Context: an optimization exercise on an open-source flow, tuned for small area. The choices shown serve that exercise and are no tape-out recipe. RTL that was checked went through simulation tests only; none was proved equivalent to the original. Not every run is shown, and edits may drop behaviour that the tests do not exercise. For runs 3 and 9, only the layout was checked, not whether the RTL still works.

==> flow/design.v <==
module aoi222(input a0, b0, a1, b1, a2, b2, output y);
	assign y = ~((a0 & b0) | (a1 & b1) | (a2 & b2));
endmodule
module oai21(input a0, a1, b, output y);
	assign y = ~((a0 | a1) & b);
endmodule
module invm(input a, output y);
	assign y = ~a;
endmodule
module nand2m(input a, b, output y);
	assign y = ~(a & b);
endmodule
module nand3m(input a, b, c, output y);
	assign y = ~(a & b & c);
endmodule
module nand4m(input a, b, c, d, output y);
	assign y = ~(a & b & c & d);
endmodule
module nor2m(input a, b, output y);
	assign y = ~(a | b);
endmodule
module or3m(input a, b, c, output y);
	assign y = a | b | c;
endmodule
module xor2m(input a, b, output y);
	assign y = a ^ b;
endmodule
module xnor2m(input a, b, output y);
	assign y = ~(a ^ b);
endmodule
module and2m(input a, b, output y);
	assign y = a & b;
endmodule
module or2m(input a, b, output y);
	assign y = a | b;
endmodule
module nand2bm(input an, b, output y);
	assign y = ~(~an & b);
endmodule
module oai22(input a0, a1, b0, b1, output y);
	assign y = ~((a0 | a1) & (b0 | b1));
endmodule
module ao21(input a0, a1, b, output y);
	assign y = (a0 & a1) | b;
endmodule
module rf_rdbit(input [31:1] s, input [31:1] d, output y);
	wire [10:0] n;
	genvar g;
	generate for (g = 0; g < 10; g = g + 1) begin : A
		aoi222 a(s[3*g+1], d[3*g+1], s[3*g+2], d[3*g+2], s[3*g+3], d[3*g+3], n[g]);
	end endgenerate
	nand2m a31(s[31], d[31], n[10]);
	wire p0, p1, p2;
	nand4m c0(n[0], n[1], n[2], n[3], p0);
	nand4m c1(n[4], n[5], n[6], n[7], p1);
	nand3m c2(n[8], n[9], n[10], p2);
	or3m c3(p0, p1, p2, y);
endmodule
module ALU(input [31:0] wbv, mema, rd1, rd2, input [15:0] imm,
		input sAw, sAm, sAr, sBw, sBm, sBi, sBr,
		input sub, selS, selXo, selAo, selSlt, selLg,
		output [31:0] lo, output hi);
	wire [32:0] c;       
	wire [31:0] px;      
	wire nselAo, nselXo;
	wire nImmHi;
	wire s32;
	invm ia(selAo, nselAo);
	invm ix(selXo, nselXo);
	nand2m ih(sBi, imm[15], nImmHi);
	assign c[0] = sub;
	genvar i;
	generate for (i = 0; i < 32; i = i + 1) begin : S
		wire nA, nB1, B;
		aoi222 ma(sAw, wbv[i], sAm, mema[i], sAr, rd1[i], nA);
		aoi222 mb(sBw, wbv[i], sBm, mema[i], sBr, rd2[i], nB1);
		if (i < 16) begin : LB
			wire nI;
			nand2m mi(sBi, imm[i], nI);
			nand2m mo(nB1, nI, B);
		end else begin : HB
			nand2m mo(nB1, nImmHi, B);
		end
		wire s;
		if (i % 2 == 0) begin : E
			wire nb, g, p, nL;
			xnor2m xb(B, sub, nb);           
			nor2m  gg(nA, nb, g);            
			nand2m pp(nA, nb, p);            
			xor2m  xx(nA, nb, px[i]);        
			oai21  cc(c[i], g, p, c[i+1]);   
			xor2m  ss(px[i], c[i], s);
			aoi222 ml(selS, s, selXo, px[i], selAo, g, nL);
			if (i == 0) begin : SLT
				wire nT;
				nand2m mt(selSlt, s32, nT);
				nand2m mo(nL, nT, lo[i]);
			end else begin : NS
				invm mo(nL, lo[i]);
			end
		end else begin : O
			wire a, b, ng, np, t;
			invm   ia(nA, a);
			xor2m  xb(B, sub, b);
			nand2m gg(a, b, ng);             
			nor2m  pp(a, b, np);             
			nand2bm xx(np, ng, px[i]);       
			oai21  cc(np, c[i], ng, c[i+1]); 
			xor2m  ss(px[i], c[i], s);
			oai22  ml(nselAo, ng, nselXo, px[i], t);
			ao21   mo(selS, s, t, lo[i]);
		end
	end endgenerate
	xnor2m sg(c[32], px[31], s32);
	assign hi = (selS & s32) | (selLg & lo[31]);
endmodule
module inc30(input [29:0] a, output [29:0] y);
	wire [30:0] t;       
	invm i0(a[0], y[0]);
	assign t[1] = a[0];
	genvar k;
	generate for (k = 1; k < 30; k = k + 1) begin : B
		if (k % 2 == 1) begin : O
			nand2m cc(t[k], a[k], t[k+1]);
			xor2m  ss(a[k], t[k], y[k]);
		end else begin : E
			wire an;
			invm   ia(a[k], an);
			nor2m  cc(t[k], an, t[k+1]);
			xnor2m ss(a[k], t[k], y[k]);
		end
	end endgenerate
endmodule
module badd30(input [29:0] a, input [15:0] imm, output [29:0] y);
	wire [16:0] c;       
	xor2m  s0(a[0], imm[0], y[0]);
	nand2m c0(a[0], imm[0], c[1]);
	genvar k;
	generate for (k = 1; k < 16; k = k + 1) begin : L
		if (k % 2 == 1) begin : O
			wire ng, np, npx;
			nand2m  gg(a[k], imm[k], ng);
			nor2m   pp(a[k], imm[k], np);
			nand2bm xx(np, ng, npx);
			oai21   cc(np, c[k], ng, c[k+1]);
			xor2m   ss(npx, c[k], y[k]);
		end else begin : E
			wire g, p, npx;
			and2m   gg(a[k], imm[k], g);
			or2m    pp(a[k], imm[k], p);
			nand2bm xx(g, p, npx);
			oai21   cc(c[k], g, p, c[k+1]);
			xnor2m  ss(npx, c[k], y[k]);
		end
	end endgenerate
	wire [30:16] t;      
	xor2m t16(imm[15], c[16], t[16]);
	generate for (k = 16; k < 30; k = k + 1) begin : H
		wire x;
		if (k % 2 == 0) begin : E
			xor2m  xs(a[k], imm[15], x);
			nand2m cc(x, t[k], t[k+1]);
			xor2m  ss(a[k], t[k], y[k]);
		end else begin : O
			xnor2m xs(a[k], imm[15], x);
			nor2m  cc(x, t[k], t[k+1]);
			xnor2m ss(a[k], t[k], y[k]);
		end
	end endgenerate
endmodule
module pcmux(input [29:0] r, j, b, n, input sr, sj, sb, sn, output [29:0] y);
	genvar k;
	generate for (k = 0; k < 30; k = k + 1) begin : B
		wire n1, n2;
		aoi222 m1(sr, r[k], sj, j[k], sn, n[k], n1);
		nand2m m2(sb, b[k], n2);
		nand2m m3(n1, n2, y[k]);
	end endgenerate
endmodule
module auxmux(input [29:0] pc4, input [4:0] rt, input [15:0] imm, input [31:0] lo, rd2,
		input sjal, slui, smflo, srd2, hbit, output [31:0] y);
	wire nh = ~hbit;
	wire nhh = ~((slui & rt[4]) | hbit);
	wire [20:0] lv = {rt, imm};
	genvar k;
	generate for (k = 0; k < 32; k = k + 1) begin : B
		wire n1, n2;
		if (k < 2) begin : L
			aoi222 m1(slui, lv[k], smflo, lo[k], srd2, rd2[k], n1);
			nand2m m3(n1, nh, y[k]);
		end else if (k < 21) begin : M
			aoi222 m1(sjal, pc4[k-2], smflo, lo[k], srd2, rd2[k], n1);
			nand2m m2(slui, lv[k], n2);
			nand3m m3(n1, n2, nh, y[k]);
		end else begin : H
			aoi222 m1(sjal, pc4[k-2], smflo, lo[k], srd2, rd2[k], n1);
			nand2m m3(n1, nhh, y[k]);
		end
	end endgenerate
endmodule
module wbmux(input [31:0] a, b, c, input sa, sb, sc, output [31:0] y);
	genvar k;
	generate for (k = 0; k < 32; k = k + 1) begin : B
		wire n1;
		aoi222 m1(sa, a[k], sb, b[k], sc, c[k], n1);
		invm m2(n1, y[k]);
	end endgenerate
endmodule
module Pipeline(input clk, input rst, input [31:0] Inst, readData_Mem,
		output [31:0] adr_inst, adr_Mem, writeData_Mem,
		output memWrite, memRead);
	localparam OP_ADDI = 6'b001000, OP_ADD = 6'b100000, OP_SUB = 6'b100010, OP_AND = 6'b100100,
		OP_OR = 6'b100101, OP_XOR = 6'b100110, OP_SLT = 6'b101010, OP_SLTI = 6'b001010,
		OP_LW = 6'b100011, OP_SW = 6'b101011, OP_MFLO = 6'b010000, OP_MFHI = 6'b010001,
		OP_J = 6'b000010, OP_JAL = 6'b000011, OP_JR = 6'b000111, OP_BEQ = 6'b000100,
		OP_BNE = 6'b000101, OP_LUI = 6'b001111;
	reg [31:2] pc;
	reg [31:0] id_inst;
	reg [31:2] id_pc4;
	reg [5:0] ex_op;
	reg [4:0] ex_rs, ex_rt;
	reg [15:0] ex_imm;
	reg [31:0] ex_rd1, ex_rd2;
	reg [31:2] ex_pc4;
	reg ex_sAw, ex_sAm, ex_sAr, ex_sBw, ex_sBm, ex_sBi, ex_sBr;
	reg [31:0] mem_alu, mem_aux;
	reg mem_hi;
	reg [4:0] mem_dest;
	reg mem_wr, mem_rd, mem_we, mem_isalu;
	reg [31:0] wb_val;
	wire e_addi = ex_op == OP_ADDI, e_add = ex_op == OP_ADD, e_sub = ex_op == OP_SUB,
		e_and = ex_op == OP_AND, e_or = ex_op == OP_OR, e_xor = ex_op == OP_XOR,
		e_slt = ex_op == OP_SLT, e_slti = ex_op == OP_SLTI, e_lw = ex_op == OP_LW,
		e_sw = ex_op == OP_SW, e_mflo = ex_op == OP_MFLO, e_mfhi = ex_op == OP_MFHI,
		e_j = ex_op == OP_J, e_jal = ex_op == OP_JAL, e_jr = ex_op == OP_JR,
		e_beq = ex_op == OP_BEQ, e_bne = ex_op == OP_BNE, e_lui = ex_op == OP_LUI;
	wire e_rtype = e_add | e_sub | e_and | e_or | e_xor | e_slt;
	wire e_itype = e_addi | e_slti | e_lw;
	wire e_alu = e_rtype | e_addi | e_slti;
	wire e_rw = e_alu | e_lw | e_mflo | e_mfhi | e_jal | e_lui;
	wire [4:0] e_dest = e_itype ? ex_rt : e_rtype ? ex_imm[15:11] : e_jal ? 5'd31 : ex_rs;
	wire e_wr = e_rw && e_dest != 5'd0;
	wire e_jmp = e_j | e_jal;
	wire [5:0] id_op = id_inst[31:26];
	wire [4:0] id_rs = id_inst[25:21];
	wire [4:0] id_rt = id_inst[20:16];
	wire [31:0] rd1, rd2;
	wire [31:0] mem_val;
	reg [32*32-1:32] rf;
	reg [31:1] rf_valid;
	wire [31:1] sel1, sel2, rf_we;
	genvar gi, gb;
	generate
		for (gi = 1; gi < 32; gi = gi + 1) begin : RSEL
			assign sel1[gi] = rf_valid[gi] && id_rs == gi;
			assign sel2[gi] = rf_valid[gi] && id_rt == gi;
			assign rf_we[gi] = mem_wr && mem_dest == gi;
			always @(posedge clk) begin
				if (rf_we[gi]) rf[32*gi +: 32] <= mem_val;
				if (rst) rf_valid[gi] <= 1'b0;
				else if (rf_we[gi]) rf_valid[gi] <= 1'b1;
			end
		end
		for (gb = 0; gb < 32; gb = gb + 1) begin : RBIT
			wire [31:1] col;
			for (gi = 1; gi < 32; gi = gi + 1) begin : C
				assign col[gi] = rf[32*gi + gb];
			end
			rf_rdbit r1(sel1, col, rd1[gb]);
			rf_rdbit r2(sel2, col, rd2[gb]);
		end
	endgenerate
	wire stall = e_lw && (ex_rt == id_rs || ex_rt == id_rt);
	wire eq = (rd1 == rd2);
	wire flush = ((id_op == OP_BEQ) && eq) || ((id_op == OP_BNE) && !eq);
	wire take = flush && !stall;
	wire [31:2] btarget;
	badd30 BA(id_pc4, id_inst[15:0], btarget);
	wire fa_wb = mem_wr && mem_dest == id_rs;
	wire fa_mem = e_wr && e_dest == id_rs;
	wire fb_wb = mem_wr && mem_dest == id_rt;
	wire fb_mem = e_wr && e_dest == id_rt;
	wire id_imm = !stall && (id_op == OP_ADDI || id_op == OP_SLTI || id_op == OP_LW || id_op == OP_SW);
	wire e_lg = e_and | e_or | e_xor;
	wire e_slts = e_slt | e_slti;
	wire [31:0] alu_lo;
	wire alu_hi;
	ALU EXE(wb_val, mem_alu, ex_rd1, ex_rd2, ex_imm,
		ex_sAw, ex_sAm, ex_sAr, ex_sBw, ex_sBm, ex_sBi, ex_sBr,
		e_sub | e_slts, !(e_lg | e_slts | e_beq | e_bne), e_xor | e_or, e_and | e_or, e_slts, e_lg,
		alu_lo, alu_hi);
	wire [31:0] aux;
	auxmux AX(ex_pc4, ex_rt, ex_imm, mem_alu, ex_rd2,
		e_jal, e_lui, e_mflo, !(e_jal | e_lui | e_mflo | e_mfhi), e_mfhi & mem_hi, aux);
	wire [31:2] pc_inc;
	inc30 PI(pc, pc_inc);
	wire [31:2] pc_next;
	pcmux PM(ex_rd1[29:0], {ex_pc4[31:28], ex_imm[10:0], ex_rs, ex_rt, ex_imm[15:11]}, btarget, pc_inc,
		!rst && e_jr, !rst && e_jmp, !rst && take && !e_jr && !e_jmp, !rst && !take && !e_jr && !e_jmp,
		pc_next);
	wbmux WM(readData_Mem, mem_alu, mem_aux, mem_rd, mem_isalu, !(mem_rd | mem_isalu), mem_val);
	always @(posedge clk) begin
		if (rst || !stall) pc <= pc_next;
		if (rst || flush) id_inst <= 32'd0;
		else if (!stall) id_inst <= Inst;
		if (!stall) id_pc4 <= pc_inc;
		ex_op <= (rst || stall) ? 6'd0 : id_op;
		ex_rs <= id_rs;
		ex_rt <= id_rt;
		ex_imm <= id_inst[15:0];
		ex_rd1 <= rd1;
		ex_rd2 <= rd2;
		ex_pc4 <= id_pc4;
		ex_sAw <= fa_wb;
		ex_sAm <= !fa_wb && fa_mem;
		ex_sAr <= !fa_wb && !fa_mem;
		ex_sBw <= fb_wb;
		ex_sBm <= !fb_wb && fb_mem;
		ex_sBi <= !fb_wb && !fb_mem && id_imm;
		ex_sBr <= !fb_wb && !fb_mem && !id_imm;
		mem_alu <= alu_lo;
		mem_hi <= alu_hi;
		mem_aux <= aux;
		mem_dest <= e_dest;
		mem_wr <= !rst && e_wr;
		mem_rd <= !rst && e_lw;
		mem_we <= !rst && e_sw;
		mem_isalu <= e_alu;
		wb_val <= mem_val;
	end
	assign adr_inst = {pc, 2'b00};
	assign adr_Mem = mem_alu;
	assign writeData_Mem = mem_aux;
	assign memRead = mem_rd;
	assign memWrite = mem_we;
endmodule
==> flow/run.sh <==
#!/bin/bash
# synth_recipe.tcl (not shown) runs the flow's synth.tcl, then flattens the netlist and writes it again
# the make line also repeats each setting of config.mk as NAME=value (left out here)
make -C /OpenROAD-flow-scripts/flow DESIGN_CONFIG=/design/flow/config.mk WORK_HOME=/design/flow/orfs CLKGATE_MAP_FILE= SYNTH_SCRIPT=/design/flow/synth_recipe.tcl finish
==> flow/config.mk <==
export PLATFORM = sky130hd
export DESIGN_NAME = Pipeline
export DESIGN_NICKNAME = Pipeline
export VERILOG_FILES = /design/flow/design.v
export SDC_FILE = /design/flow/constraint.sdc
export NUM_CORES = 4
export LEC_CHECK = 0
export CAP_MARGIN = 20
export CORE_MARGIN = 2
export CORE_UTILIZATION = 45
export PLACE_DENSITY = 0.6
export SLEW_MARGIN = 20
export SYNTH_HIERARCHICAL = 1
export SYNTH_MINIMUM_KEEP_SIZE = 0
==> flow/constraint.sdc <==
create_clock -name core_clock -period 8.0 [get_ports {clk}]
set_input_delay 1.6000 -clock core_clock [delete_from_list [all_inputs] [get_ports {clk}]]
set_output_delay 1.6000 -clock core_clock [all_outputs]
set_load 0.01 [all_outputs]
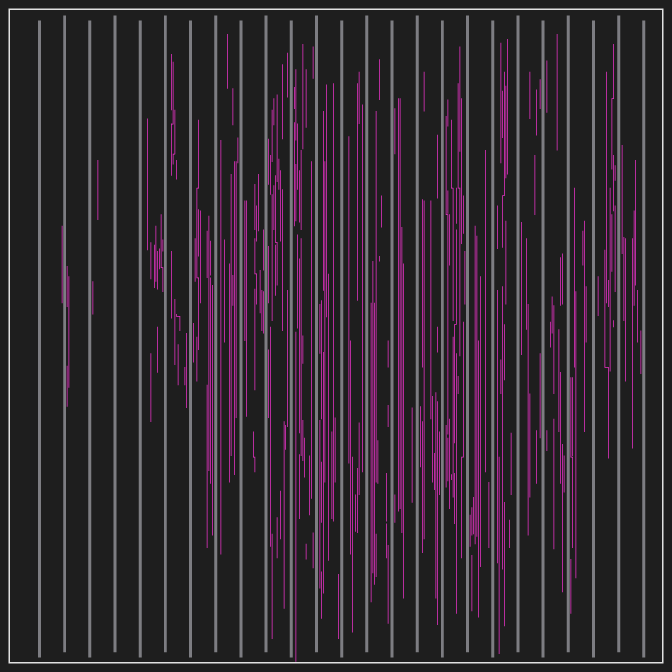
run_1/m4.png
Supply wires on this layer in grey.
- main direction: vertical
- nets with wire on the layer: 182
Detailed Route WL: 211 mm
Vias: 42.0k

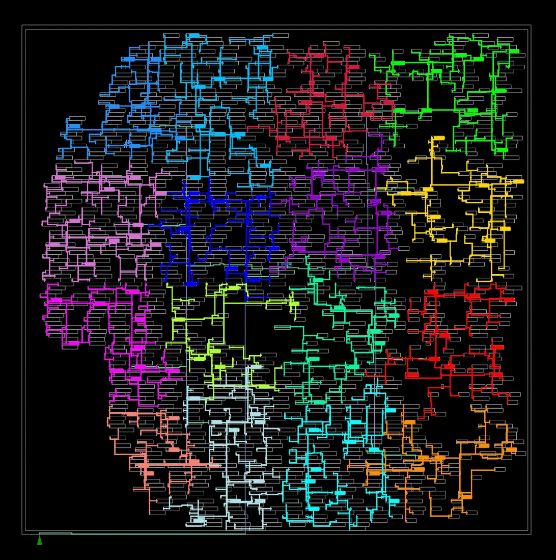
run_1/cts.png
Seq cells: 1354
Num CTS Buffers: 145
CTS H-Tree Depth: 4

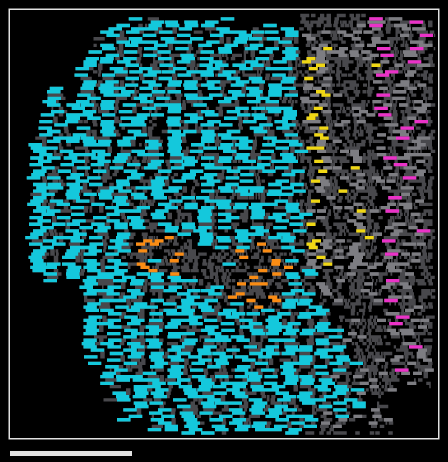
run_1/ff_map.png
The bar under the picture is 100 um long. Other sequential cells in the stronger grey, the rest of the logic in the fainter grey.
- rf_valid: orange (flops 31; where middle)
- rf: cyan (flops 992)
- id_pc4: magenta (flops 30; where a column on the right)
- ex_rd1: yellow (flops 32)
- not coloured: 269
storage element area: 37600 sq um
sequential share of cell area: 0.586
Core Util, Final: 0.536

==> metrics.cfg, run 1 <==
[run_status]
status = no timing/DRC/antenna violations

[setup_path]
crit_type = reg -> reg
r2r_slack_ns = 0.66
r2r_start = ex_op[4]
start_kind = flop
crit_family = compound AO/OA/AOI/OAI gates
critPathMaxFanout = 11

[logic_synthesis]
yosys.area.top_type = edfxtp_1
synth_xor_area_frac = 0.0336
synth_ff_type = edfxtp_1
yosysTopAreaCellShare = 0.582
synth-edff-count = 1052
synth-compound-area-share = 0.168
yosys_warnings = 7
ys_types = 71
netlist_area_sq_um = 54300
ys_seq_area_frac = 0.693

[timing]
period_share = 0.918
setup_viol = 0
fin_crit_ns = 7.34
setup_tns_ns = 0
finClkSkew_ns = 0.0317

[layout]
area_growth_pct = 18.4
drive_above_1_share = 0.113
fill_cells = 9943
multi_input_area_sq_um = 16500
stdcell_area_sq_um = 64300

[cts]
path_clk_slew_ns = 0.06
postCtsSetupBuffers = 0
cts.sinks = 1354
cts.path.max_buffers = 3

[routing]
drt-met1-wl_mm = 74.7
wl_met2_mm = 91.9
viasPerCell = 7.16
dr.pass1.iters = 14

[grt]
antenna_found_initial = 12
grt_pass1_wl_mm = 293
grt_max_degree = 51
grt.overflow.total = 0
grt_pass1_vias = 39600

[place]
post-dp-hpwl_mm = 133
place.gp.congestion = 0.971
io_buffers = 161
post-place-ws_ns = 0.102

[hold_path]
hold_end = ex_pc4[14]
hold_path_class = reg -> reg

[die]
core-area_sq_um = 120000

[run 1: worst max-delay path by stage]
| stage | depth (start not counted) | start | to | slack [ns] |
|---|---|---|---|---|
| after floorplan | 39 | ex_op[5] | mem_hi | 0.07 |
| after global placement | 39 | ex_op[4] | mem_hi | 0.25 |
| after detailed placement | 39 | ex_op[4] | mem_hi | 0.10 |
| after CTS | 39 | ex_op[4] | mem_hi | 0.05 |
| after global routing | 40 | ex_op[4] | mem_hi | 0.01 |
| final | 40 | ex_op[4] | mem_hi | 0.66 |
[run 1: placed cells by master, fill, tap and decap left out, drive strengths merged, types with 30 or more instances in the layout]
cell type,Yosys,layout
xor2,152,152
a222oi,814,814
nor2,212,212
xnor2,56,56
mux2i,30,30
nand4,131,131
nand3,87,87
dfxtp,302,302
buf,12,181
clkinv,0,52
nand2b,43,43
clkbuf,26,194
clkdlybuf4s50,0,161
inv,87,94
o21ai,55,55
and3,61,61
edfxtp,1052,1052
nand2,290,290
or3,67,67
[run 1: registers in the layout (all words and copies together), names as in the netlist, 5 cells and up]
| signal | count |
|---|---|
| ex_imm | 16 |
| ex_op | 6 |
| ex_pc4 | 30 |
| ex_rd1 | 32 |
| ex_rd2 | 32 |
| ex_rs | 5 |
| ex_rt | 5 |
| id_inst | 32 |
| id_pc4 | 30 |
| mem_alu | 32 |
| mem_aux | 32 |
| mem_dest | 5 |
| pc | 30 |
| rf | 992 |
| rf_valid | 31 |
| wb_val | 32 |
[run 1: cell type report]
type,instances,share of cell area
antenna,9,0.000350
clock buffer,194,0.0639
clock inverter,70,0.00859
inverter,87,0.00508
multi-input combinational,2196,0.257
sequential,1354,0.586
tap,1612,0.0314
timing repair buffer,342,0.0478
[run 1: cell families (layout without fill, tap and decap cells)]
logic type,Yosys count,after routing
AO/OA/AOI/OAI,961,961
flip-flops,1354,1354
XOR/XNOR,208,208
multiplexers,30,30
AND/OR/NAND/NOR,995,995
other,1,11
buffers and inverters,125,693
[run 1: modules after synthesis, one instance, submodules excluded, excerpt]
module,area (sq um),copies in the design
Pipeline,40900,1
or2m,6.26,7
xor2m,8.76,103
ao21,7.51,16
nand4m,6.26,128
auxmux,12.5,1
[run 1: stage by stage]
stage	hold slack [ns]	instances
after global placement	0.361	5588
after CTS	0.383	5854
after detailed placement	0.373	5590
final	0.385	5864
after global routing	0.397	5857
after floorplan	0.329	3675
==> run 2: changes to the inputs <==
==> flow/flow/run.sh (new file) <==
#!/bin/bash
# Layout flow: the standard synthesis unchanged, then the standard ORFS
# steps with these changes:
#  - port buffers are buf_1 instead of the resizer's default choice
#  - clock tree synthesis without dummy loads
#  - power recovery (downsizing of gates off the critical paths), with cells
#    free to change footprint
# Each step's full output goes to the ORFS logs under orfs/logs, and the
# output of each make call to a log file here.
set -uo pipefail
bash standard.sh synth > make_synth.log 2>&1 || exit 1
export BUFFER_PORTS_ARGS="-buffer_cell sky130_fd_sc_hd__buf_1"
export CTS_ARGS="-sink_clustering_enable -repair_clock_nets -dont_use_dummy_load"
export RECOVER_POWER=100
bash standard.sh MATCH_CELL_FOOTPRINT=0 finish > make_layout.log 2>&1 || exit 1
==> flow/standard.sh (new file) <==
#!/bin/bash
# synth_recipe.tcl (not shown) runs the flow's synth.tcl, then flattens the netlist and writes it again
# the make line also repeats each setting of config.mk as NAME=value (left out here)
make -C /OpenROAD-flow-scripts/flow DESIGN_CONFIG=/design/flow/config.mk WORK_HOME=/design/flow/orfs CLKGATE_MAP_FILE= SYNTH_SCRIPT=/design/flow/synth_recipe.tcl "${@:-finish}"
removed: flow/run.sh
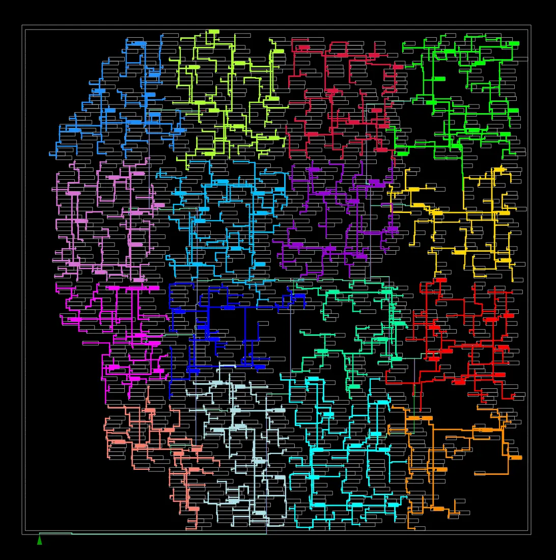
run_2/cts.png
# clock sinks: 1354
clock root buffer: clkbuf_16
Num CTS Buffers: 142

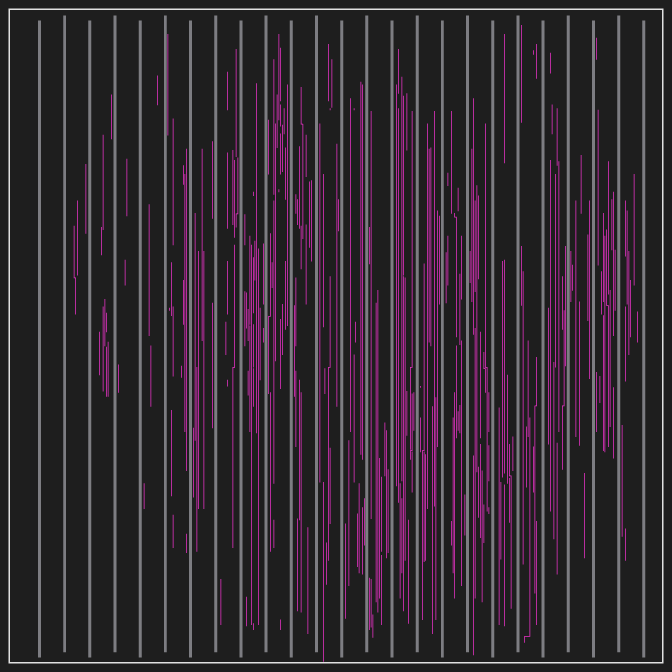
run_2/m4.png
Supply wires on this layer in grey.
- share of all routed wire: 8.0%
- nets with wire on the layer: 190
- main direction: vertical
- wire length on this layer: 16700 um
Detailed Route WL: 209 mm
Vias: 41.5k

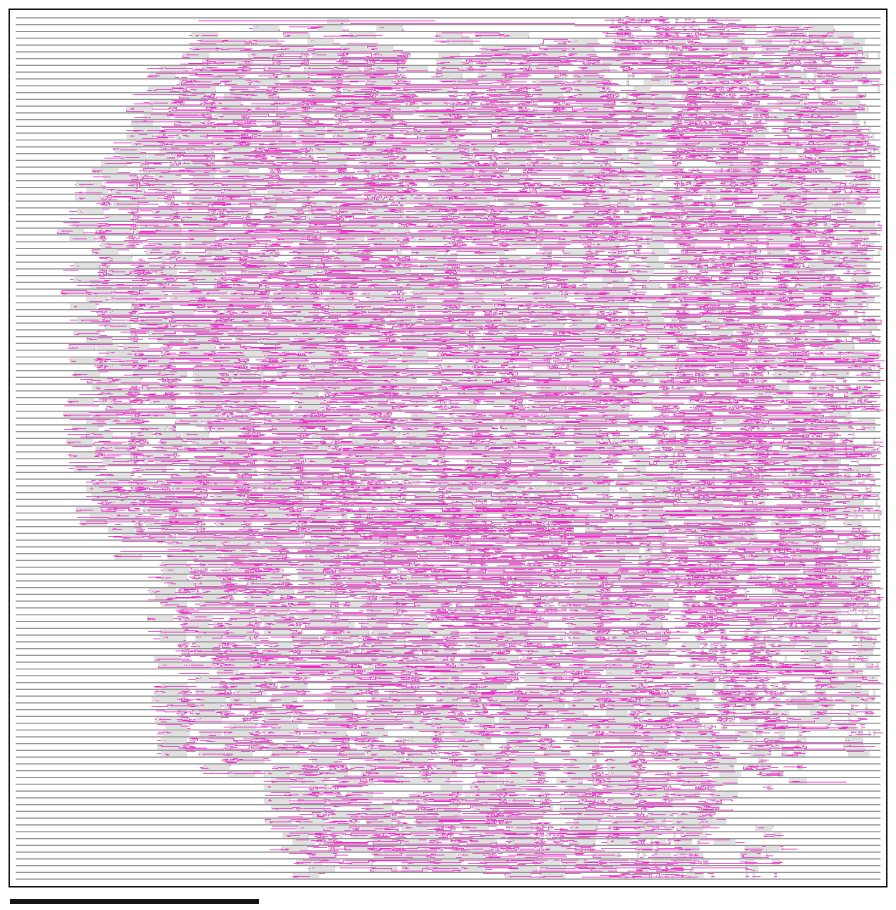
run_2/m1.png
The bar under the picture is 100 um long. Supply wires on this layer in grey. Cells faint in the background.
- nets with wire on the layer: 4008
- main direction: horizontal
met1 Use GR: 0.423

==> run 2 against run 1 <==
Worst setup slack got worse by 0.34 ns. Cell count fell by 1.9%. Critical endpoint is now id_inst[15]. Global-route usage fell by 0.38 points. Clock skew rose by 0.045 ns. The layout now fails its checks (capacitance limit, slew limit). First-iteration DRC count fell by 0.64%. Critical path depth fell by 24.
==> metrics.cfg, run 2 <==
[logic_synthesis]
synth_ff_type = edfxtp_1
yosys.area.top_type = edfxtp_1
synth-edff-count = 1052  ; unchanged
netlist_area_sq_um = 54300  ; unchanged

[die]
core-area_sq_um = 120000  ; unchanged

[run_status]
check.faults = capacitance limit, slew limit
status = failed layout checks

[layout]
n_all_inverters = 87  ; unchanged
drive_above_1_share = 0.0761  ; -0.0368
ff_latch_area_sq_um = 37600  ; about the same
buf_share = 0.0288  ; -0.0190
multi_input_area_share = 0.266  ; +0.00884
nClkBuffers = 142  ; -27%
final_common_cell = edfxtp_1
fill_cells = 10100  ; +1.9%
largest_register_ffs = 992  ; unchanged

[setup_path]
r2r_start = id_inst[24]
crit_type = reg -> reg
start_kind = flop

[timing]
setup_viol = 0  ; unchanged
slew_viol_final = 2010

[routing]
dr.pass1.iters = 13  ; -1
drt-met1-wl_mm = 73.6  ; -1.5%

[run]
cap_violations = 62

[place]
io_buffers = 161  ; unchanged

[grt]
grt.overflow.total = 0  ; unchanged

-- run 2: worst max-delay path, stage by stage (launching register included) --
cell and delay, ns:
dfxtp_1 0.69, nor2b_1 0.45, nor2b_1 0.40, and3_1 1.03
clkbuf_1 0.71, clkbuf_1 0.68, a222oi_1 0.14, nand4_1 0.26
or3_1 0.28, xor2_1 0.13, nor4_1 0.36, nand4_1 0.51
nor2_1 0.35, xnor2_1 0.13, o21bai_2 0.71, clkbuf_2 0.52
nor2_1 0.10
-- run 2: repair_timing --
item | CTS | global route
setup endpoints to repair | 0 | 4
buffers inserted | 0 | 3
hold buffers | 0 | 0
resized for setup | 0 | 12
-- run 2: worst max path at each step --
stage,startpoint,to,slack (ns),cells after the start
after floorplan,ex_op[5],mem_hi,0.07,39
after global placement,ex_op[4],mem_hi,0.18,39
after detailed placement,ex_op[4],mem_hi,0.12,39
after CTS,ex_op[4],mem_hi,0.12,39
after global routing,ex_op[4],mem_alu[0],0.05,40
final,id_inst[24],id_inst[15],0.32,16
-- run 2: Yosys stat by module (local to each module, per instance), excerpt --
| module | times used | flip-flops and latches | area (sq um) | cells inside |
|---|---|---|---|---|
| nor2m | 60 | 0 | 3.75 | 1 |
| ALU | 1 | 0 | 8.76 | 1 |
| xnor2m | 51 | 0 | 8.76 | 1 |
| Pipeline | 1 | 1354 | 40900 | 1895 |
| or3m | 64 | 0 | 6.26 | 1 |
| xor2m | 103 | 0 | 8.76 | 1 |
| aoi222 | 814 | 0 | 10.0 | 1 |
| and2m | 7 | 0 | 6.26 | 1 |
| nand3m | 83 | 0 | 5.00 | 1 |
| oai22 | 16 | 0 | 6.26 | 1 |
| oai21 | 47 | 0 | 5.00 | 1 |
| ao21 | 16 | 0 | 7.51 | 1 |
| nand2m | 269 | 0 | 3.75 | 1 |
| nand2bm | 31 | 0 | 6.26 | 1 |
| auxmux | 1 | 0 | 12.5 | 2 |
| or2m | 7 | 0 | 6.26 | 1 |
-- run 2: kinds of logic (layout without fill, tap and decap cells) --
group | count (synthesis) | in the layout | synth area share
compound gates | 961 | 961 | 0.168
mux | 30 | 30 | 0.00553
buf+inv | 125 | 589 | 0.00915
xor+xnor | 208 | 208 | 0.0336
flops | 1354 | 1354 | 0.693
other cells | 1 | 6 | 0.0000691
simple gates | 995 | 995 | 0.0905
==> run 3: changes to the inputs <==
--- a/flow/design.v
+++ b/flow/design.v
@@ -223,6 +223,7 @@
 	reg [31:0] ex_rd1, ex_rd2;
 	reg [31:2] ex_pc4;
 	reg ex_sAw, ex_sAm, ex_sAr, ex_sBw, ex_sBm, ex_sBi, ex_sBr;
+	reg ex_sub;          
 	reg [31:0] mem_alu, mem_aux;
 	reg mem_hi;
 	reg [4:0] mem_dest;
@@ -287,7 +288,7 @@
 	wire alu_hi;
 	ALU EXE(wb_val, mem_alu, ex_rd1, ex_rd2, ex_imm,
 		ex_sAw, ex_sAm, ex_sAr, ex_sBw, ex_sBm, ex_sBi, ex_sBr,
-		e_sub | e_slts, !(e_lg | e_slts | e_beq | e_bne), e_xor | e_or, e_and | e_or, e_slts, e_lg,
+		ex_sub, !(e_lg | e_slts | e_beq | e_bne), e_xor | e_or, e_and | e_or, e_slts, e_lg,
 		alu_lo, alu_hi);
 	wire [31:0] aux;
 	auxmux AX(ex_pc4, ex_rt, ex_imm, mem_alu, ex_rd2,
@@ -318,6 +319,7 @@
 		ex_sBm <= !fb_wb && fb_mem;
 		ex_sBi <= !fb_wb && !fb_mem && id_imm;
 		ex_sBr <= !fb_wb && !fb_mem && !id_imm;
+		ex_sub <= !stall && (id_op == OP_SUB || id_op == OP_SLT || id_op == OP_SLTI);
 		mem_alu <= alu_lo;
 		mem_hi <= alu_hi;
 		mem_aux <= aux;
==> flow/flow/run.sh (replaced) <==
#!/bin/bash
# Layout flow: the standard synthesis unchanged, then the standard ORFS
# steps with these changes:
#  - port buffers are buf_1 instead of the resizer's default choice
#  - clock tree from clkbuf_8 buffers, without dummy loads


# Each step's full output goes to the ORFS logs under orfs/logs, and the
# output of each make call to a log file here.
set -uo pipefail
bash standard.sh synth > make_synth.log 2>&1 || exit 1
export BUFFER_PORTS_ARGS="-buffer_cell sky130_fd_sc_hd__buf_1"
export CTS_ARGS="-sink_clustering_enable -repair_clock_nets -dont_use_dummy_load -buf_list sky130_fd_sc_hd__clkbuf_8 -sink_clustering_size 16 -sink_clustering_max_diameter 80"

bash standard.sh MATCH_CELL_FOOTPRINT=0 finish > make_layout.log 2>&1 || exit 1
==> flow/config.mk (replaced) <==
export PLATFORM = sky130hd
export DESIGN_NAME = Pipeline
export DESIGN_NICKNAME = Pipeline
export VERILOG_FILES = /design/flow/design.v
export SDC_FILE = /design/flow/constraint.sdc
export NUM_CORES = 4
export LEC_CHECK = 0
export CAP_MARGIN = 10
export CORE_MARGIN = 2
export CORE_UTILIZATION = 40
export PLACE_DENSITY = 0.6
export SLEW_MARGIN = 10
export SYNTH_HIERARCHICAL = 1
export SYNTH_MINIMUM_KEEP_SIZE = 0
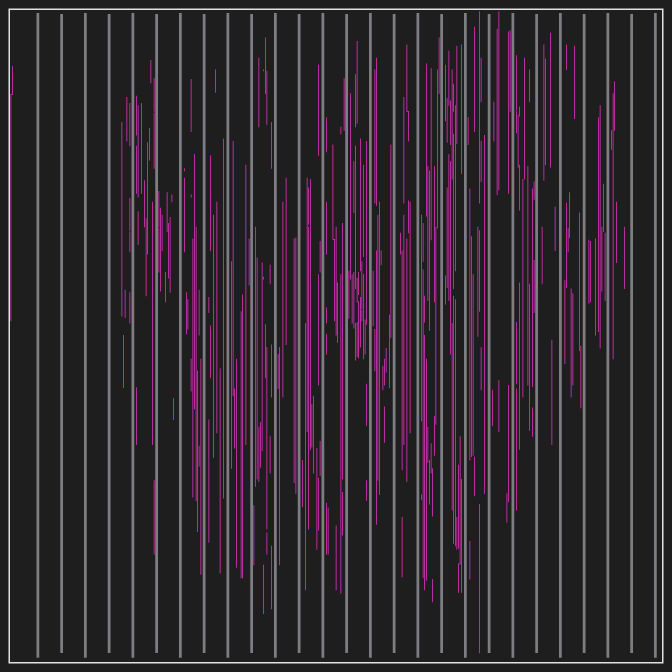
run_3/m4.png
Supply wires on this layer in grey.
- share of all routed wire: 7.7%
- main direction: vertical
Detailed Route WL: 211 mm
Vias: 41.2k

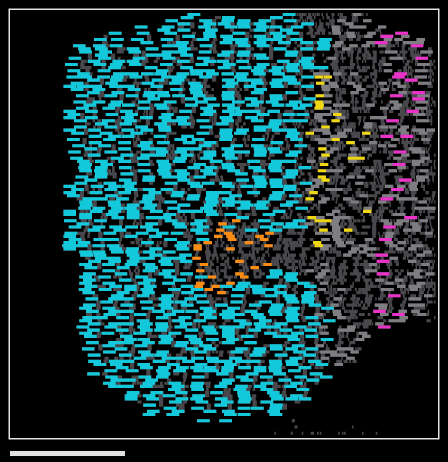
run_3/ff_map.png
The bar under the picture is 100 um long. Other sequential cells in the stronger grey, the rest of the logic in the fainter grey.
- rf_valid: orange (flops 31; where middle)
- rf: cyan (flops 992)
- ex_rd1: yellow (flops 32)
- id_pc4: magenta (flops 30)
- not coloured: 270

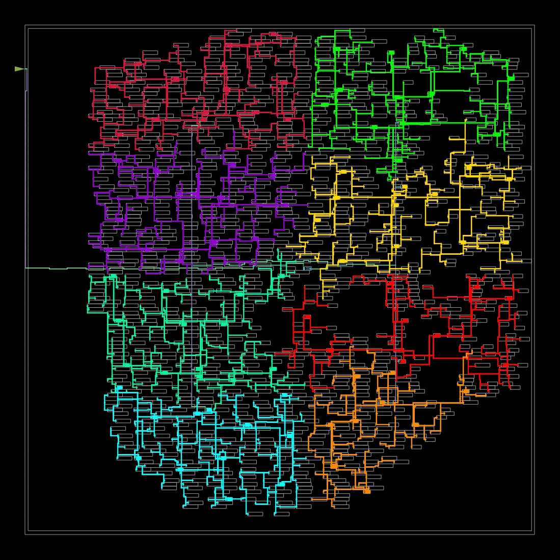
run_3/cts.png
CTS H-Tree Depth: 3
clock root buffer: clkbuf_8
Num CTS Buffers: 95
Seq cells: 1355

==> run 3 against run 2 <==
Now clean on timing, DRC and antenna. Maximum frequency grew 5.4%. Core utilization is 7.3 points lower. Register-to-register slack improved by 0.39 ns. Wire length is 0.94% higher. Sequential cell count is 1 higher. Hold slack gained 0.032 ns. Worst setup slack better by 0.39 ns. Largest cell class unchanged. Highest routed layer unchanged.
==> metrics.cfg, run 3 <==
[run_status]
status = no timing/DRC/antenna violations

[setup_path]
critPathBufInv = 2  ; -1
worst_ep_arrival_time_ns = 8.02
crit_type = reg -> reg
cp.required_ns = 8.73
end_kind = flop
crit_family = compound AO/OA/AOI/OAI gates
start_kind = flop
cpMaxStageDelayCell = a222oi_1
critPathMaxFanout = 31
max_stage_delay_ns = 0.39  ; -0.64 ns
crit_top_cell = o21ai_1

[cts]
cts_resized = 0  ; unchanged
holdBufCountCts = 0  ; unchanged
cts.path.max_buffers = 3
cts.sinks = 1355  ; +0.074%
path_clk_slew_ns = 0.12
postCtsSetupBuffers = 0  ; unchanged

[logic_synthesis]
synth_top_family_by_area = compound AO/OA/AOI/OAI gates
synth-seq-cells = 1355
muxShareOfSynthArea = 0.00631  ; +0.000782
synth_ff_type = edfxtp_1
synthAdderAreaFrac = 0  ; unchanged
synth_xor_area_frac = 0.0342  ; +0.000634
ys_top_cells_by_area = edfxtp_1, a222oi_1, dfxtp_1
ys_seq_area_frac = 0.693
synth-edff-count = 1052  ; unchanged
yosys.area_share.simple = 0.0902  ; -0.000283
synth-compound-area-share = 0.166  ; -0.00243
synthTopCellsByCount = edfxtp_1, a222oi_1, dfxtp_1
netlist_area_sq_um = 54300  ; about the same
yosys.area.top_type = edfxtp_1
ys_types = 59

[routing]
dr.pass1.iters = 15  ; +2
viasPerCell = 7.07
final_antenna_net_count = 0

[run]
cap_violations = 0  ; -100%

[timing]
fin_crit_ns = 7.29
setup_viol = 0  ; unchanged
slew_viol_final = 0  ; -100%
rsz0062_at_grt = false
worst_pin_slew_ns = 1.23
period_share = 0.911

[layout]
largest_register_ffs = 992  ; unchanged
fin_util = 0.442
drive_above_1_share = 0.0845  ; +0.00838
final_common_cell = edfxtp_1
regMostFlops = rf
fill_cells = 12100  ; +20%
area_growth_pct = 9.99

[die]
pin_count = 164
fp.dieH_um = 372
core-area_sq_um = 135000  ; +13%

[grt]
grt.overflow.total = 0  ; unchanged

[place]
dp_cells = 5721
io_buffers = 161  ; unchanged

[run 3: changes by cell type after synthesis, moves of 4 or more]
cell      previous run  this run
a211oi_1             6         1
buf_2                7        14
clkbuf_1            26        20
nand2_1            290       286
nand3_1             87        94
nor2_1             212       208
nor4_1              16        21
o21ai_0              4         8
o31ai_1              4         0
xnor2_1             56        60
[run 3: cells by family (layout without fill, tap and decap cells)]
kind of cell	count (synthesis)	in the layout
DFF	1355	1355
and+or+nand+nor	996	996
AOI/OAI and AO/OA	944	944
xor gates and xnor gates	212	212
buffers and inverters	131	493
muxes	34	34
other	1	6
[run 3: area by class of cell]
| type | instances | area (sq um) | share of cell area |
|---|---|---|---|
| Antenna cell | 4 | 10.0 | 0.000168 |
| Clock buffer | 95 | 1310 | 0.0219 |
| Inverter | 88 | 330 | 0.00553 |
| Multi-Input combinational cell | 2188 | 16500 | 0.276 |
| Sequential cell | 1355 | 37700 | 0.630 |
| Tap cell | 1781 | 2230 | 0.0373 |
| Timing Repair Buffer | 310 | 1730 | 0.0290 |
[run 3: modules after synthesis (local to each module, per instance), excerpt]
module	copies in the design	cells inside	area, sq um
aoi222	814	1	10.0
oai22	16	1	6.26
or2m	7	1	6.26
nor2m	60	1	3.75
or3m	64	1	6.26
xnor2m	51	1	8.76
Pipeline	1	1894	40900
xor2m	103	1	8.76
nand2m	269	1	3.75
nand4m	128	1	6.26
ALU	1	1	8.76
auxmux	1	2	12.5
oai21	47	1	5.00
ao21	16	1	7.51
[run 3: final timing paths]
| path | startpoint | cells after the start | slack (ns) | end |
|---|---|---|---|---|
| worst max-delay path | ex_sBw | 39 | 0.71 | mem_hi |
| worst min-delay path | id_pc4[14] | 0 | 0.39 | ex_pc4[14] |
| worst max register to register | ex_sBw | 39 | 0.71 | mem_hi |
| worst min register to register | id_pc4[14] | 0 | 0.39 | ex_pc4[14] |
[run 3: layer usage]
metal  global-route usage  wire, um
met3               0.0809     30200
met2                0.445     91800
met5             0.000350        37
met1                0.370     72800
met4                0.193     16300
==> run 4: changes to the inputs <==
--- a/flow/design.v
+++ b/flow/design.v
@@ -248,19 +248,15 @@
 	wire [31:0] rd1, rd2;
 	wire [31:0] mem_val;
 	reg [32*32-1:32] rf;
-	reg [31:1] rf_valid;
 	wire [31:1] sel1, sel2, rf_we;
 	genvar gi, gb;
 	generate
 		for (gi = 1; gi < 32; gi = gi + 1) begin : RSEL
-			assign sel1[gi] = rf_valid[gi] && id_rs == gi;
-			assign sel2[gi] = rf_valid[gi] && id_rt == gi;
-			assign rf_we[gi] = mem_wr && mem_dest == gi;
-			always @(posedge clk) begin
+			assign sel1[gi] = id_rs == gi;
+			assign sel2[gi] = id_rt == gi;
+			assign rf_we[gi] = rst || (mem_wr && mem_dest == gi);
+			always @(posedge clk)
 				if (rf_we[gi]) rf[32*gi +: 32] <= mem_val;
-				if (rst) rf_valid[gi] <= 1'b0;
-				else if (rf_we[gi]) rf_valid[gi] <= 1'b1;
-			end
 		end
 		for (gb = 0; gb < 32; gb = gb + 1) begin : RBIT
 			wire [31:1] col;
@@ -299,7 +295,7 @@
 	pcmux PM(ex_rd1[29:0], {ex_pc4[31:28], ex_imm[10:0], ex_rs, ex_rt, ex_imm[15:11]}, btarget, pc_inc,
 		!rst && e_jr, !rst && e_jmp, !rst && take && !e_jr && !e_jmp, !rst && !take && !e_jr && !e_jmp,
 		pc_next);
-	wbmux WM(readData_Mem, mem_alu, mem_aux, mem_rd, mem_isalu, !(mem_rd | mem_isalu), mem_val);
+	wbmux WM(readData_Mem, mem_alu, mem_aux, !rst && mem_rd, !rst && mem_isalu, !rst && !(mem_rd | mem_isalu), mem_val);
 	always @(posedge clk) begin
 		if (rst || !stall) pc <= pc_next;
 		if (rst || flush) id_inst <= 32'd0;
--- a/flow/flow/run.sh
+++ b/flow/flow/run.sh
@@ -3,13 +3,10 @@
 # steps with these changes:
 #  - port buffers are buf_1 instead of the resizer's default choice
 #  - clock tree from clkbuf_8 buffers, without dummy loads
-
-
 # Each step's full output goes to the ORFS logs under orfs/logs, and the
 # output of each make call to a log file here.
 set -uo pipefail
 bash standard.sh synth > make_synth.log 2>&1 || exit 1
 export BUFFER_PORTS_ARGS="-buffer_cell sky130_fd_sc_hd__buf_1"
 export CTS_ARGS="-sink_clustering_enable -repair_clock_nets -dont_use_dummy_load -buf_list sky130_fd_sc_hd__clkbuf_8 -sink_clustering_size 16 -sink_clustering_max_diameter 80"
-
 bash standard.sh MATCH_CELL_FOOTPRINT=0 finish > make_layout.log 2>&1 || exit 1
--- a/flow/config.mk
+++ b/flow/config.mk
@@ -7,8 +7,8 @@
 export LEC_CHECK = 0
 export CAP_MARGIN = 10
 export CORE_MARGIN = 2
-export CORE_UTILIZATION = 40
-export PLACE_DENSITY = 0.6
+export CORE_UTILIZATION = 55
+export PLACE_DENSITY = 0.7
 export SLEW_MARGIN = 10
 export SYNTH_HIERARCHICAL = 1
 export SYNTH_MINIMUM_KEEP_SIZE = 0
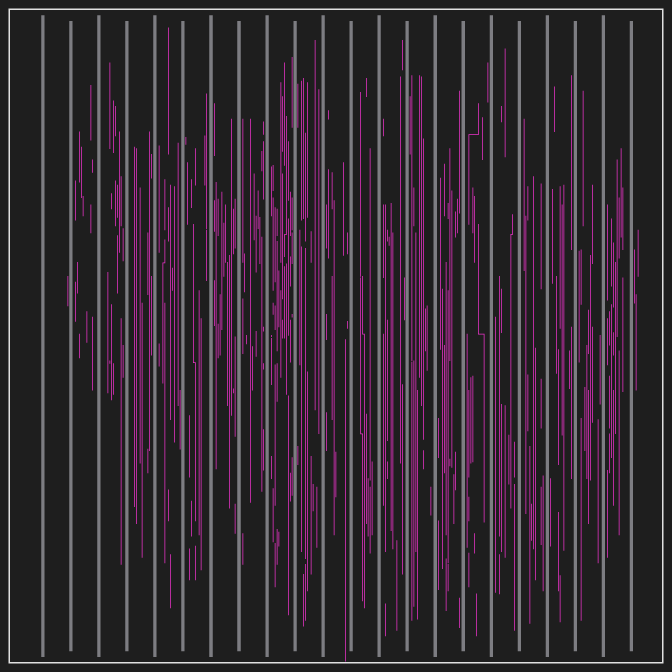
run_4/m4.png
Supply wires on this layer in grey.
- wire length on this layer: 16200 um
- longest straight run: 187 um
- nets with wire on the layer: 199
Vias: 41.4k
Detailed Route WL: 198 mm

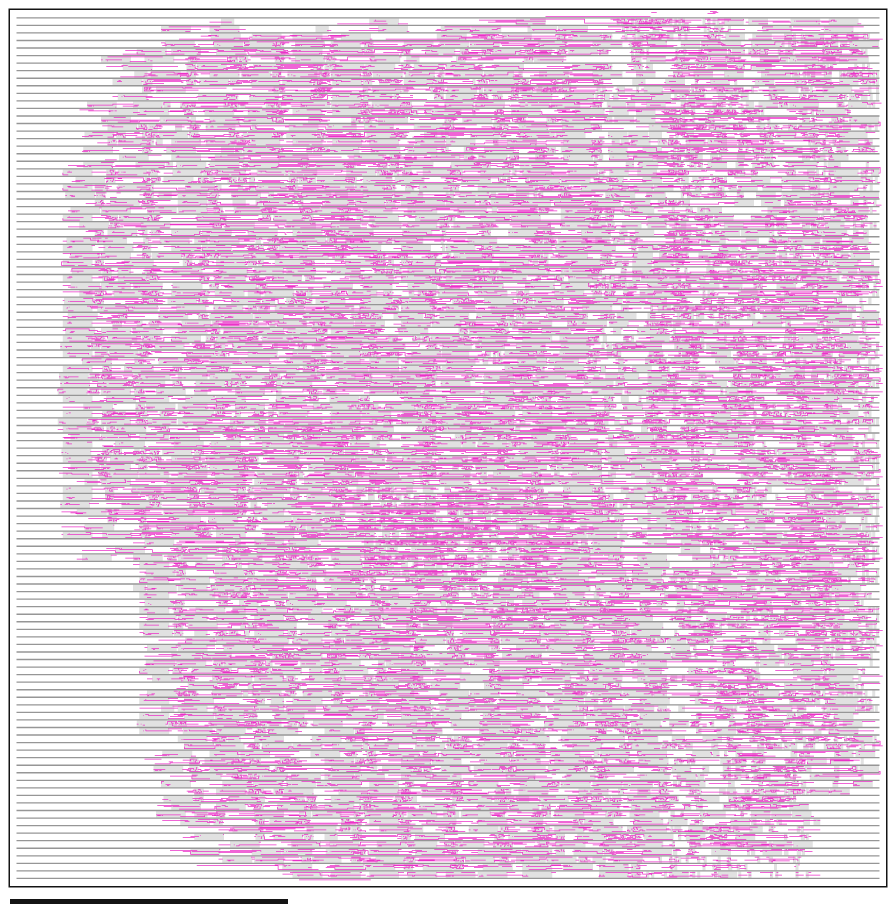
run_4/m1.png
The bar under the picture is 100 um long. Supply wires on this layer in grey. Cells faint in the background.
- longest straight run: 98.4 um
- nets with wire on the layer: 3866
- wire length on this layer: 63.4 mm
- share of all routed wire: 32%

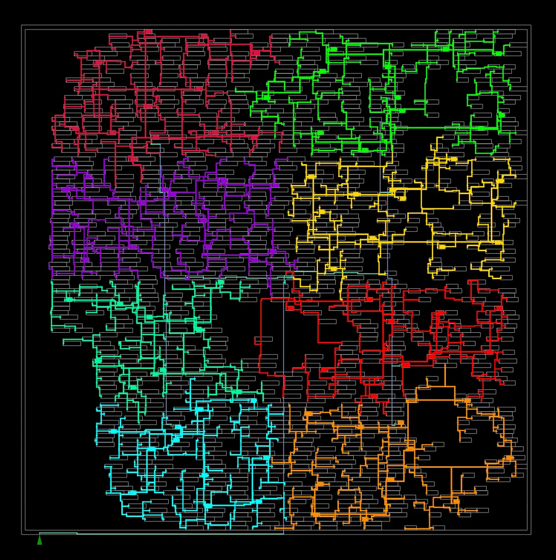
run_4/cts.png
Num CTS Buffers: 92
# clock sinks: 1324
Seq cells: 1324

==> run 4 against run 3 <==
Area after synthesis down 1.7%. Non-clock buffer count down 3. Sequential cell count down 31. Critical endpoint unchanged. Design area down 2.2%. Clock skew down 0.068 ns. Sequential share of layout area up 0.35 points. Critical path depth down 1. Hold slack worse by 0.0085 ns. Still clean on timing, DRC and antenna. First-iteration DRC count up 4.5%. Wire length down 6.0%. Worst setup slack worse by 0.031 ns.
==> metrics.cfg, run 4 <==
[setup_path]
worst_ep_arrival_time_ns = 8.02  ; about the same
crit_top_cell = o21ai_1
max_stage_delay_ns = 0.37  ; -0.02 ns
end_kind = flop
crit_type = reg -> reg
critPathMaxFanout = 31  ; unchanged

[layout]
final_common_cell = edfxtp_1
regMostFlops = rf
ff_latch_area_sq_um = 37000  ; -1.6%
area_growth_pct = 9.39
fill_cells = 7363  ; -39%
largest_register_ffs = 992  ; unchanged
multi_input_area_sq_um = 16400  ; -0.24%

[cts]
path_clk_slew_ns = 0.12  ; about the same
cts_resized = 0  ; unchanged
clockRootBuffer = clkbuf_8
cts.path.max_buffers = 3  ; unchanged
postCtsSetupBuffers = 0  ; unchanged
htree_levels = 3  ; unchanged
holdBufCountCts = 0  ; unchanged

[routing]
topRoutingLayerUsed = met5
dr.pass1.iters = 13  ; -2
drt-met1-wl_mm = 63.4  ; -13%
final_antenna_net_count = 0  ; unchanged
wl_met3_mm = 33.3  ; +10%
wl_met2_mm = 85.6  ; -6.8%

[logic_synthesis]
ys_types = 70  ; +19%
yosys.area.top_type = edfxtp_1
netlist_area_sq_um = 53400  ; -1.7%
ys_seq_area_frac = 0.693  ; about the same
synth-seq-cells = 1324  ; -2.3%

[run]
cap_violations = 0  ; unchanged

[timing]
period_share = 0.915  ; +0.00394
fin_crit_ns = 7.32  ; +0.0315 ns
setup_viol = 0  ; unchanged
worst_pin_slew_ns = 1.34  ; +0.109 ns

[grt]
met3_usage = 0.118  ; +0.0369
met1_usage = 0.488  ; +0.118
grt_util_met2 = 0.578  ; +0.133

[die]
core-area_sq_um = 96400  ; -29%

[run_status]
status = no timing/DRC/antenna violations

run 4: cell count changes after synthesis, sizes merged, moves of 17 or more:
cell,change
mux2i,-31
nand2,+97
clkbuf,+17
and3,-53
nor3,+22
a21oi,+31
nor2,-76
dfxtp,-31
run 4: per-module statistics from Yosys, one instance, submodules excluded, a selection:
| module | times used | flops+latches | area (sq um) |
|---|---|---|---|
| aoi222 | 814 | 0 | 10.0 |
| nand4m | 128 | 0 | 6.26 |
| oai22 | 16 | 0 | 6.26 |
| or2m | 7 | 0 | 6.26 |
| and2m | 7 | 0 | 6.26 |
| xor2m | 103 | 0 | 8.76 |
| nand2m | 269 | 0 | 3.75 |
| or3m | 64 | 0 | 6.26 |
| ao21 | 16 | 0 | 7.51 |
| ALU | 1 | 0 | 8.76 |
run 4: per-stage QoR:
step | cells | setup WS, ns | util
6_report | 5281 | 0.678 | 0.606
5_1_grt | 5276 | -0.00776 | 0.606
4_1_cts | 5271 | 0.487 | 0.605
3_5_place_dp | 5179 | 0.549 | 0.592
3_3_place_gp | 5179 | 0.616 | 0.592
2_1_floorplan | 3646 | 1.06 | -
run 4: layout make-up:
cell class              count  area share
inverters                  92     0.00591
flip-flops and latches   1324       0.634
repair buffers            307      0.0297
well taps                1276      0.0273
diodes                      7    0.000300
multi-input cells        2183       0.281
clock buffers              92      0.0217
run 4: cells by family (layout without fill, tap and decap cells):
kind of cell           count (synthesis)  count (layout)  share of synthesized area
buffers and inverters                139             491                     0.0101
other                                  1               9                  0.0000702
XOR/XNOR                             207             207                     0.0339
multiplexers                           1               1                   0.000187
flip-flops                          1324            1324                      0.693
AND/OR/NAND/NOR                      966             966                     0.0869
AO/OA/AOI/OAI                       1007            1007                      0.175
run 4: critical path: cells and delay by family (launching register included):
| kind | cells | cell delay (ns) |
|---|---|---|
| AO/OA/AOI/OAI | 33 | 6.08 |
| buffers and inverters | 1 | 0.25 |
| XOR/XNOR | 2 | 0.32 |
| AND/OR/NAND/NOR | 2 | 0.20 |
| flip-flops | 1 | 0.33 |
run 4: path summary, 6_finish.rpt:
kind / start / to / slack [ns] / cells after the start
max: ex_sBw / mem_hi / 0.68 / 38
min: id_pc4[4] / ex_pc4[4] / 0.38 / 0
max reg2reg: ex_sBw / mem_hi / 0.68 / 38
min reg2reg: id_pc4[4] / ex_pc4[4] / 0.38 / 0
==> run 5: changes to the inputs <==
--- a/flow/config.mk
+++ b/flow/config.mk
@@ -7,8 +7,8 @@
 export LEC_CHECK = 0
 export CAP_MARGIN = 10
 export CORE_MARGIN = 2
-export CORE_UTILIZATION = 55
-export PLACE_DENSITY = 0.7
+export CORE_UTILIZATION = 40
+export PLACE_DENSITY = 0.6
 export SLEW_MARGIN = 10
 export SYNTH_HIERARCHICAL = 1
 export SYNTH_MINIMUM_KEEP_SIZE = 0
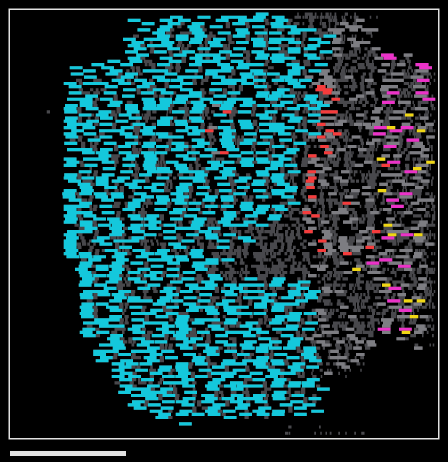
run_5/ff_map.png
The bar under the picture is 100 um long. Other sequential cells in the stronger grey, the rest of the logic in the fainter grey.
- id_pc4: magenta (flops 30)
- ex_imm: yellow (flops 16; where right middle)
- rf: cyan (flops 992)
- ex_rd1: red (flops 32)

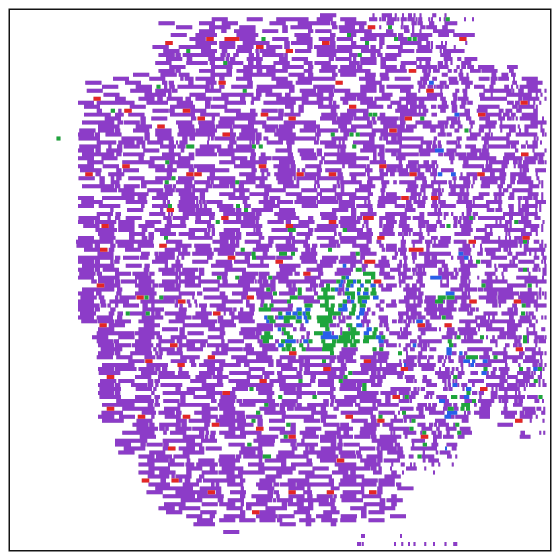
run_5/sizing.png
- x2: blue (cells 75; share 1.9%)
- x6 and larger: red (cells 98; share 2.4%)
- x3 and x4: green (cells 232; share 5.7%)
- x1 and smaller: purple (cells 3635; share 90%)
area grow syn2layout: 11.4%
post-route cell area: 59500 sq um
Buffers, non-clock: 347
setup slack after layout: 0.649 ns

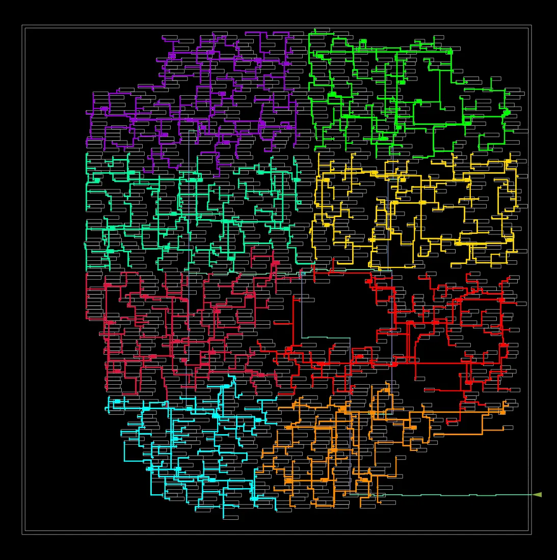
run_5/cts.png
Num CTS Buffers: 94

==> run 5 against run 4 <==
Worst setup slack got worse by 0.029 ns. Via count rose by 0.73%. Core utilization fell by 16 points. Non-clock buffer count rose by 40. Critical endpoint unchanged. Highest routed layer unchanged.
==> metrics.cfg, run 5 <==
[logic_synthesis]
ys_types = 70  ; unchanged
synth-seq-cells = 1324  ; unchanged
netlist_area_sq_um = 53400  ; unchanged
muxShareOfSynthArea = 0.000187  ; unchanged
synthTopCellsByCount = edfxtp_1, a222oi_1, nand2_1
synth_top_family_by_area = compound AO/OA/AOI/OAI gates
synthAdderAreaFrac = 0  ; unchanged
synth-compound-area-share = 0.175  ; unchanged
yosys.area.top_type = edfxtp_1
synth_xor_area_frac = 0.0339  ; unchanged
ys_seq_area_frac = 0.693  ; unchanged
yosys.area_share.simple = 0.0869  ; unchanged

[routing]
post_drt_wl_per_cell_um = 37.1
drt-total-wl_mm = 216  ; +8.7%
num_vias = 41700  ; +0.73%
dr.pass1.iters = 13  ; unchanged
final_antenna_net_count = 0  ; unchanged
route.detailed.drc = 0

[setup_path]
r2r_start = ex_sBw
r2r_slack_ns = 0.65  ; -0.03 ns
crit_family = compound AO/OA/AOI/OAI gates
critPathBufInv = 0  ; -1
r2r_cells = 38  ; unchanged
worst_ep_arrival_time_ns = 8.05  ; +0.03 ns
r2r_end = mem_hi
critPathMaxFanout = 4  ; -87%
max_stage_delay_ns = 0.35  ; -0.02 ns
crit_top_cell = o21ai_1
crit_type = reg -> reg

[timing]
period_share = 0.919  ; +0.00359
setup_viol = 0  ; unchanged
fin_crit_ns = 7.35  ; +0.0287 ns
worst_pin_slew_ns = 1.31  ; -0.0310 ns

[cts]
clockRootBuffer = clkbuf_8
htree_levels = 3  ; unchanged
cts.sinks = 1324  ; unchanged
cts.path.max_buffers = 3  ; unchanged
path_clk_slew_ns = 0.11  ; about the same

[layout]
stdcell_count = 5813  ; +10%
regMostFlops = rf
final_cell_mix = edfxtp_1, a222oi_1, nand2_1, dfxtp_1, buf_4
drive_above_1_share = 0.100
largest_register_ffs = 992  ; unchanged

[hold_path]
hold_path.startpoint = id_inst[12]
hold_path_depth = 0  ; unchanged
hold_end = ex_imm[12]

[die]
row_count = 134
core-area_sq_um = 133000  ; +38%

[place]
post-dp-hpwl_mm = 135
post-place-ws_ns = 0.405  ; -0.144 ns

[run]
cap_violations = 0  ; unchanged

[run_status]
status = no timing/DRC/antenna violations

[grt]
grt.overflow.total = 0

run 5: metal layers:
layer  up-vias  GRT usage  routed length, um
li1      16800          -                  -
met1     20600      0.382              74000
met2      3671      0.459              94300
met3       675     0.0813              30600
met4         8      0.210              16800
met5         -    0.00463                131
run 5: repair_timing:
item,4_1_cts,5_1_grt
buffers inserted,0,0
endpoints found under the setup margin,0,4
hold buffers,0,0
gates resized for setup,0,7
hold endpoints to repair,0,0
run 5: per-stage QoR:
step                      setup TNS, ns   util  hold slack (ns)
after CTS                             0  0.447            0.317
after global routing            -0.0188  0.447            0.342
after floorplan                       0      -            0.326
after detailed placement              0  0.437            0.369
final                                 0  0.448            0.323
after global placement                0  0.437            0.361
run 5: worst max path at each step:
stage	endpoint	slack [ns]	from	cells after the start
finish	mem_hi	0.65	ex_sBw	38
global route	mem_hi	-0.02	ex_sBw	38
CTS	mem_hi	0.30	ex_sBw	38
detailed placement	mem_hi	0.41	ex_sBw	38
global placement	mem_hi	0.31	ex_sBw	38
floorplan	mem_hi	1.06	ex_sub	36
run 5: cells by family after synthesis:
| group | after synthesis |
|---|---|
| xor+xnor | 207 |
| buf+inv | 139 |
| compound gates | 1007 |
| other cells | 1 |
| mux | 1 |
| flops | 1324 |
| simple gates | 966 |
run 5: Yosys stat by module, one instance, submodules excluded, a selection:
module,cells inside,flops+latches
nor2m,1,0
nand2bm,1,0
invm,1,0
Pipeline,1866,1324
and2m,1,0
xnor2m,1,0
run 5: layout make-up:
cell class	count	area, sq um
repair buffers	347	2070
inverters	92	345
clock buffers	94	1290
multi-input cells	2183	16500
flip-flops and latches	1324	37000
diodes	5	12.5
fillers	11800	73500
well taps	1768	2210
==> run 6: changes to the inputs <==
--- a/flow/flow/run.sh
+++ b/flow/flow/run.sh
@@ -8,5 +8,5 @@
 set -uo pipefail
 bash standard.sh synth > make_synth.log 2>&1 || exit 1
 export BUFFER_PORTS_ARGS="-buffer_cell sky130_fd_sc_hd__buf_1"
-export CTS_ARGS="-sink_clustering_enable -repair_clock_nets -dont_use_dummy_load -buf_list sky130_fd_sc_hd__clkbuf_8 -sink_clustering_size 16 -sink_clustering_max_diameter 80"
+export CTS_ARGS="-sink_clustering_enable -repair_clock_nets -dont_use_dummy_load -buf_list sky130_fd_sc_hd__clkbuf_8 -sink_clustering_size 14 -sink_clustering_max_diameter 60"
 bash standard.sh MATCH_CELL_FOOTPRINT=0 finish > make_layout.log 2>&1 || exit 1
--- a/flow/config.mk
+++ b/flow/config.mk
@@ -7,8 +7,8 @@
 export LEC_CHECK = 0
 export CAP_MARGIN = 10
 export CORE_MARGIN = 2
-export CORE_UTILIZATION = 40
-export PLACE_DENSITY = 0.6
+export CORE_UTILIZATION = 55
+export PLACE_DENSITY = 0.7
 export SLEW_MARGIN = 10
 export SYNTH_HIERARCHICAL = 1
 export SYNTH_MINIMUM_KEEP_SIZE = 0
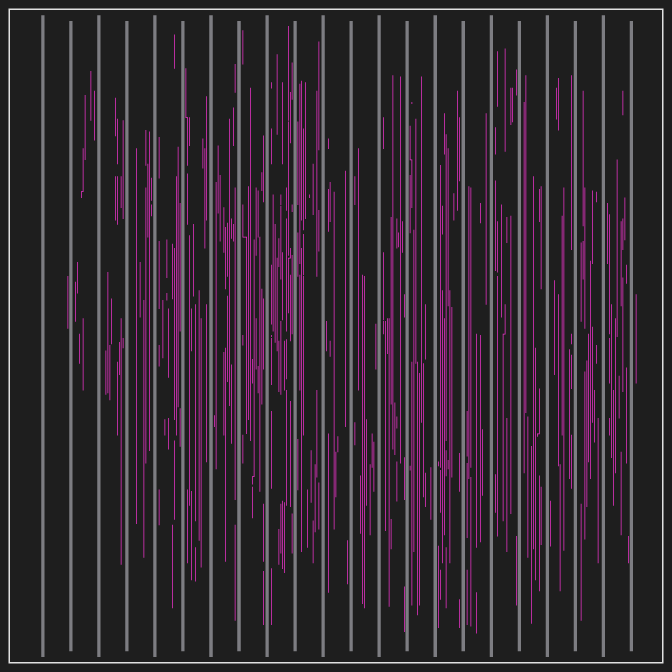
run_6/m4.png
Supply wires on this layer in grey.
- wire length on this layer: 15800 um
- longest straight run: 187 um
- main direction: vertical
- share of all routed wire: 8.0%

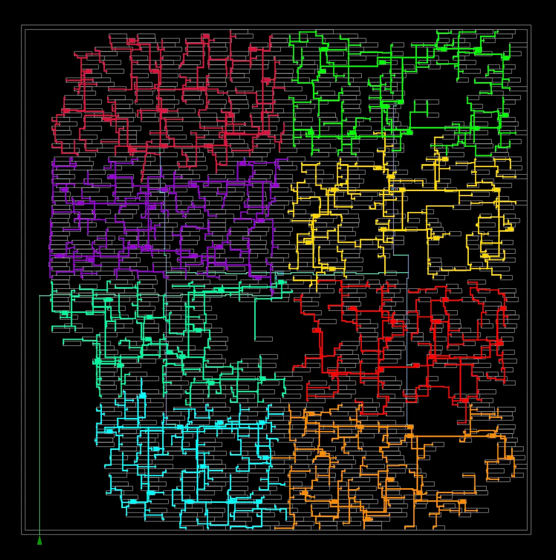
run_6/cts.png
Num CTS Buffers: 110

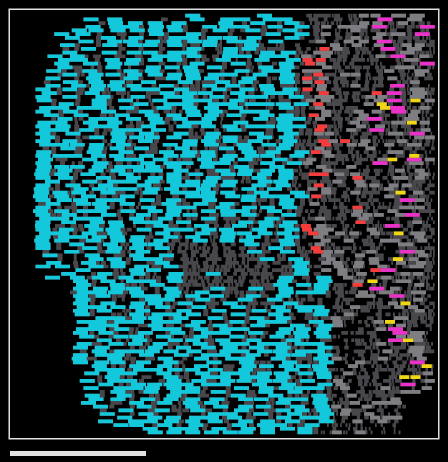
run_6/ff_map.png
The bar under the picture is 100 um long. Other sequential cells in the stronger grey, the rest of the logic in the fainter grey.
- ex_rd1: red (flops 32)
- ex_imm: yellow (flops 16)
- id_pc4: magenta (flops 30; where a column on the right)
- rf: cyan (flops 992)
- not coloured: 254
Core Util, Final: 0.609
sequential share of cell area: 0.631

==> run 6 against run 5 <==
Global-route usage is 8.3 points higher. Maximum frequency grew 1.1%. Synthesized cell count unchanged. Clock skew fell by 0.020 ns. Register-to-register slack improved by 0.08 ns. Critical path depth unchanged. Sequential share of layout area up 0.83 points. Via count decreased by 0.20%. Core utilization grew 16 points.
==> metrics.cfg, run 6 <==
[setup_path]
worst_ep_arrival_time_ns = 7.96  ; -0.09 ns
crit_cells = 38  ; unchanged
r2r_slack_ns = 0.73  ; +0.08 ns
r2r_start = ex_sBw

[routing]
dr.pass1.iters = 14  ; +1
route.detailed.drc = 0  ; unchanged
drt-met1-wl_mm = 64.0  ; -14%
wl_met3_mm = 32.5  ; +6.5%

[logic_synthesis]
ys_seq_area_frac = 0.693  ; unchanged
yosys.area.top_type = edfxtp_1
netlist_area_sq_um = 53400  ; unchanged
synth-seq-cells = 1324  ; unchanged

[place]
post-place-ws_ns = 0.549  ; +0.144 ns

[layout]
final_cell_mix = edfxtp_1, a222oi_1, nand2_1, dfxtp_1, buf_1
drive_above_1_share = 0.0946  ; -0.00565

[grt]
grt.overflow.total = 0  ; unchanged
grt_util_met2 = 0.581  ; +0.122

[timing]
worst_hold_slack_ns = 0.381  ; +0.0579 ns
setup_viol = 0  ; unchanged

[die]
row_count = 114  ; -15%

[run_status]
status = no timing/DRC/antenna violations

[cts]
cts.sinks = 1324  ; unchanged
cts.path.max_buffers = 3  ; unchanged

## run 6: per-module statistics from Yosys, one instance, submodules excluded, excerpt
| module | times used | flip-flops and latches | area [sq um] | cells |
|---|---|---|---|---|
| ao21 | 16 | 0 | 7.51 | 1 |
| invm | 80 | 0 | 3.75 | 1 |
| aoi222 | 814 | 0 | 10.0 | 1 |
| xor2m | 103 | 0 | 8.76 | 1 |
| and2m | 7 | 0 | 6.26 | 1 |
| Pipeline | 1 | 1324 | 40000 | 1866 |
| nand2m | 269 | 0 | 3.75 | 1 |
| nand4m | 128 | 0 | 6.26 | 1 |
| nand2bm | 31 | 0 | 6.26 | 1 |
| oai22 | 16 | 0 | 6.26 | 1 |
| xnor2m | 51 | 0 | 8.76 | 1 |
| auxmux | 1 | 0 | 12.5 | 2 |
## run 6: area by class of cell
cell class | count | area, sq um | area share
clock buffer | 110 | 1510 | 0.0258
multi-input combinational | 2183 | 16400 | 0.280
inverter | 92 | 345 | 0.00588
tap | 1276 | 1600 | 0.0272
sequential | 1324 | 37000 | 0.631
timing repair buffer | 308 | 1790 | 0.0304
antenna | 3 | 7.51 | 0.000128
## run 6: logic make-up (layout without fill, tap and decap cells)
| kind of cell | Yosys count | in the layout | share of synthesized area |
|---|---|---|---|
| mux | 1 | 1 | 0.000187 |
| xor+xnor | 207 | 207 | 0.0339 |
| compound gates | 1007 | 1007 | 0.175 |
| buf+inv | 139 | 510 | 0.0101 |
| other cells | 1 | 5 | 0.0000702 |
| simple gates | 966 | 966 | 0.0869 |
| flops | 1324 | 1324 | 0.693 |
## run 6: timing repair
action / in CTS / in global routing
buffers inserted: 0 / 0
resized for setup: 0 / 6
setup endpoints to repair: 0 / 2
## run 6: worst min path at each step
stage                            from         end  slack, ns  cells past startpoint
after floorplan           id_inst[23]    ex_rs[2]       0.33                      0
after global placement      id_pc4[4]   ex_pc4[4]       0.36                      0
after detailed placement  id_inst[10]  ex_imm[10]       0.37                      0
after CTS                   id_pc4[4]   ex_pc4[4]       0.37                      0
after global routing        id_pc4[4]   ex_pc4[4]       0.38                      0
final                       id_pc4[4]   ex_pc4[4]       0.38                      0
==> run 7: changes to the inputs <==
--- a/flow/design.v
+++ b/flow/design.v
@@ -56,6 +56,46 @@
 	nand3m c2(n[8], n[9], n[10], p2);
 	or3m c3(p0, p1, p2, y);
 endmodule
+module rdec(input [4:0] a, output [31:1] y);
+	wire [4:0] an;
+	wire [3:0] ph;       
+	wire [7:0] pl;       
+	genvar i;
+	generate for (i = 0; i < 5; i = i + 1) begin : I
+		invm iv(a[i], an[i]);
+	end endgenerate
+	nand2m h0(an[4], an[3], ph[0]);
+	nand2m h1(an[4], a[3], ph[1]);
+	nand2m h2(a[4], an[3], ph[2]);
+	nand2m h3(a[4], a[3], ph[3]);
+	generate for (i = 0; i < 8; i = i + 1) begin : L
+		nand3m l(((i >> 2) & 1) ? a[2] : an[2], ((i >> 1) & 1) ? a[1] : an[1], (i & 1) ? a[0] : an[0], pl[i]);
+	end endgenerate
+	generate for (i = 1; i < 32; i = i + 1) begin : Y
+		nor2m g(ph[i >> 3], pl[i & 7], y[i]);
+	end endgenerate
+endmodule
+module wdec(input [4:0] a, input we, rst, output [31:1] y);
+	wire [4:0] an;
+	wire rn;
+	wire [3:0] ph;       
+	wire [7:0] pl;       
+	genvar i;
+	generate for (i = 0; i < 5; i = i + 1) begin : I
+		invm iv(a[i], an[i]);
+	end endgenerate
+	invm ir(rst, rn);
+	nand3m h0(we, an[4], an[3], ph[0]);
+	nand3m h1(we, an[4], a[3], ph[1]);
+	nand3m h2(we, a[4], an[3], ph[2]);
+	nand3m h3(we, a[4], a[3], ph[3]);
+	generate for (i = 0; i < 8; i = i + 1) begin : L
+		nand3m l(((i >> 2) & 1) ? a[2] : an[2], ((i >> 1) & 1) ? a[1] : an[1], (i & 1) ? a[0] : an[0], pl[i]);
+	end endgenerate
+	generate for (i = 1; i < 32; i = i + 1) begin : Y
+		oai21 g(ph[i >> 3], pl[i & 7], rn, y[i]);
+	end endgenerate
+endmodule
 module ALU(input [31:0] wbv, mema, rd1, rd2, input [15:0] imm,
 		input sAw, sAm, sAr, sBw, sBm, sBi, sBr,
 		input sub, selS, selXo, selAo, selSlt, selLg,
@@ -249,12 +289,12 @@
 	wire [31:0] mem_val;
 	reg [32*32-1:32] rf;
 	wire [31:1] sel1, sel2, rf_we;
+	rdec D1(id_rs, sel1);
+	rdec D2(id_rt, sel2);
+	wdec DW(mem_dest, mem_wr, rst, rf_we);
 	genvar gi, gb;
 	generate
 		for (gi = 1; gi < 32; gi = gi + 1) begin : RSEL
-			assign sel1[gi] = id_rs == gi;
-			assign sel2[gi] = id_rt == gi;
-			assign rf_we[gi] = rst || (mem_wr && mem_dest == gi);
 			always @(posedge clk)
 				if (rf_we[gi]) rf[32*gi +: 32] <= mem_val;
 		end
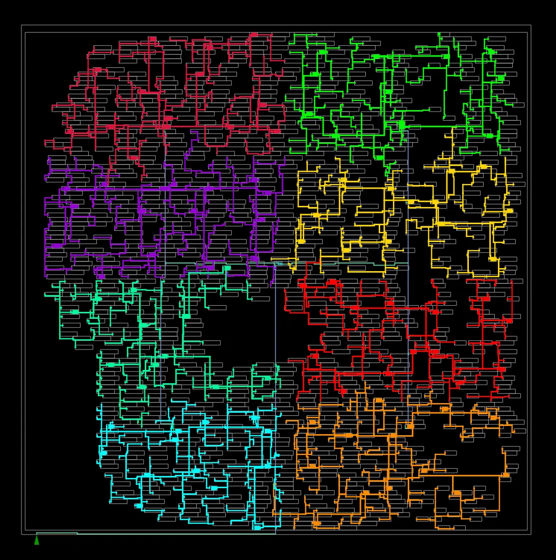
run_7/cts.png

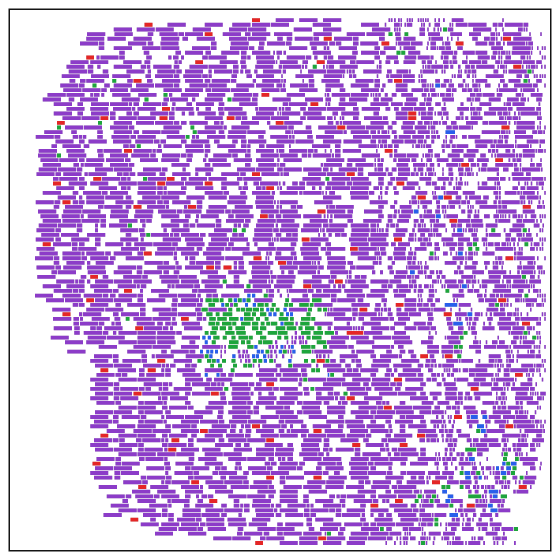
run_7/sizing.png
- x6 and larger: red (cells 111; share 2.8%)
- x3 and x4: green (cells 207; share 5.2%)
- x2: blue (cells 73; share 1.8%)
- x1 and smaller: purple (cells 3563; share 90%)

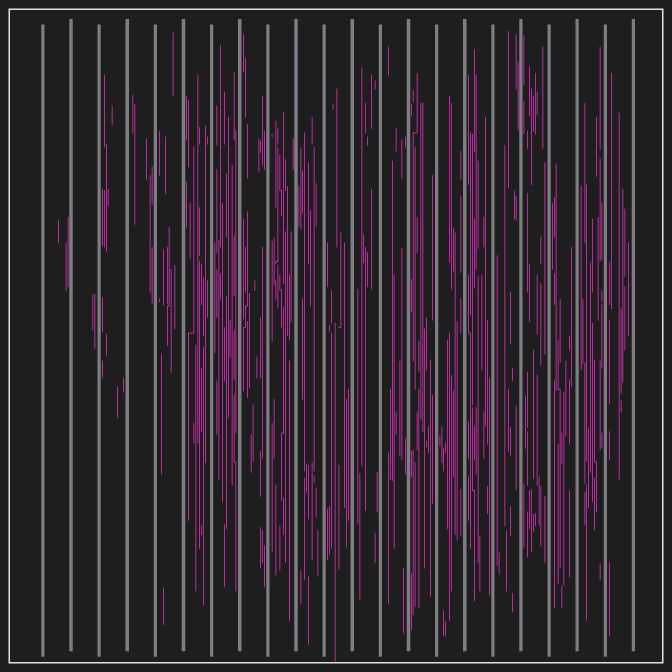
run_7/m4.png
Supply wires on this layer in grey.
- main direction: vertical
- longest straight run: 192 um
- wire length on this layer: 15800 um
- share of all routed wire: 8.1%
- nets with wire on the layer: 218
Detailed Route WL: 196 mm
Vias: 41.3k

==> run 7 against run 6 <==
Global-route usage decreased by 0.088 points. Sequential cell count unchanged. Still clean.
==> metrics.cfg, run 7 <==
[run_status]
status = no timing/DRC/antenna violations

[logic_synthesis]
yosys.area.top_type = edfxtp_1
netlist_area_sq_um = 53100  ; -0.64%
ys_seq_area_frac = 0.698  ; +0.00448
synth-seq-cells = 1324  ; unchanged

[cts]
cts.path.max_buffers = 3  ; unchanged
cts.sinks = 1324  ; unchanged
postCtsSetupBuffers = 0  ; unchanged

[layout]
final_cell_mix = edfxtp_1, a222oi_1, nand2_1, dfxtp_1, buf_1
ff_latch_area_sq_um = 37000  ; unchanged
multi_input_area_sq_um = 16300  ; -0.81%
drive_above_1_share = 0.0989  ; +0.00429

[routing]
wl_met3_mm = 32.5  ; -0.22%
route.detailed.drc = 0  ; unchanged
dr.pass1.iters = 14  ; unchanged
drt-met1-wl_mm = 62.4  ; -2.4%

[setup_path]
crit_cells = 38  ; unchanged
r2r_start = ex_sBm
cp-startpoint = ex_sBm
worst_ep_arrival_time_ns = 8.13  ; +0.17 ns
r2r_slack_ns = 0.55  ; -0.17 ns

[die]
row_count = 113  ; -0.88%

[timing]
setup_viol = 0  ; unchanged

[place]
post-place-ws_ns = 0.232  ; -0.317 ns

==> run 7: cell count changes in the layout (fill, tap and decap cells not counted), moves of 13 or more <==
cell and change:
nand2b_1 -13, xnor2_1 +37, nand3_1 +25, nor3_2 -21, mux2i_1 +31, nand2_1 -77, o21ai_4 +22, nor2_1 +19
a21oi_1 -32, xor2_1 -36
==> run 7: through the flow <==
step,utilization,instances
after floorplan,-,3549
after global placement,0.598,5108
after detailed placement,0.598,5108
after CTS,0.614,5218
after global routing,0.615,5220
final,0.615,5228
==> run 7: repair_timing <==
item                       CTS  global route
hold buffers                 0             0
resized for setup            0            11
setup endpoints to repair    0             5
==> run 7: modules after synthesis (local to each module, per instance), excerpt <==
| module | flip-flops and latches | cell area [sq um] | times used |
|---|---|---|---|
| and2m | 0 | 6.26 | 7 |
| nor2m | 0 | 3.75 | 122 |
| or3m | 0 | 6.26 | 64 |
| xor2m | 0 | 8.76 | 103 |
| nand3m | 0 | 5.00 | 111 |
| invm | 0 | 3.75 | 96 |
==> run 7: layout make-up <==
type                    instances  share of cell area
multi-input cells            2108               0.278
well taps                    1265              0.0270
inverters                     100             0.00641
repair buffers                312              0.0300
flip-flops and latches       1324               0.632
clock buffers                 110              0.0258
diodes                          9            0.000384
==> run 7: worst min-delay path by stage <==
stage                           start          to  slack (ns)  cells past startpoint
after floorplan           id_inst[10]  ex_imm[10]        0.35                      0
after global placement     id_pc4[12]  ex_pc4[12]        0.36                      0
after detailed placement   id_pc4[10]  ex_pc4[10]        0.37                      0
after CTS                  id_inst[7]   ex_imm[7]        0.37                      0
after global routing       id_inst[9]   ex_imm[9]        0.38                      0
final                     id_inst[12]  ex_imm[12]        0.37                      0
==> run 7: kinds of logic after synthesis <==
logic type	Yosys count	share of synthesized area
DFF	1324	0.698
and+or+nand+nor	893	0.0810
buffers and inverters	117	0.00861
other	1	0.0000707
AOI/OAI and AO/OA	973	0.172
muxes	32	0.00604
xor gates and xnor gates	208	0.0343
==> run 8: changes to the inputs <==
--- a/flow/flow/run.sh
+++ b/flow/flow/run.sh
@@ -8,5 +8,5 @@
 set -uo pipefail
 bash standard.sh synth > make_synth.log 2>&1 || exit 1
 export BUFFER_PORTS_ARGS="-buffer_cell sky130_fd_sc_hd__buf_1"
-export CTS_ARGS="-sink_clustering_enable -repair_clock_nets -dont_use_dummy_load -buf_list sky130_fd_sc_hd__clkbuf_8 -sink_clustering_size 14 -sink_clustering_max_diameter 60"
+export CTS_ARGS="-sink_clustering_enable -repair_clock_nets -dont_use_dummy_load -buf_list sky130_fd_sc_hd__clkbuf_8 -sink_clustering_size 16 -sink_clustering_max_diameter 60"
 bash standard.sh MATCH_CELL_FOOTPRINT=0 finish > make_layout.log 2>&1 || exit 1
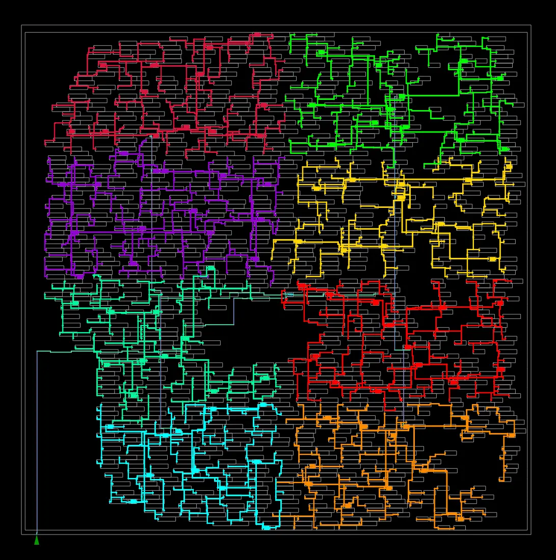
run_8/cts.png
Num CTS Buffers: 99

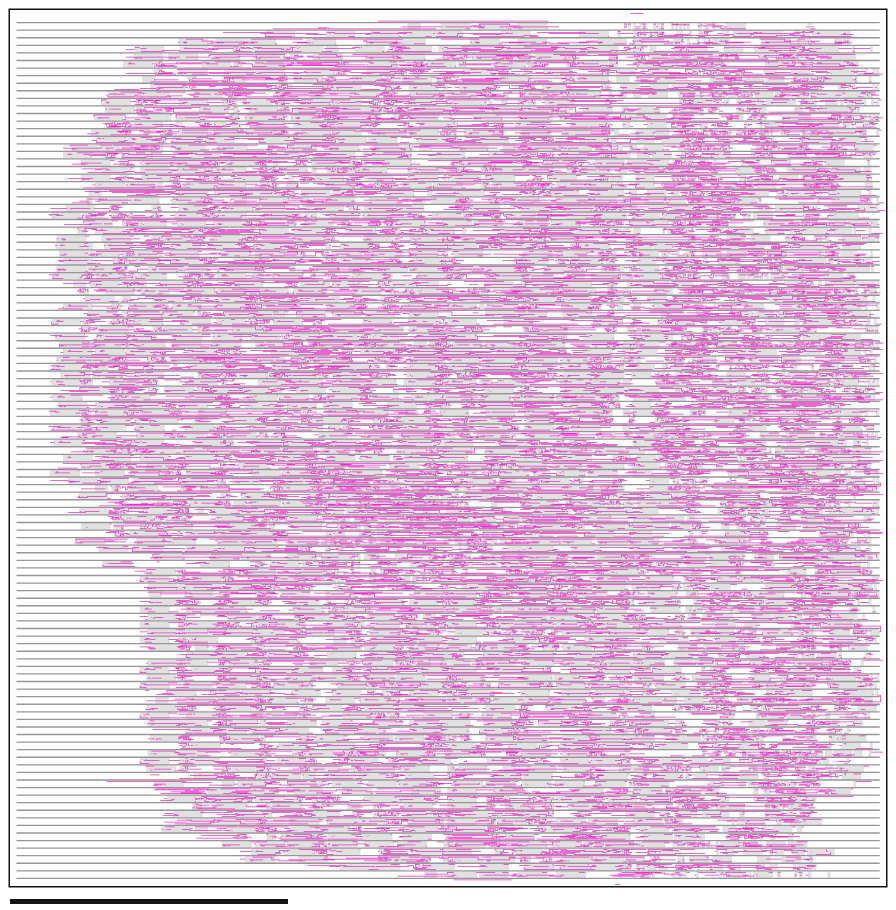
run_8/m1.png
The bar under the picture is 100 um long. Supply wires on this layer in grey. Cells faint in the background.
- share of all routed wire: 32%
- main direction: horizontal
- wire length on this layer: 62.3 mm
- longest straight run: 92.0 um

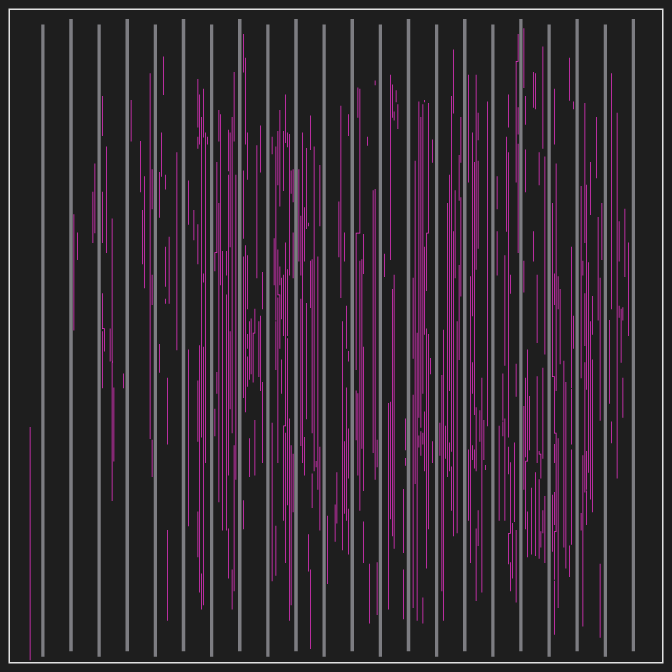
run_8/m4.png
Supply wires on this layer in grey.
- nets with wire on the layer: 208
- share of all routed wire: 8.0%
- longest straight run: 176 um

==> run 8 against run 7 <==
Largest cell class unchanged. Critical path depth unchanged. Cell count down 0.21%. Hold slack about the same. Maximum frequency down 0.19%. Design area down 0.24%. Synthesized cell count unchanged. Via count down 0.31%.
==> metrics.cfg, run 8 <==
[logic_synthesis]
netlist_area_sq_um = 53100  ; unchanged
ys_types = 57
synth-compound-area-share = 0.172  ; unchanged
yosys.area.top_type = edfxtp_1
muxShareOfSynthArea = 0.00604  ; unchanged
synth-seq-cells = 1324  ; unchanged
ys_seq_area_frac = 0.698  ; unchanged
yosys.area_share.simple = 0.0810  ; unchanged

[hold_path]
hold_path_depth = 0  ; unchanged
hold_end = ex_pc4[12]
hold_path.startpoint = id_pc4[12]

[die]
row_count = 113  ; unchanged
core-area_sq_um = 95300

[layout]
fill_cells = 7235
drive_above_1_share = 0.0966  ; -0.00228
fin_util = 0.613  ; -0.00146
stdcell_area_sq_um = 58400

[routing]
dr.pass1.iters = 11  ; -3
drt-total-wl_mm = 196  ; about the same
num_vias = 41100  ; -0.31%
route.detailed.drc = 0  ; unchanged

[setup_path]
r2r_slack_ns = 0.54  ; about the same
r2r_start = ex_sBm
worst_ep_arrival_time_ns = 8.15  ; +0.02 ns

[cts]
cts.path.max_buffers = 3  ; unchanged
postCtsSetupBuffers = 0  ; unchanged
cts.sinks = 1324  ; unchanged
cts_resized = 0  ; unchanged
holdBufCountCts = 0  ; unchanged

[place]
post-place-ws_ns = 0.232  ; unchanged
dp_cells = 5108  ; unchanged

[run_status]
status = no timing/DRC/antenna violations

[timing]
worst_pin_slew_ns = 1.28

[grt]
grt.overflow.total = 0
grt_use_total = 0.387

run 8: changes by cell type in the layout (fill, tap and decap cells not counted):
cell / change
clkinv_1: +1
inv_1: -1
diode_2: -1
buf_8: +1
clkbuf_8: -11
run 8: critical path: cells and delay by family (launching register included):
kind,cells,cell delay (ns)
AO/OA/AOI/OAI,34,6.22
XOR/XNOR,2,0.35
flip-flops,1,0.44
AND/OR/NAND/NOR,2,0.31
run 8: cell type report:
type | count | area [sq um] | share of cell area
antenna | 8 | 20.0 | 0.000343
clock buffer | 99 | 1360 | 0.0233
inverter | 100 | 375 | 0.00642
multi-input combinational | 2108 | 16300 | 0.279
sequential | 1324 | 37000 | 0.634
tap | 1265 | 1580 | 0.0271
timing repair buffer | 313 | 1770 | 0.0303
run 8: modules after synthesis (local to each module, per instance), a selection:
module / cells / flip-flops and latches / cell area (sq um)
ALU: 1 / 0 / 8.76
invm: 1 / 0 / 3.75
oai22: 1 / 0 / 6.26
nand2m: 1 / 0 / 3.75
nand2bm: 1 / 0 / 6.26
or3m: 1 / 0 / 6.26
aoi222: 1 / 0 / 10.0
run 8: kinds of logic after synthesis:
| family | Yosys count |
|---|---|
| AND/OR/NAND/NOR | 893 |
| multiplexers | 32 |
| flip-flops | 1324 |
| XOR/XNOR | 208 |
| AO/OA/AOI/OAI | 973 |
| buffers and inverters | 117 |
| other | 1 |
run 8: worst max-delay path by stage:
stage	cells past startpoint	startpoint	to	slack, ns
after detailed placement	38	ex_sBm	mem_hi	0.23
after floorplan	36	ex_sub	mem_hi	1.07
final	38	ex_sBm	mem_hi	0.54
after CTS	38	ex_sBm	mem_hi	0.14
after global routing	38	ex_sBm	mem_hi	-0.12
after global placement	38	ex_sBm	mem_hi	0.44
run 8: layer usage:
layer / part of all wire / vias up / wire [um] / track usage
li1: - / 16400 / - / -
met1: 0.32 / 19900 / 62300 / 0.477
met2: 0.43 / 4005 / 85100 / 0.582
met3: 0.17 / 753 / 33200 / 0.134
met4: 0.080 / 12 / 15600 / 0.255
met5: 0.00036 / - / 71 / 0
--- run 9 (changed files replaced; the others as in run 8) ---
removed: flow/flow/run.sh
removed: flow/standard.sh
==> flow/design.v <==
module MUX_2#(parameter N = 1) (A,B,s,OUT);
	input[N - 1:0] A,B;
	input s;
	output[N - 1:0] OUT;
	assign OUT = (s)? A : B;
endmodule 
module MUX_4#(parameter N = 1) (A,B,C,D,s,OUT);
	input[N - 1:0] A,B,C,D;
	input [1:0]s;
	output[N - 1:0] OUT;
	assign OUT = (s == 2'b0)? A :
			(s == 2'b01) ? B:
			(s == 2'b10) ? C:
			(s == 2'b11) ? D:
			0;
endmodule 
module MUX_8#(parameter N = 1) (A,B,C,D,E,F,G,H,s,OUT);
	input[N - 1:0] A,B,C,D,E,F,G,H;
	input [2:0]s;
	output[N - 1:0] OUT;
	assign OUT = (s == 0)? A :
			(s == 1) ? B:
			(s == 2) ? C:
			(s == 3) ? D:
			(s == 4) ? E:
			(s == 5) ? F:
			(s == 6) ? G:
			(s == 7) ? H:
			0;
endmodule 
module Reg#(parameter N = 1)(input [N-1:0]D, input clk, enable, rst, output reg [N-1 : 0] Q);
	always@(posedge clk)begin
		if(rst) Q <= 0;
		else if(enable) Q <= D;
	end
endmodule
module RegFile(input clk, input rst, input [4:0] readReg1, readReg2, writeReg, input regwrite, input [31:0] writeData,
		output [31:0] readData1, readData2);
	reg [32*32-1:32] MemReg;
	wire wr = regwrite && writeReg != 0;
	integer index;
	always@(posedge clk)begin
		for (index=1; index < 32; index = index + 1)
			if(rst) MemReg[32*index +: 32] <= 0;
			else if(wr && writeReg == index) MemReg[32*index +: 32] <= writeData;
	end
	wire [32*32-1:0] regs = {MemReg, 32'd0};
	assign readData1 = (readReg1 == 0) ? 32'd0 : (wr && writeReg == readReg1) ? writeData : regs[32*readReg1 +: 32];
	assign readData2 = (readReg2 == 0) ? 32'd0 : (wr && writeReg == readReg2) ? writeData : regs[32*readReg2 +: 32];
endmodule
module SignExtend(A,B);
	input[15:0] A;
	output [31:0] B;
	assign B = { {16{A[15]}},A } ;
endmodule
module ALU (A, B, ALUcont, zero, out);
	input [3:0] ALUcont;
	input signed [31:0] A, B;
	output reg zero;
	output reg signed [63:0] out;
    always @(A, B, ALUcont)begin
     	out = 0;
	    zero = 0;
      	case(ALUcont)
         	4'b0000 : out = A + B;
         	4'b0001 : out = A - B;
         	4'b0010 : out = A & B;
         	4'b0011 : out = A | B;
         	4'b0100 : out = A ^ B;
		4'b0101 : out = (A < B) ? 1 : 0;
		4'b1000 : begin
			zero = ( A == B ) ? 1 : 0;
			out = 0;
		end
		4'b1001 : begin
			zero = ( A != B ) ? 1 : 0;
			out = 0;
		end
		default : out = 0;
       	endcase
     end
 endmodule
module CU(input [31:0] Inst,
		input clk,
		output reg pcwrite, RegWrite, branch, MemWrite, MemRead, j, jr, jal, 
		output reg [3:0] ALUcont,
		output reg [2:0] ALUSrc1, ALUSrc2, Mem2Reg, RegDst);
		always@(*)begin
			{pcwrite , RegWrite, branch, MemWrite, MemRead, j, jr, jal}<=8'b10000000;
   			ALUcont<=4'b0;
			ALUSrc1 <= 3'b0;
			ALUSrc2 <= 3'b0;
			Mem2Reg <= 3'b0;
			RegDst <= 3'b0;
			 case(Inst[31:26])
				6'b001000: begin 
					ALUSrc2 <= 3;
					RegWrite <= 1;
					Mem2Reg <= 1;
					RegDst <= 1;
				end
				6'b100000: begin 
					RegWrite <= 1;
					Mem2Reg <= 1;
					RegDst <= 2;
				end
				6'b100010: begin 
					ALUcont <= 4'b0001;
					RegWrite <= 1;
					Mem2Reg <= 1;
					RegDst <= 2;
				end
				6'b100100: begin 
					ALUcont <= 4'b0010;
					RegWrite <= 1;
					Mem2Reg <= 1;
					RegDst <= 2;
				end
				6'b100101: begin 
					ALUcont <= 4'b0011;
					RegWrite <= 1;
					Mem2Reg <= 1;
					RegDst <= 2;
				end
				6'b100110: begin 
					ALUcont <= 4'b0100;
					RegWrite <= 1;
					Mem2Reg <= 1;
					RegDst <= 2;
				end
				6'b101010: begin 
					RegWrite <= 1;
					Mem2Reg <= 1;
					RegDst <= 2;
					ALUcont <= 4'b0101;
				end
				6'b001010: begin 
					ALUSrc2 <= 3;
					RegWrite <= 1;
					Mem2Reg <= 1;
					RegDst <= 1;
					ALUcont <= 4'b0101;
				end
				6'b011000: begin 
				end
				6'b011010: begin 
				end
				6'b100011:begin 
					RegWrite <= 1;
					MemRead <= 1;
					ALUSrc2 <= 3;
					RegDst <= 1;
				end
				6'b101011:begin 
					MemWrite <= 1;
					ALUSrc2 <= 3;
				end
				6'b010000:begin 
					RegDst <= 0;
					RegWrite <= 1;
					Mem2Reg <= 5;
				end
				6'b010001:begin 
					RegDst <= 0;
					RegWrite <= 1;
					Mem2Reg <= 2;
				end
				6'b000010:begin 
					j <= 1;
				end
				6'b000011:begin 
					RegWrite <= 1;
					Mem2Reg <= 3;
					RegDst <= 3;
					jal <= 1;
				end
				6'b000111:begin 
					jr <= 1;
				end
				6'b000100:begin 
					branch <= 1;
					ALUcont <= 4'd8;
				end
				6'b000101:begin 
					branch <= 1;
					ALUcont <= 4'd9;
				end
				6'b001111:begin 
					RegDst <= 0;
					RegWrite <= 1;
					Mem2Reg <= 4;
				end
			endcase
		end
endmodule
module forwardUnit(input [4:0] EX_Mem_Rd, Mem_WB_Rd, ID_EX_Rs, ID_EX_Rt,
			 input EX_Mem_regwrite, Mem_WB_regwrite,
			input [1:0] ALUSrc1, ALUSrc2,
			output [1:0] ALUsrc1, ALUsrc2);
	assign ALUsrc1 = (Mem_WB_regwrite==1 && (Mem_WB_Rd==ID_EX_Rs  ) && Mem_WB_Rd != 0)?
			2'd2 : (EX_Mem_regwrite == 1 && (EX_Mem_Rd==ID_EX_Rs  ) && EX_Mem_Rd!=0)?
			2'd1 : ALUSrc1;
	assign ALUsrc2 = (Mem_WB_regwrite==1 && (  Mem_WB_Rd==ID_EX_Rt) && Mem_WB_Rd != 0)?
			2'd1 : (EX_Mem_regwrite == 1 && ( EX_Mem_Rd==ID_EX_Rt) && EX_Mem_Rd!=0)?
			2'd2 : ALUSrc2;
endmodule
module HazardDetec(input [31:0] readData1, readData2, input [5:0] IFout_opc,
			input ID_EX_memread,
			input [4:0] ID_EX_Rd, IF_ID_Rs, IF_ID_Rt,
			output IFflush,pcwrite,contsel,IFwrite );
	assign {pcwrite,contsel,IFwrite} = (ID_EX_memread==1 && (ID_EX_Rd==IF_ID_Rs || ID_EX_Rd==IF_ID_Rt))? 3'd0:3'd7;
	assign IFflush = ((IFout_opc == 6'b000100 && readData1 == readData2)||(IFout_opc == 6'b000101 && readData1 != readData2))?
		1 : 0;
endmodule
module DP(input clk, input rst, input [31:0] Inst, readData_Mem,
		input pcwrite, RegWrite, branch, MemWrite, MemRead, j, jr, jal,contsel, IFwrite, IFflush,
		input [3:0] ALUcont,
		input [2:0] ALUSrc1_CU, ALUSrc2_CU, ALUSrc1_FW, ALUSrc2_FW, Mem2Reg, RegDst,
		output [1:0] ALUsrc1, ALUsrc2,
		output [4:0] EX_Mem_Rd, Mem_WB_Rd, ID_EX_Rs, ID_EX_Rt,
		output EX_Mem_regwrite, Mem_WB_regwrite,
		output [31:0] readData1out, readData2out, 
		output [5:0] IFout_opc,
		output ID_EX_memread,
		output [4:0] ID_EX_Rd, IF_ID_Rs, IF_ID_Rt,
		output [31:0] adr_inst, adr_Mem, writeData_Mem ,Inst_CU,
		output memWrite, memRead);
	wire [31:0] hiout, lowout, jrout, plus4out, pcsrcout, jjalout,  plusbranchout, signexout, readData1, readData2,
		ALUSrc1out, ALUSrc2out, Mem2Regout;
	wire [63:0] IFout, ALUout;
	wire [22:0] contselout;
	wire [165:0] IDout;
	wire [161:0] EXout;
	wire [157:0] Memout;
	wire [4:0] RegDstout;
	wire zero, tmp, pcsrc;  
	Reg#(32) pc(jrout, clk, pcwrite, rst, adr_inst);
	Reg#(32) hi(Memout[121:90], clk, 1'b1, rst, hiout);
	Reg#(32) lo(Memout[57:26], clk, 1'b1, rst, lowout);
	Reg#(64) IF({plus4out, Inst}, clk, IFwrite, IFflush | rst, IFout); 
	Reg#(166) ID({contselout, IFout[63:32], readData1, readData2, signexout, IFout[25:21], IFout[20:16], IFout[15:11]},
			clk, 1'b1, rst, IDout);
	Reg#(162) EX({IDout[165:162], IDout[148:146], IDout[142:111], zero, ALUout, IDout[78:47], IDout[9:5], IDout[30:15],
			RegDstout}, clk, 1'b1, rst, EXout);
	Reg#(158) Mem({EXout[161], EXout[157:123], EXout[121:90], readData_Mem, EXout[89:58], EXout[25:5], EXout[4:0]},
			clk, 1'b1, rst, Memout);
	ALU EXE(ALUSrc1out, ALUSrc2out, IDout[158:155], zero, ALUout);
	MUX_2#(32) Pcsrc(plusbranchout, plus4out, pcsrc, pcsrcout);
	 MUX_2#(32) jjal( {IDout[142:139], IDout[25:0], 2'b0}, pcsrcout, (IDout[161] | IDout[159]), jjalout);
	 MUX_2#(32) Jr((IDout[110:79] << 2), jjalout, IDout[160], jrout);
	MUX_2#(23) Contsel({RegWrite, branch, MemWrite, MemRead, j, jr, jal, 
				ALUcont, ALUSrc1_CU, ALUSrc2_CU, Mem2Reg, RegDst}, 0, contsel, contselout);
	MUX_4#(32) src1(IDout[110:79],EXout[89:58],Mem2Regout, 0 , ALUSrc1_FW,ALUSrc1out);
	MUX_4#(32) src2(IDout[78:47],Mem2Regout,EXout[89:58],IDout[46:15], ALUSrc2_FW,ALUSrc2out);
	MUX_4#(5) regdst(IDout[14:10], IDout[9:5], IDout[4:0], 5'd31, IDout[144:143],RegDstout);
	MUX_8#(32) mem2reg(Memout[89:58],Memout[57:26], hiout,Memout[153:122],{{11{Memout[25]}},Memout[25:5]},lowout,0,0,Memout[156:154],Mem2Regout);
	SignExtend SE(IFout[15:0], signexout);
	RegFile RF(clk, rst, IFout[25:21], IFout[20:16], Memout[4:0], Memout[157], Mem2Regout,readData1,readData2);
	assign Inst_CU = IFout[31:0];
	assign memRead = EXout[158];
	assign memWrite = EXout[159];
	assign pcsrc = (IFout[31:26]==6'b000100)?(contselout[21] & (readData1==readData2)):
				(IFout[31:26]==6'b000101)?(contselout[21] & (readData1!=readData2)):0;
	assign plus4out = 4 + adr_inst;
	 assign plusbranchout = IFout[63:32] + (signexout << 2) ;
	assign adr_Mem = EXout[89:58];    
	assign writeData_Mem = EXout[57:26];  
	assign EX_Mem_Rd = EXout[4:0];
	assign Mem_WB_Rd = Memout[4:0];
	assign ID_EX_Rs = IDout[14:10];
	assign ID_EX_Rt = IDout[9:5];
	assign EX_Mem_regwrite = EXout[161];
	assign Mem_WB_regwrite = Memout[157];
	assign ALUsrc1 = IDout[153:152];
	assign ALUsrc2 = IDout[150:149];
	assign readData1out = readData1;
	assign readData2out = readData2;
	assign IFout_opc = IFout[31:26];
	assign ID_EX_memread = IDout[162];
	assign ID_EX_Rd = RegDstout;
	assign IF_ID_Rs = IFout[25:21]; 
	assign IF_ID_Rt = IFout[20:16];
endmodule
module Pipeline(input clk, input rst, input [31:0] Inst, readData_Mem,
		output [31:0] adr_inst, adr_Mem, writeData_Mem,
		output memWrite, memRead);
	wire pcwrite, RegWrite, branch, MemWrite, MemRead, j, jr, jal,contsel, IFwrite, IFflush ,Pcwrite;
	wire [3:0] ALUcont;
	wire [2:0] ALUSrc1_CU, ALUSrc2_CU, ALUSrc1_FW, ALUSrc2_FW, Mem2Reg, RegDst;
	wire [1:0] ALUsrc1, ALUsrc2;
	wire [4:0] EX_Mem_Rd, Mem_WB_Rd, ID_EX_Rs, ID_EX_Rt;
	wire EX_Mem_regwrite, Mem_WB_regwrite;
	wire [31:0] readData1out, readData2out, Inst_CU;
	wire [5:0] IFout_opc;
	wire ID_EX_memread;
	wire [4:0] ID_EX_Rd, IF_ID_Rs, IF_ID_Rt;
	DP dp(clk, rst, Inst, readData_Mem,
		pcwrite, RegWrite, branch, MemWrite, MemRead, j, jr, jal,contsel, IFwrite, IFflush,
		ALUcont,
		ALUSrc1_CU, ALUSrc2_CU, ALUSrc1_FW, ALUSrc2_FW, Mem2Reg, RegDst,
		ALUsrc1, ALUsrc2,
		EX_Mem_Rd, Mem_WB_Rd, ID_EX_Rs, ID_EX_Rt,
		EX_Mem_regwrite, Mem_WB_regwrite,
		readData1out, readData2out, 
		IFout_opc,
		ID_EX_memread,
		ID_EX_Rd, IF_ID_Rs, IF_ID_Rt,
		adr_inst, adr_Mem, writeData_Mem,Inst_CU,
		memWrite, memRead);
	CU cu(Inst_CU,
		clk,
		Pcwrite, RegWrite, branch, MemWrite, MemRead, j, jr, jal, 
		ALUcont,
		ALUSrc1_CU, ALUSrc2_CU, Mem2Reg, RegDst);
	forwardUnit FW(EX_Mem_Rd, Mem_WB_Rd, ID_EX_Rs, ID_EX_Rt,
			EX_Mem_regwrite, Mem_WB_regwrite,
			ALUsrc1, ALUsrc2,
			ALUSrc1_FW, ALUSrc2_FW);
	HazardDetec HD(readData1out, readData2out, IFout_opc,
			ID_EX_memread,
			ID_EX_Rd, IF_ID_Rs, IF_ID_Rt,
			IFflush,pcwrite,contsel,IFwrite );
endmodule
==> flow/run.sh <==
#!/bin/bash
# synth_recipe.tcl (not shown) runs the flow's synth.tcl, then flattens the netlist and writes it again
# the make line also repeats each setting of config.mk as NAME=value (left out here)
make -C /OpenROAD-flow-scripts/flow DESIGN_CONFIG=/design/flow/config.mk WORK_HOME=/design/flow/orfs CLKGATE_MAP_FILE= SYNTH_SCRIPT=/design/flow/synth_recipe.tcl finish
==> flow/config.mk <==
export PLATFORM = sky130hd
export DESIGN_NAME = Pipeline
export DESIGN_NICKNAME = Pipeline
export VERILOG_FILES = /design/flow/design.v
export SDC_FILE = /design/flow/constraint.sdc
export NUM_CORES = 4
export LEC_CHECK = 0
export CAP_MARGIN = 20
export CORE_MARGIN = 2
export CORE_UTILIZATION = 45
export PLACE_DENSITY = 0.6
export SLEW_MARGIN = 20
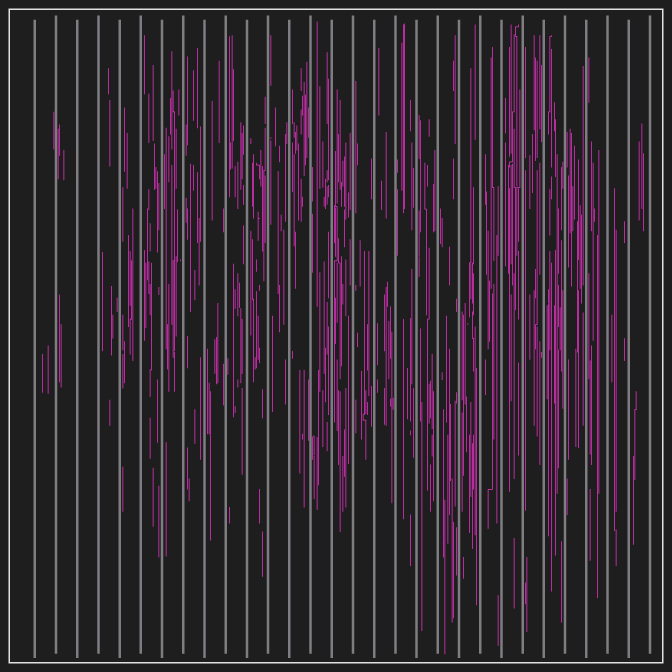
run_9/m4.png
Supply wires on this layer in grey.
- wire length on this layer: 21.6 mm
- nets with wire on the layer: 276
- share of all routed wire: 7.1%
- main direction: vertical
- longest straight run: 232 um
Vias: 66.2k
Detailed Route WL: 306 mm

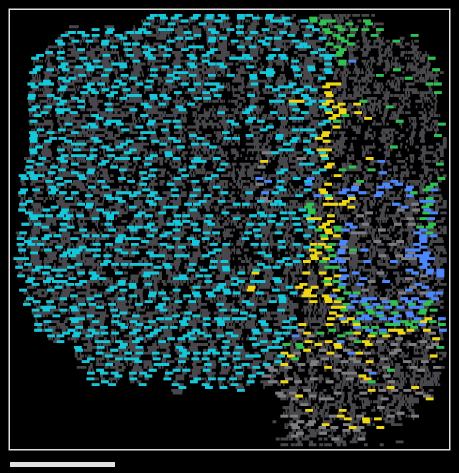
run_9/ff_map.png
The bar under the picture is 100 um long. Other sequential cells in the stronger grey, the rest of the logic in the fainter grey.
- dp.ID.Q: yellow (flops 138; where a column on the right)
- dp.RF.MemReg: cyan (flops 992)
- dp.EX.Q: green (flops 129; where a column on the right)
- dp.Mem.Q: blue (flops 127; where right middle)
Core Util, Final: 0.503
storage element area: 30400 sq um
sequential share of cell area: 0.356

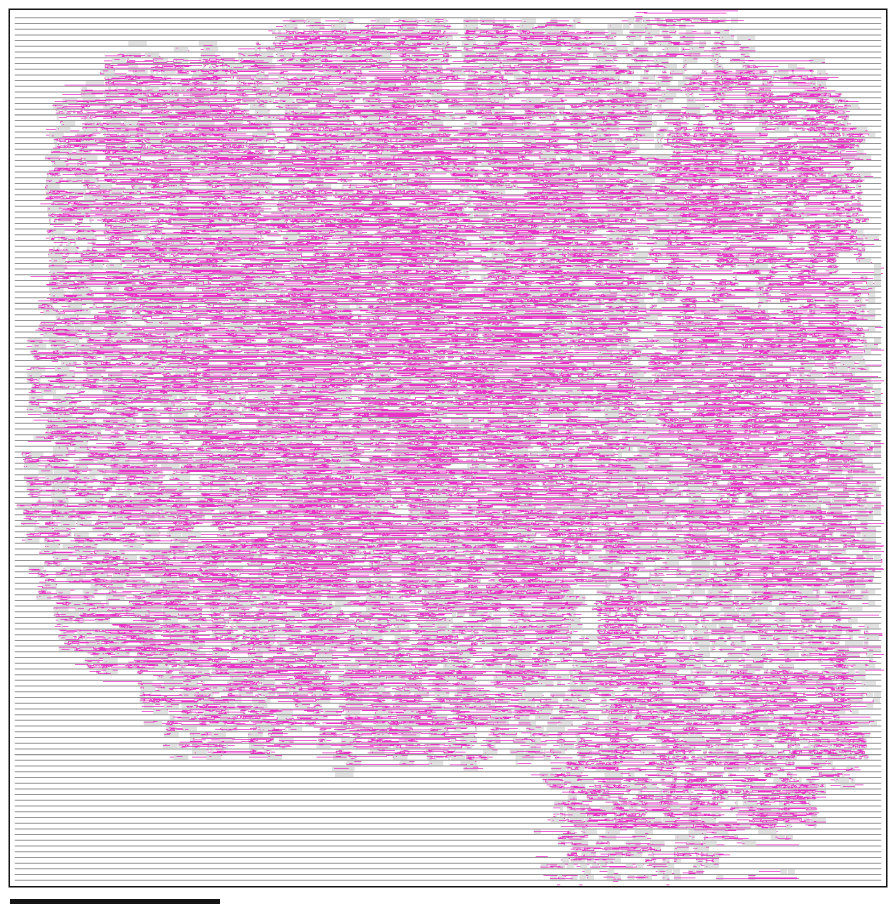
run_9/m1.png
The bar under the picture is 100 um long. Supply wires on this layer in grey. Cells faint in the background.
- nets with wire on the layer: 7790
- main direction: horizontal
- longest straight run: 102 um

==> run 9 against run 8 <==
Register-to-register slack gained 0.24 ns. Area after synthesis grew 45%. Wire length increased by 56%. Synthesized cell count rose by 130%. Design area is 46% higher. Maximum frequency grew 3.3%. Hold slack better by 0.061 ns. First-iteration DRC count down 20%. Still clean. Sequential share of layout area down 28 points. Critical endpoint is now dp.pc.Q[2]. Worst setup slack better by 0.24 ns.
==> metrics.cfg, run 9 <==
[run_status]
status = no timing/DRC/antenna violations

[logic_synthesis]
ys_types = 91  ; +60%
netlist_area_sq_um = 76800  ; +45%
synth-seq-cells = 1515  ; +14%
async_flop_share = 0
yosys.area.top_type = dfxtp_1

[grt]
grt_pass1_vias = 62200
grt_util_met2 = 0.526  ; -0.0564
grt_use_total = 0.343  ; -0.0445
met3_usage = 0.0835  ; -0.0506
met1_usage = 0.437  ; -0.0400
grt.overflow.total = 0  ; unchanged
top_usage_layer = met2

[routing]
dr.pass1.iters = 9  ; -2
route.detailed.drc = 0  ; unchanged

[setup_path]
crit_family = compound AO/OA/AOI/OAI gates
critPathMaxFanout = 40
worst_ep_arrival_time_ns = 7.95  ; -0.20 ns
critPathBufInv = 0  ; unchanged
r2r_start = dp.Mem.Q[2]

[place]
place.gp.congestion = 0.999

[layout]
drive_above_1_share = 0.140  ; +0.0435
multi_input_area_sq_um = 42500  ; +160%
fill_cells = 15600  ; +120%
nNetsFinal = 8171

[timing]
fin_crit_ns = 7.22
period_share = 0.903

[cts]
clockRootBuffer = clkbuf_16
cts.sinks = 1515  ; +14%
cts.path.max_buffers = 3  ; unchanged
postCtsSetupBuffers = 0  ; unchanged
cts_resized = 0  ; unchanged
holdBufCountCts = 0  ; unchanged
cts-buffers-inserted = 165  ; +67%

[hold_path]
hold_path.startpoint = dp.EX.Q[14]

[run]
cap_violations = 0

[die]
row_count = 151  ; +34%

run 9: cell types whose count changed after synthesis, sizes merged, moves of 516 or more:
cell and change:
edfxtp -1052, a222oi -814, a211oi +807, nor2 +1001, a21oi +516, dfxtp +1243
nand2 +536
run 9: routing by layer:
metal  routed length [um]  vias to the layer above
met5                  126                        -
li1                     -                    29100
met2               135000                     3892
met1               117000                    32200
met4                21600                       18
met3                32800                      961
run 9: final timing paths:
path	to	cells after the start	slack [ns]
worst max-delay path	dp.pc.Q[2]	14	0.78
worst min-delay path	dp.Mem.Q[14]	1	0.43
worst max register to register	dp.pc.Q[2]	14	0.78
worst min register to register	dp.Mem.Q[14]	1	0.43
run 9: cells by family after synthesis:
group | Yosys count | synth area share
buf+inv | 996 | 0.0591
flops | 1515 | 0.395
xor+xnor | 135 | 0.0154
compound gates | 2008 | 0.177
fa+ha+maj | 131 | 0.0216
mux | 783 | 0.176
simple gates | 2738 | 0.156
run 9: cell type report:
cell class | instances | share of cell area
Tap cell | 2218 | 0.0325
Clock inverter | 64 | 0.00964
Clock buffer | 238 | 0.0571
Antenna cell | 1 | 0.0000293
Inverter | 136 | 0.00599
Multi-Input combinational cell | 5795 | 0.499
Timing Repair Buffer | 361 | 0.0399
Sequential cell | 1515 | 0.356
run 9: metrics by stage:
stage | std cells | hold WS, ns | utilization | cell area, sq um | worst slack, ns
after floorplan | 8306 | 0.414 | - | 76800 | 2.87
after CTS | 10300 | 0.427 | 0.503 | 85300 | 1.13
final | 10300 | 0.427 | 0.503 | 85300 | 0.776
after global placement | 10000 | 0.417 | 0.469 | 79600 | 1.26
after global routing | 10300 | 0.443 | 0.503 | 85300 | 0.771
after detailed placement | 10000 | 0.420 | 0.469 | 79600 | 1.12

==> screenshots <==
Sizing map.
panel A
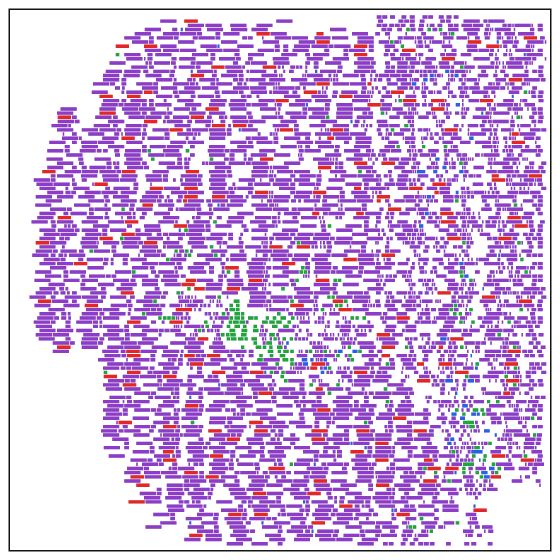
panel B
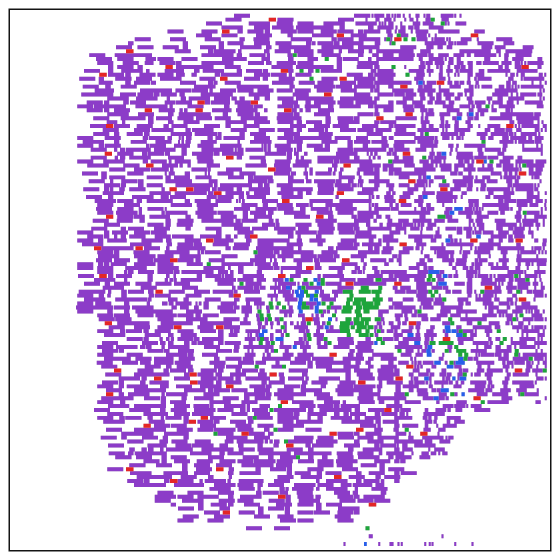
| from | picture |
|---|---|
| run 1 | panel A |
| run 3 | panel B |

Key to panel B:
- x2: blue (cells 63; share 1.6%)
- x1 and smaller: purple (cells 3695; share 92%)
- x6 and larger: red (cells 96; share 2.4%)
- x3 and x4: green (cells 182; share 4.5%)


==> gallery <==
Signal wires on met1.
The bar under the picture is 100 um long. Supply wires on this layer in grey. Cells faint in the background.
Plate I
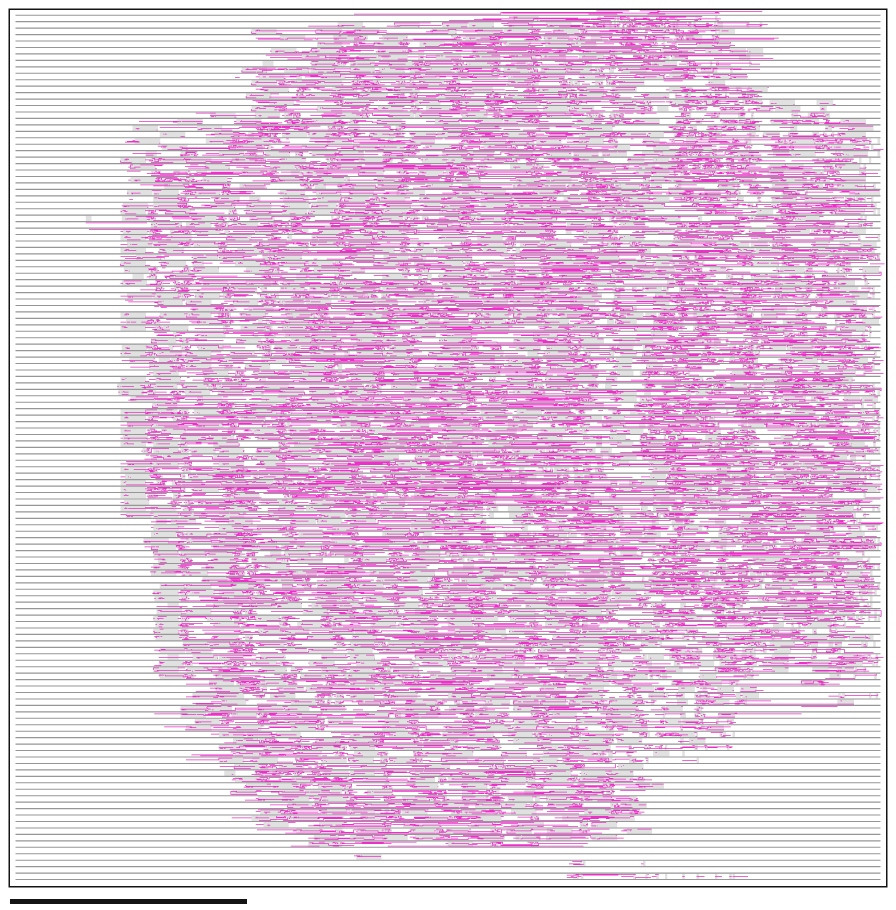
Plate II
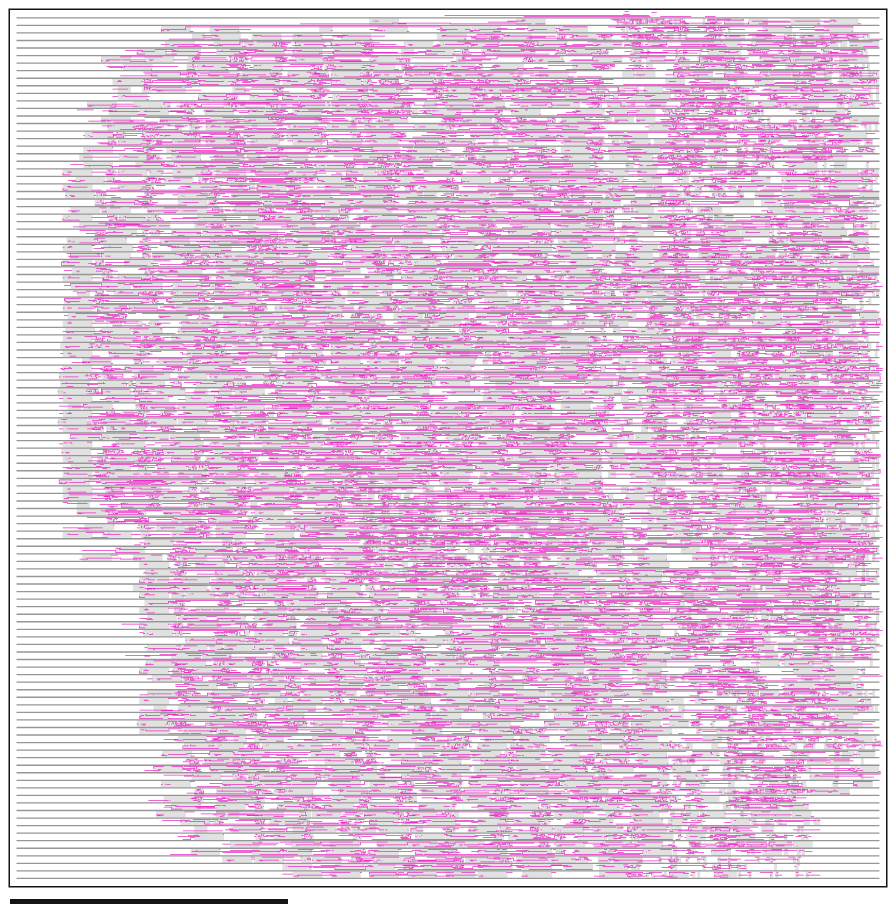
Run 6 is Plate II.
Run 5 is Plate I.
The one with the largest die is Plate I.

Key to Plate II:
- share of all routed wire: 32%
- longest straight run: 98.4 um
- main direction: horizontal

==> re-timing with driven ports <==
The flow's constraints put no driver on any port. The routed layouts listed below were extracted and timed again, unchanged, in two steps.
Step 1, drivers: a clkbuf_16 drives clk and a buf_2 each remaining input, both assumed.
Step 2 adds t to the input delays and takes it off the output delays; t is the mean of the earliest and latest rising clock arrival at the registers after step 1. Input paths then give back, and output paths get back, about the clock's delay inside the block.
Slacks: ideal ports / drivers / drivers and shift; pairs: ideal ports / drivers.
run | t, ns | slack for setup (ns) | worst hold slack (ns)
run 1 | 0.825 | 0.657 / 0.657 / 0.657 | 0.385 / 0.385 / 0.385
run 2 | 0.807 | 0.319 / 0.319 / 0.319 | 0.360 / 0.360 / 0.360
run 3 | 0.861 | 0.709 / 0.709 / 0.709 | 0.391 / 0.391 / 0.391
run 4 | 0.849 | 0.678 / 0.678 / 0.678 | 0.383 / 0.383 / 0.383
run 5 | 0.856 | 0.649 / 0.649 / 0.649 | 0.323 / 0.323 / 0.323
run 6 | 0.857 | 0.726 / 0.726 / 0.726 | 0.381 / 0.381 / 0.381
run 7 | 0.832 | 0.552 / 0.552 / 0.552 | 0.366 / 0.366 / 0.366
run 8 | 0.855 | 0.538 / 0.538 / 0.538 | 0.366 / 0.366 / 0.366
run 9 | 0.909 | 0.776 / 0.776 / 0.776 | 0.427 / 0.427 / 0.427
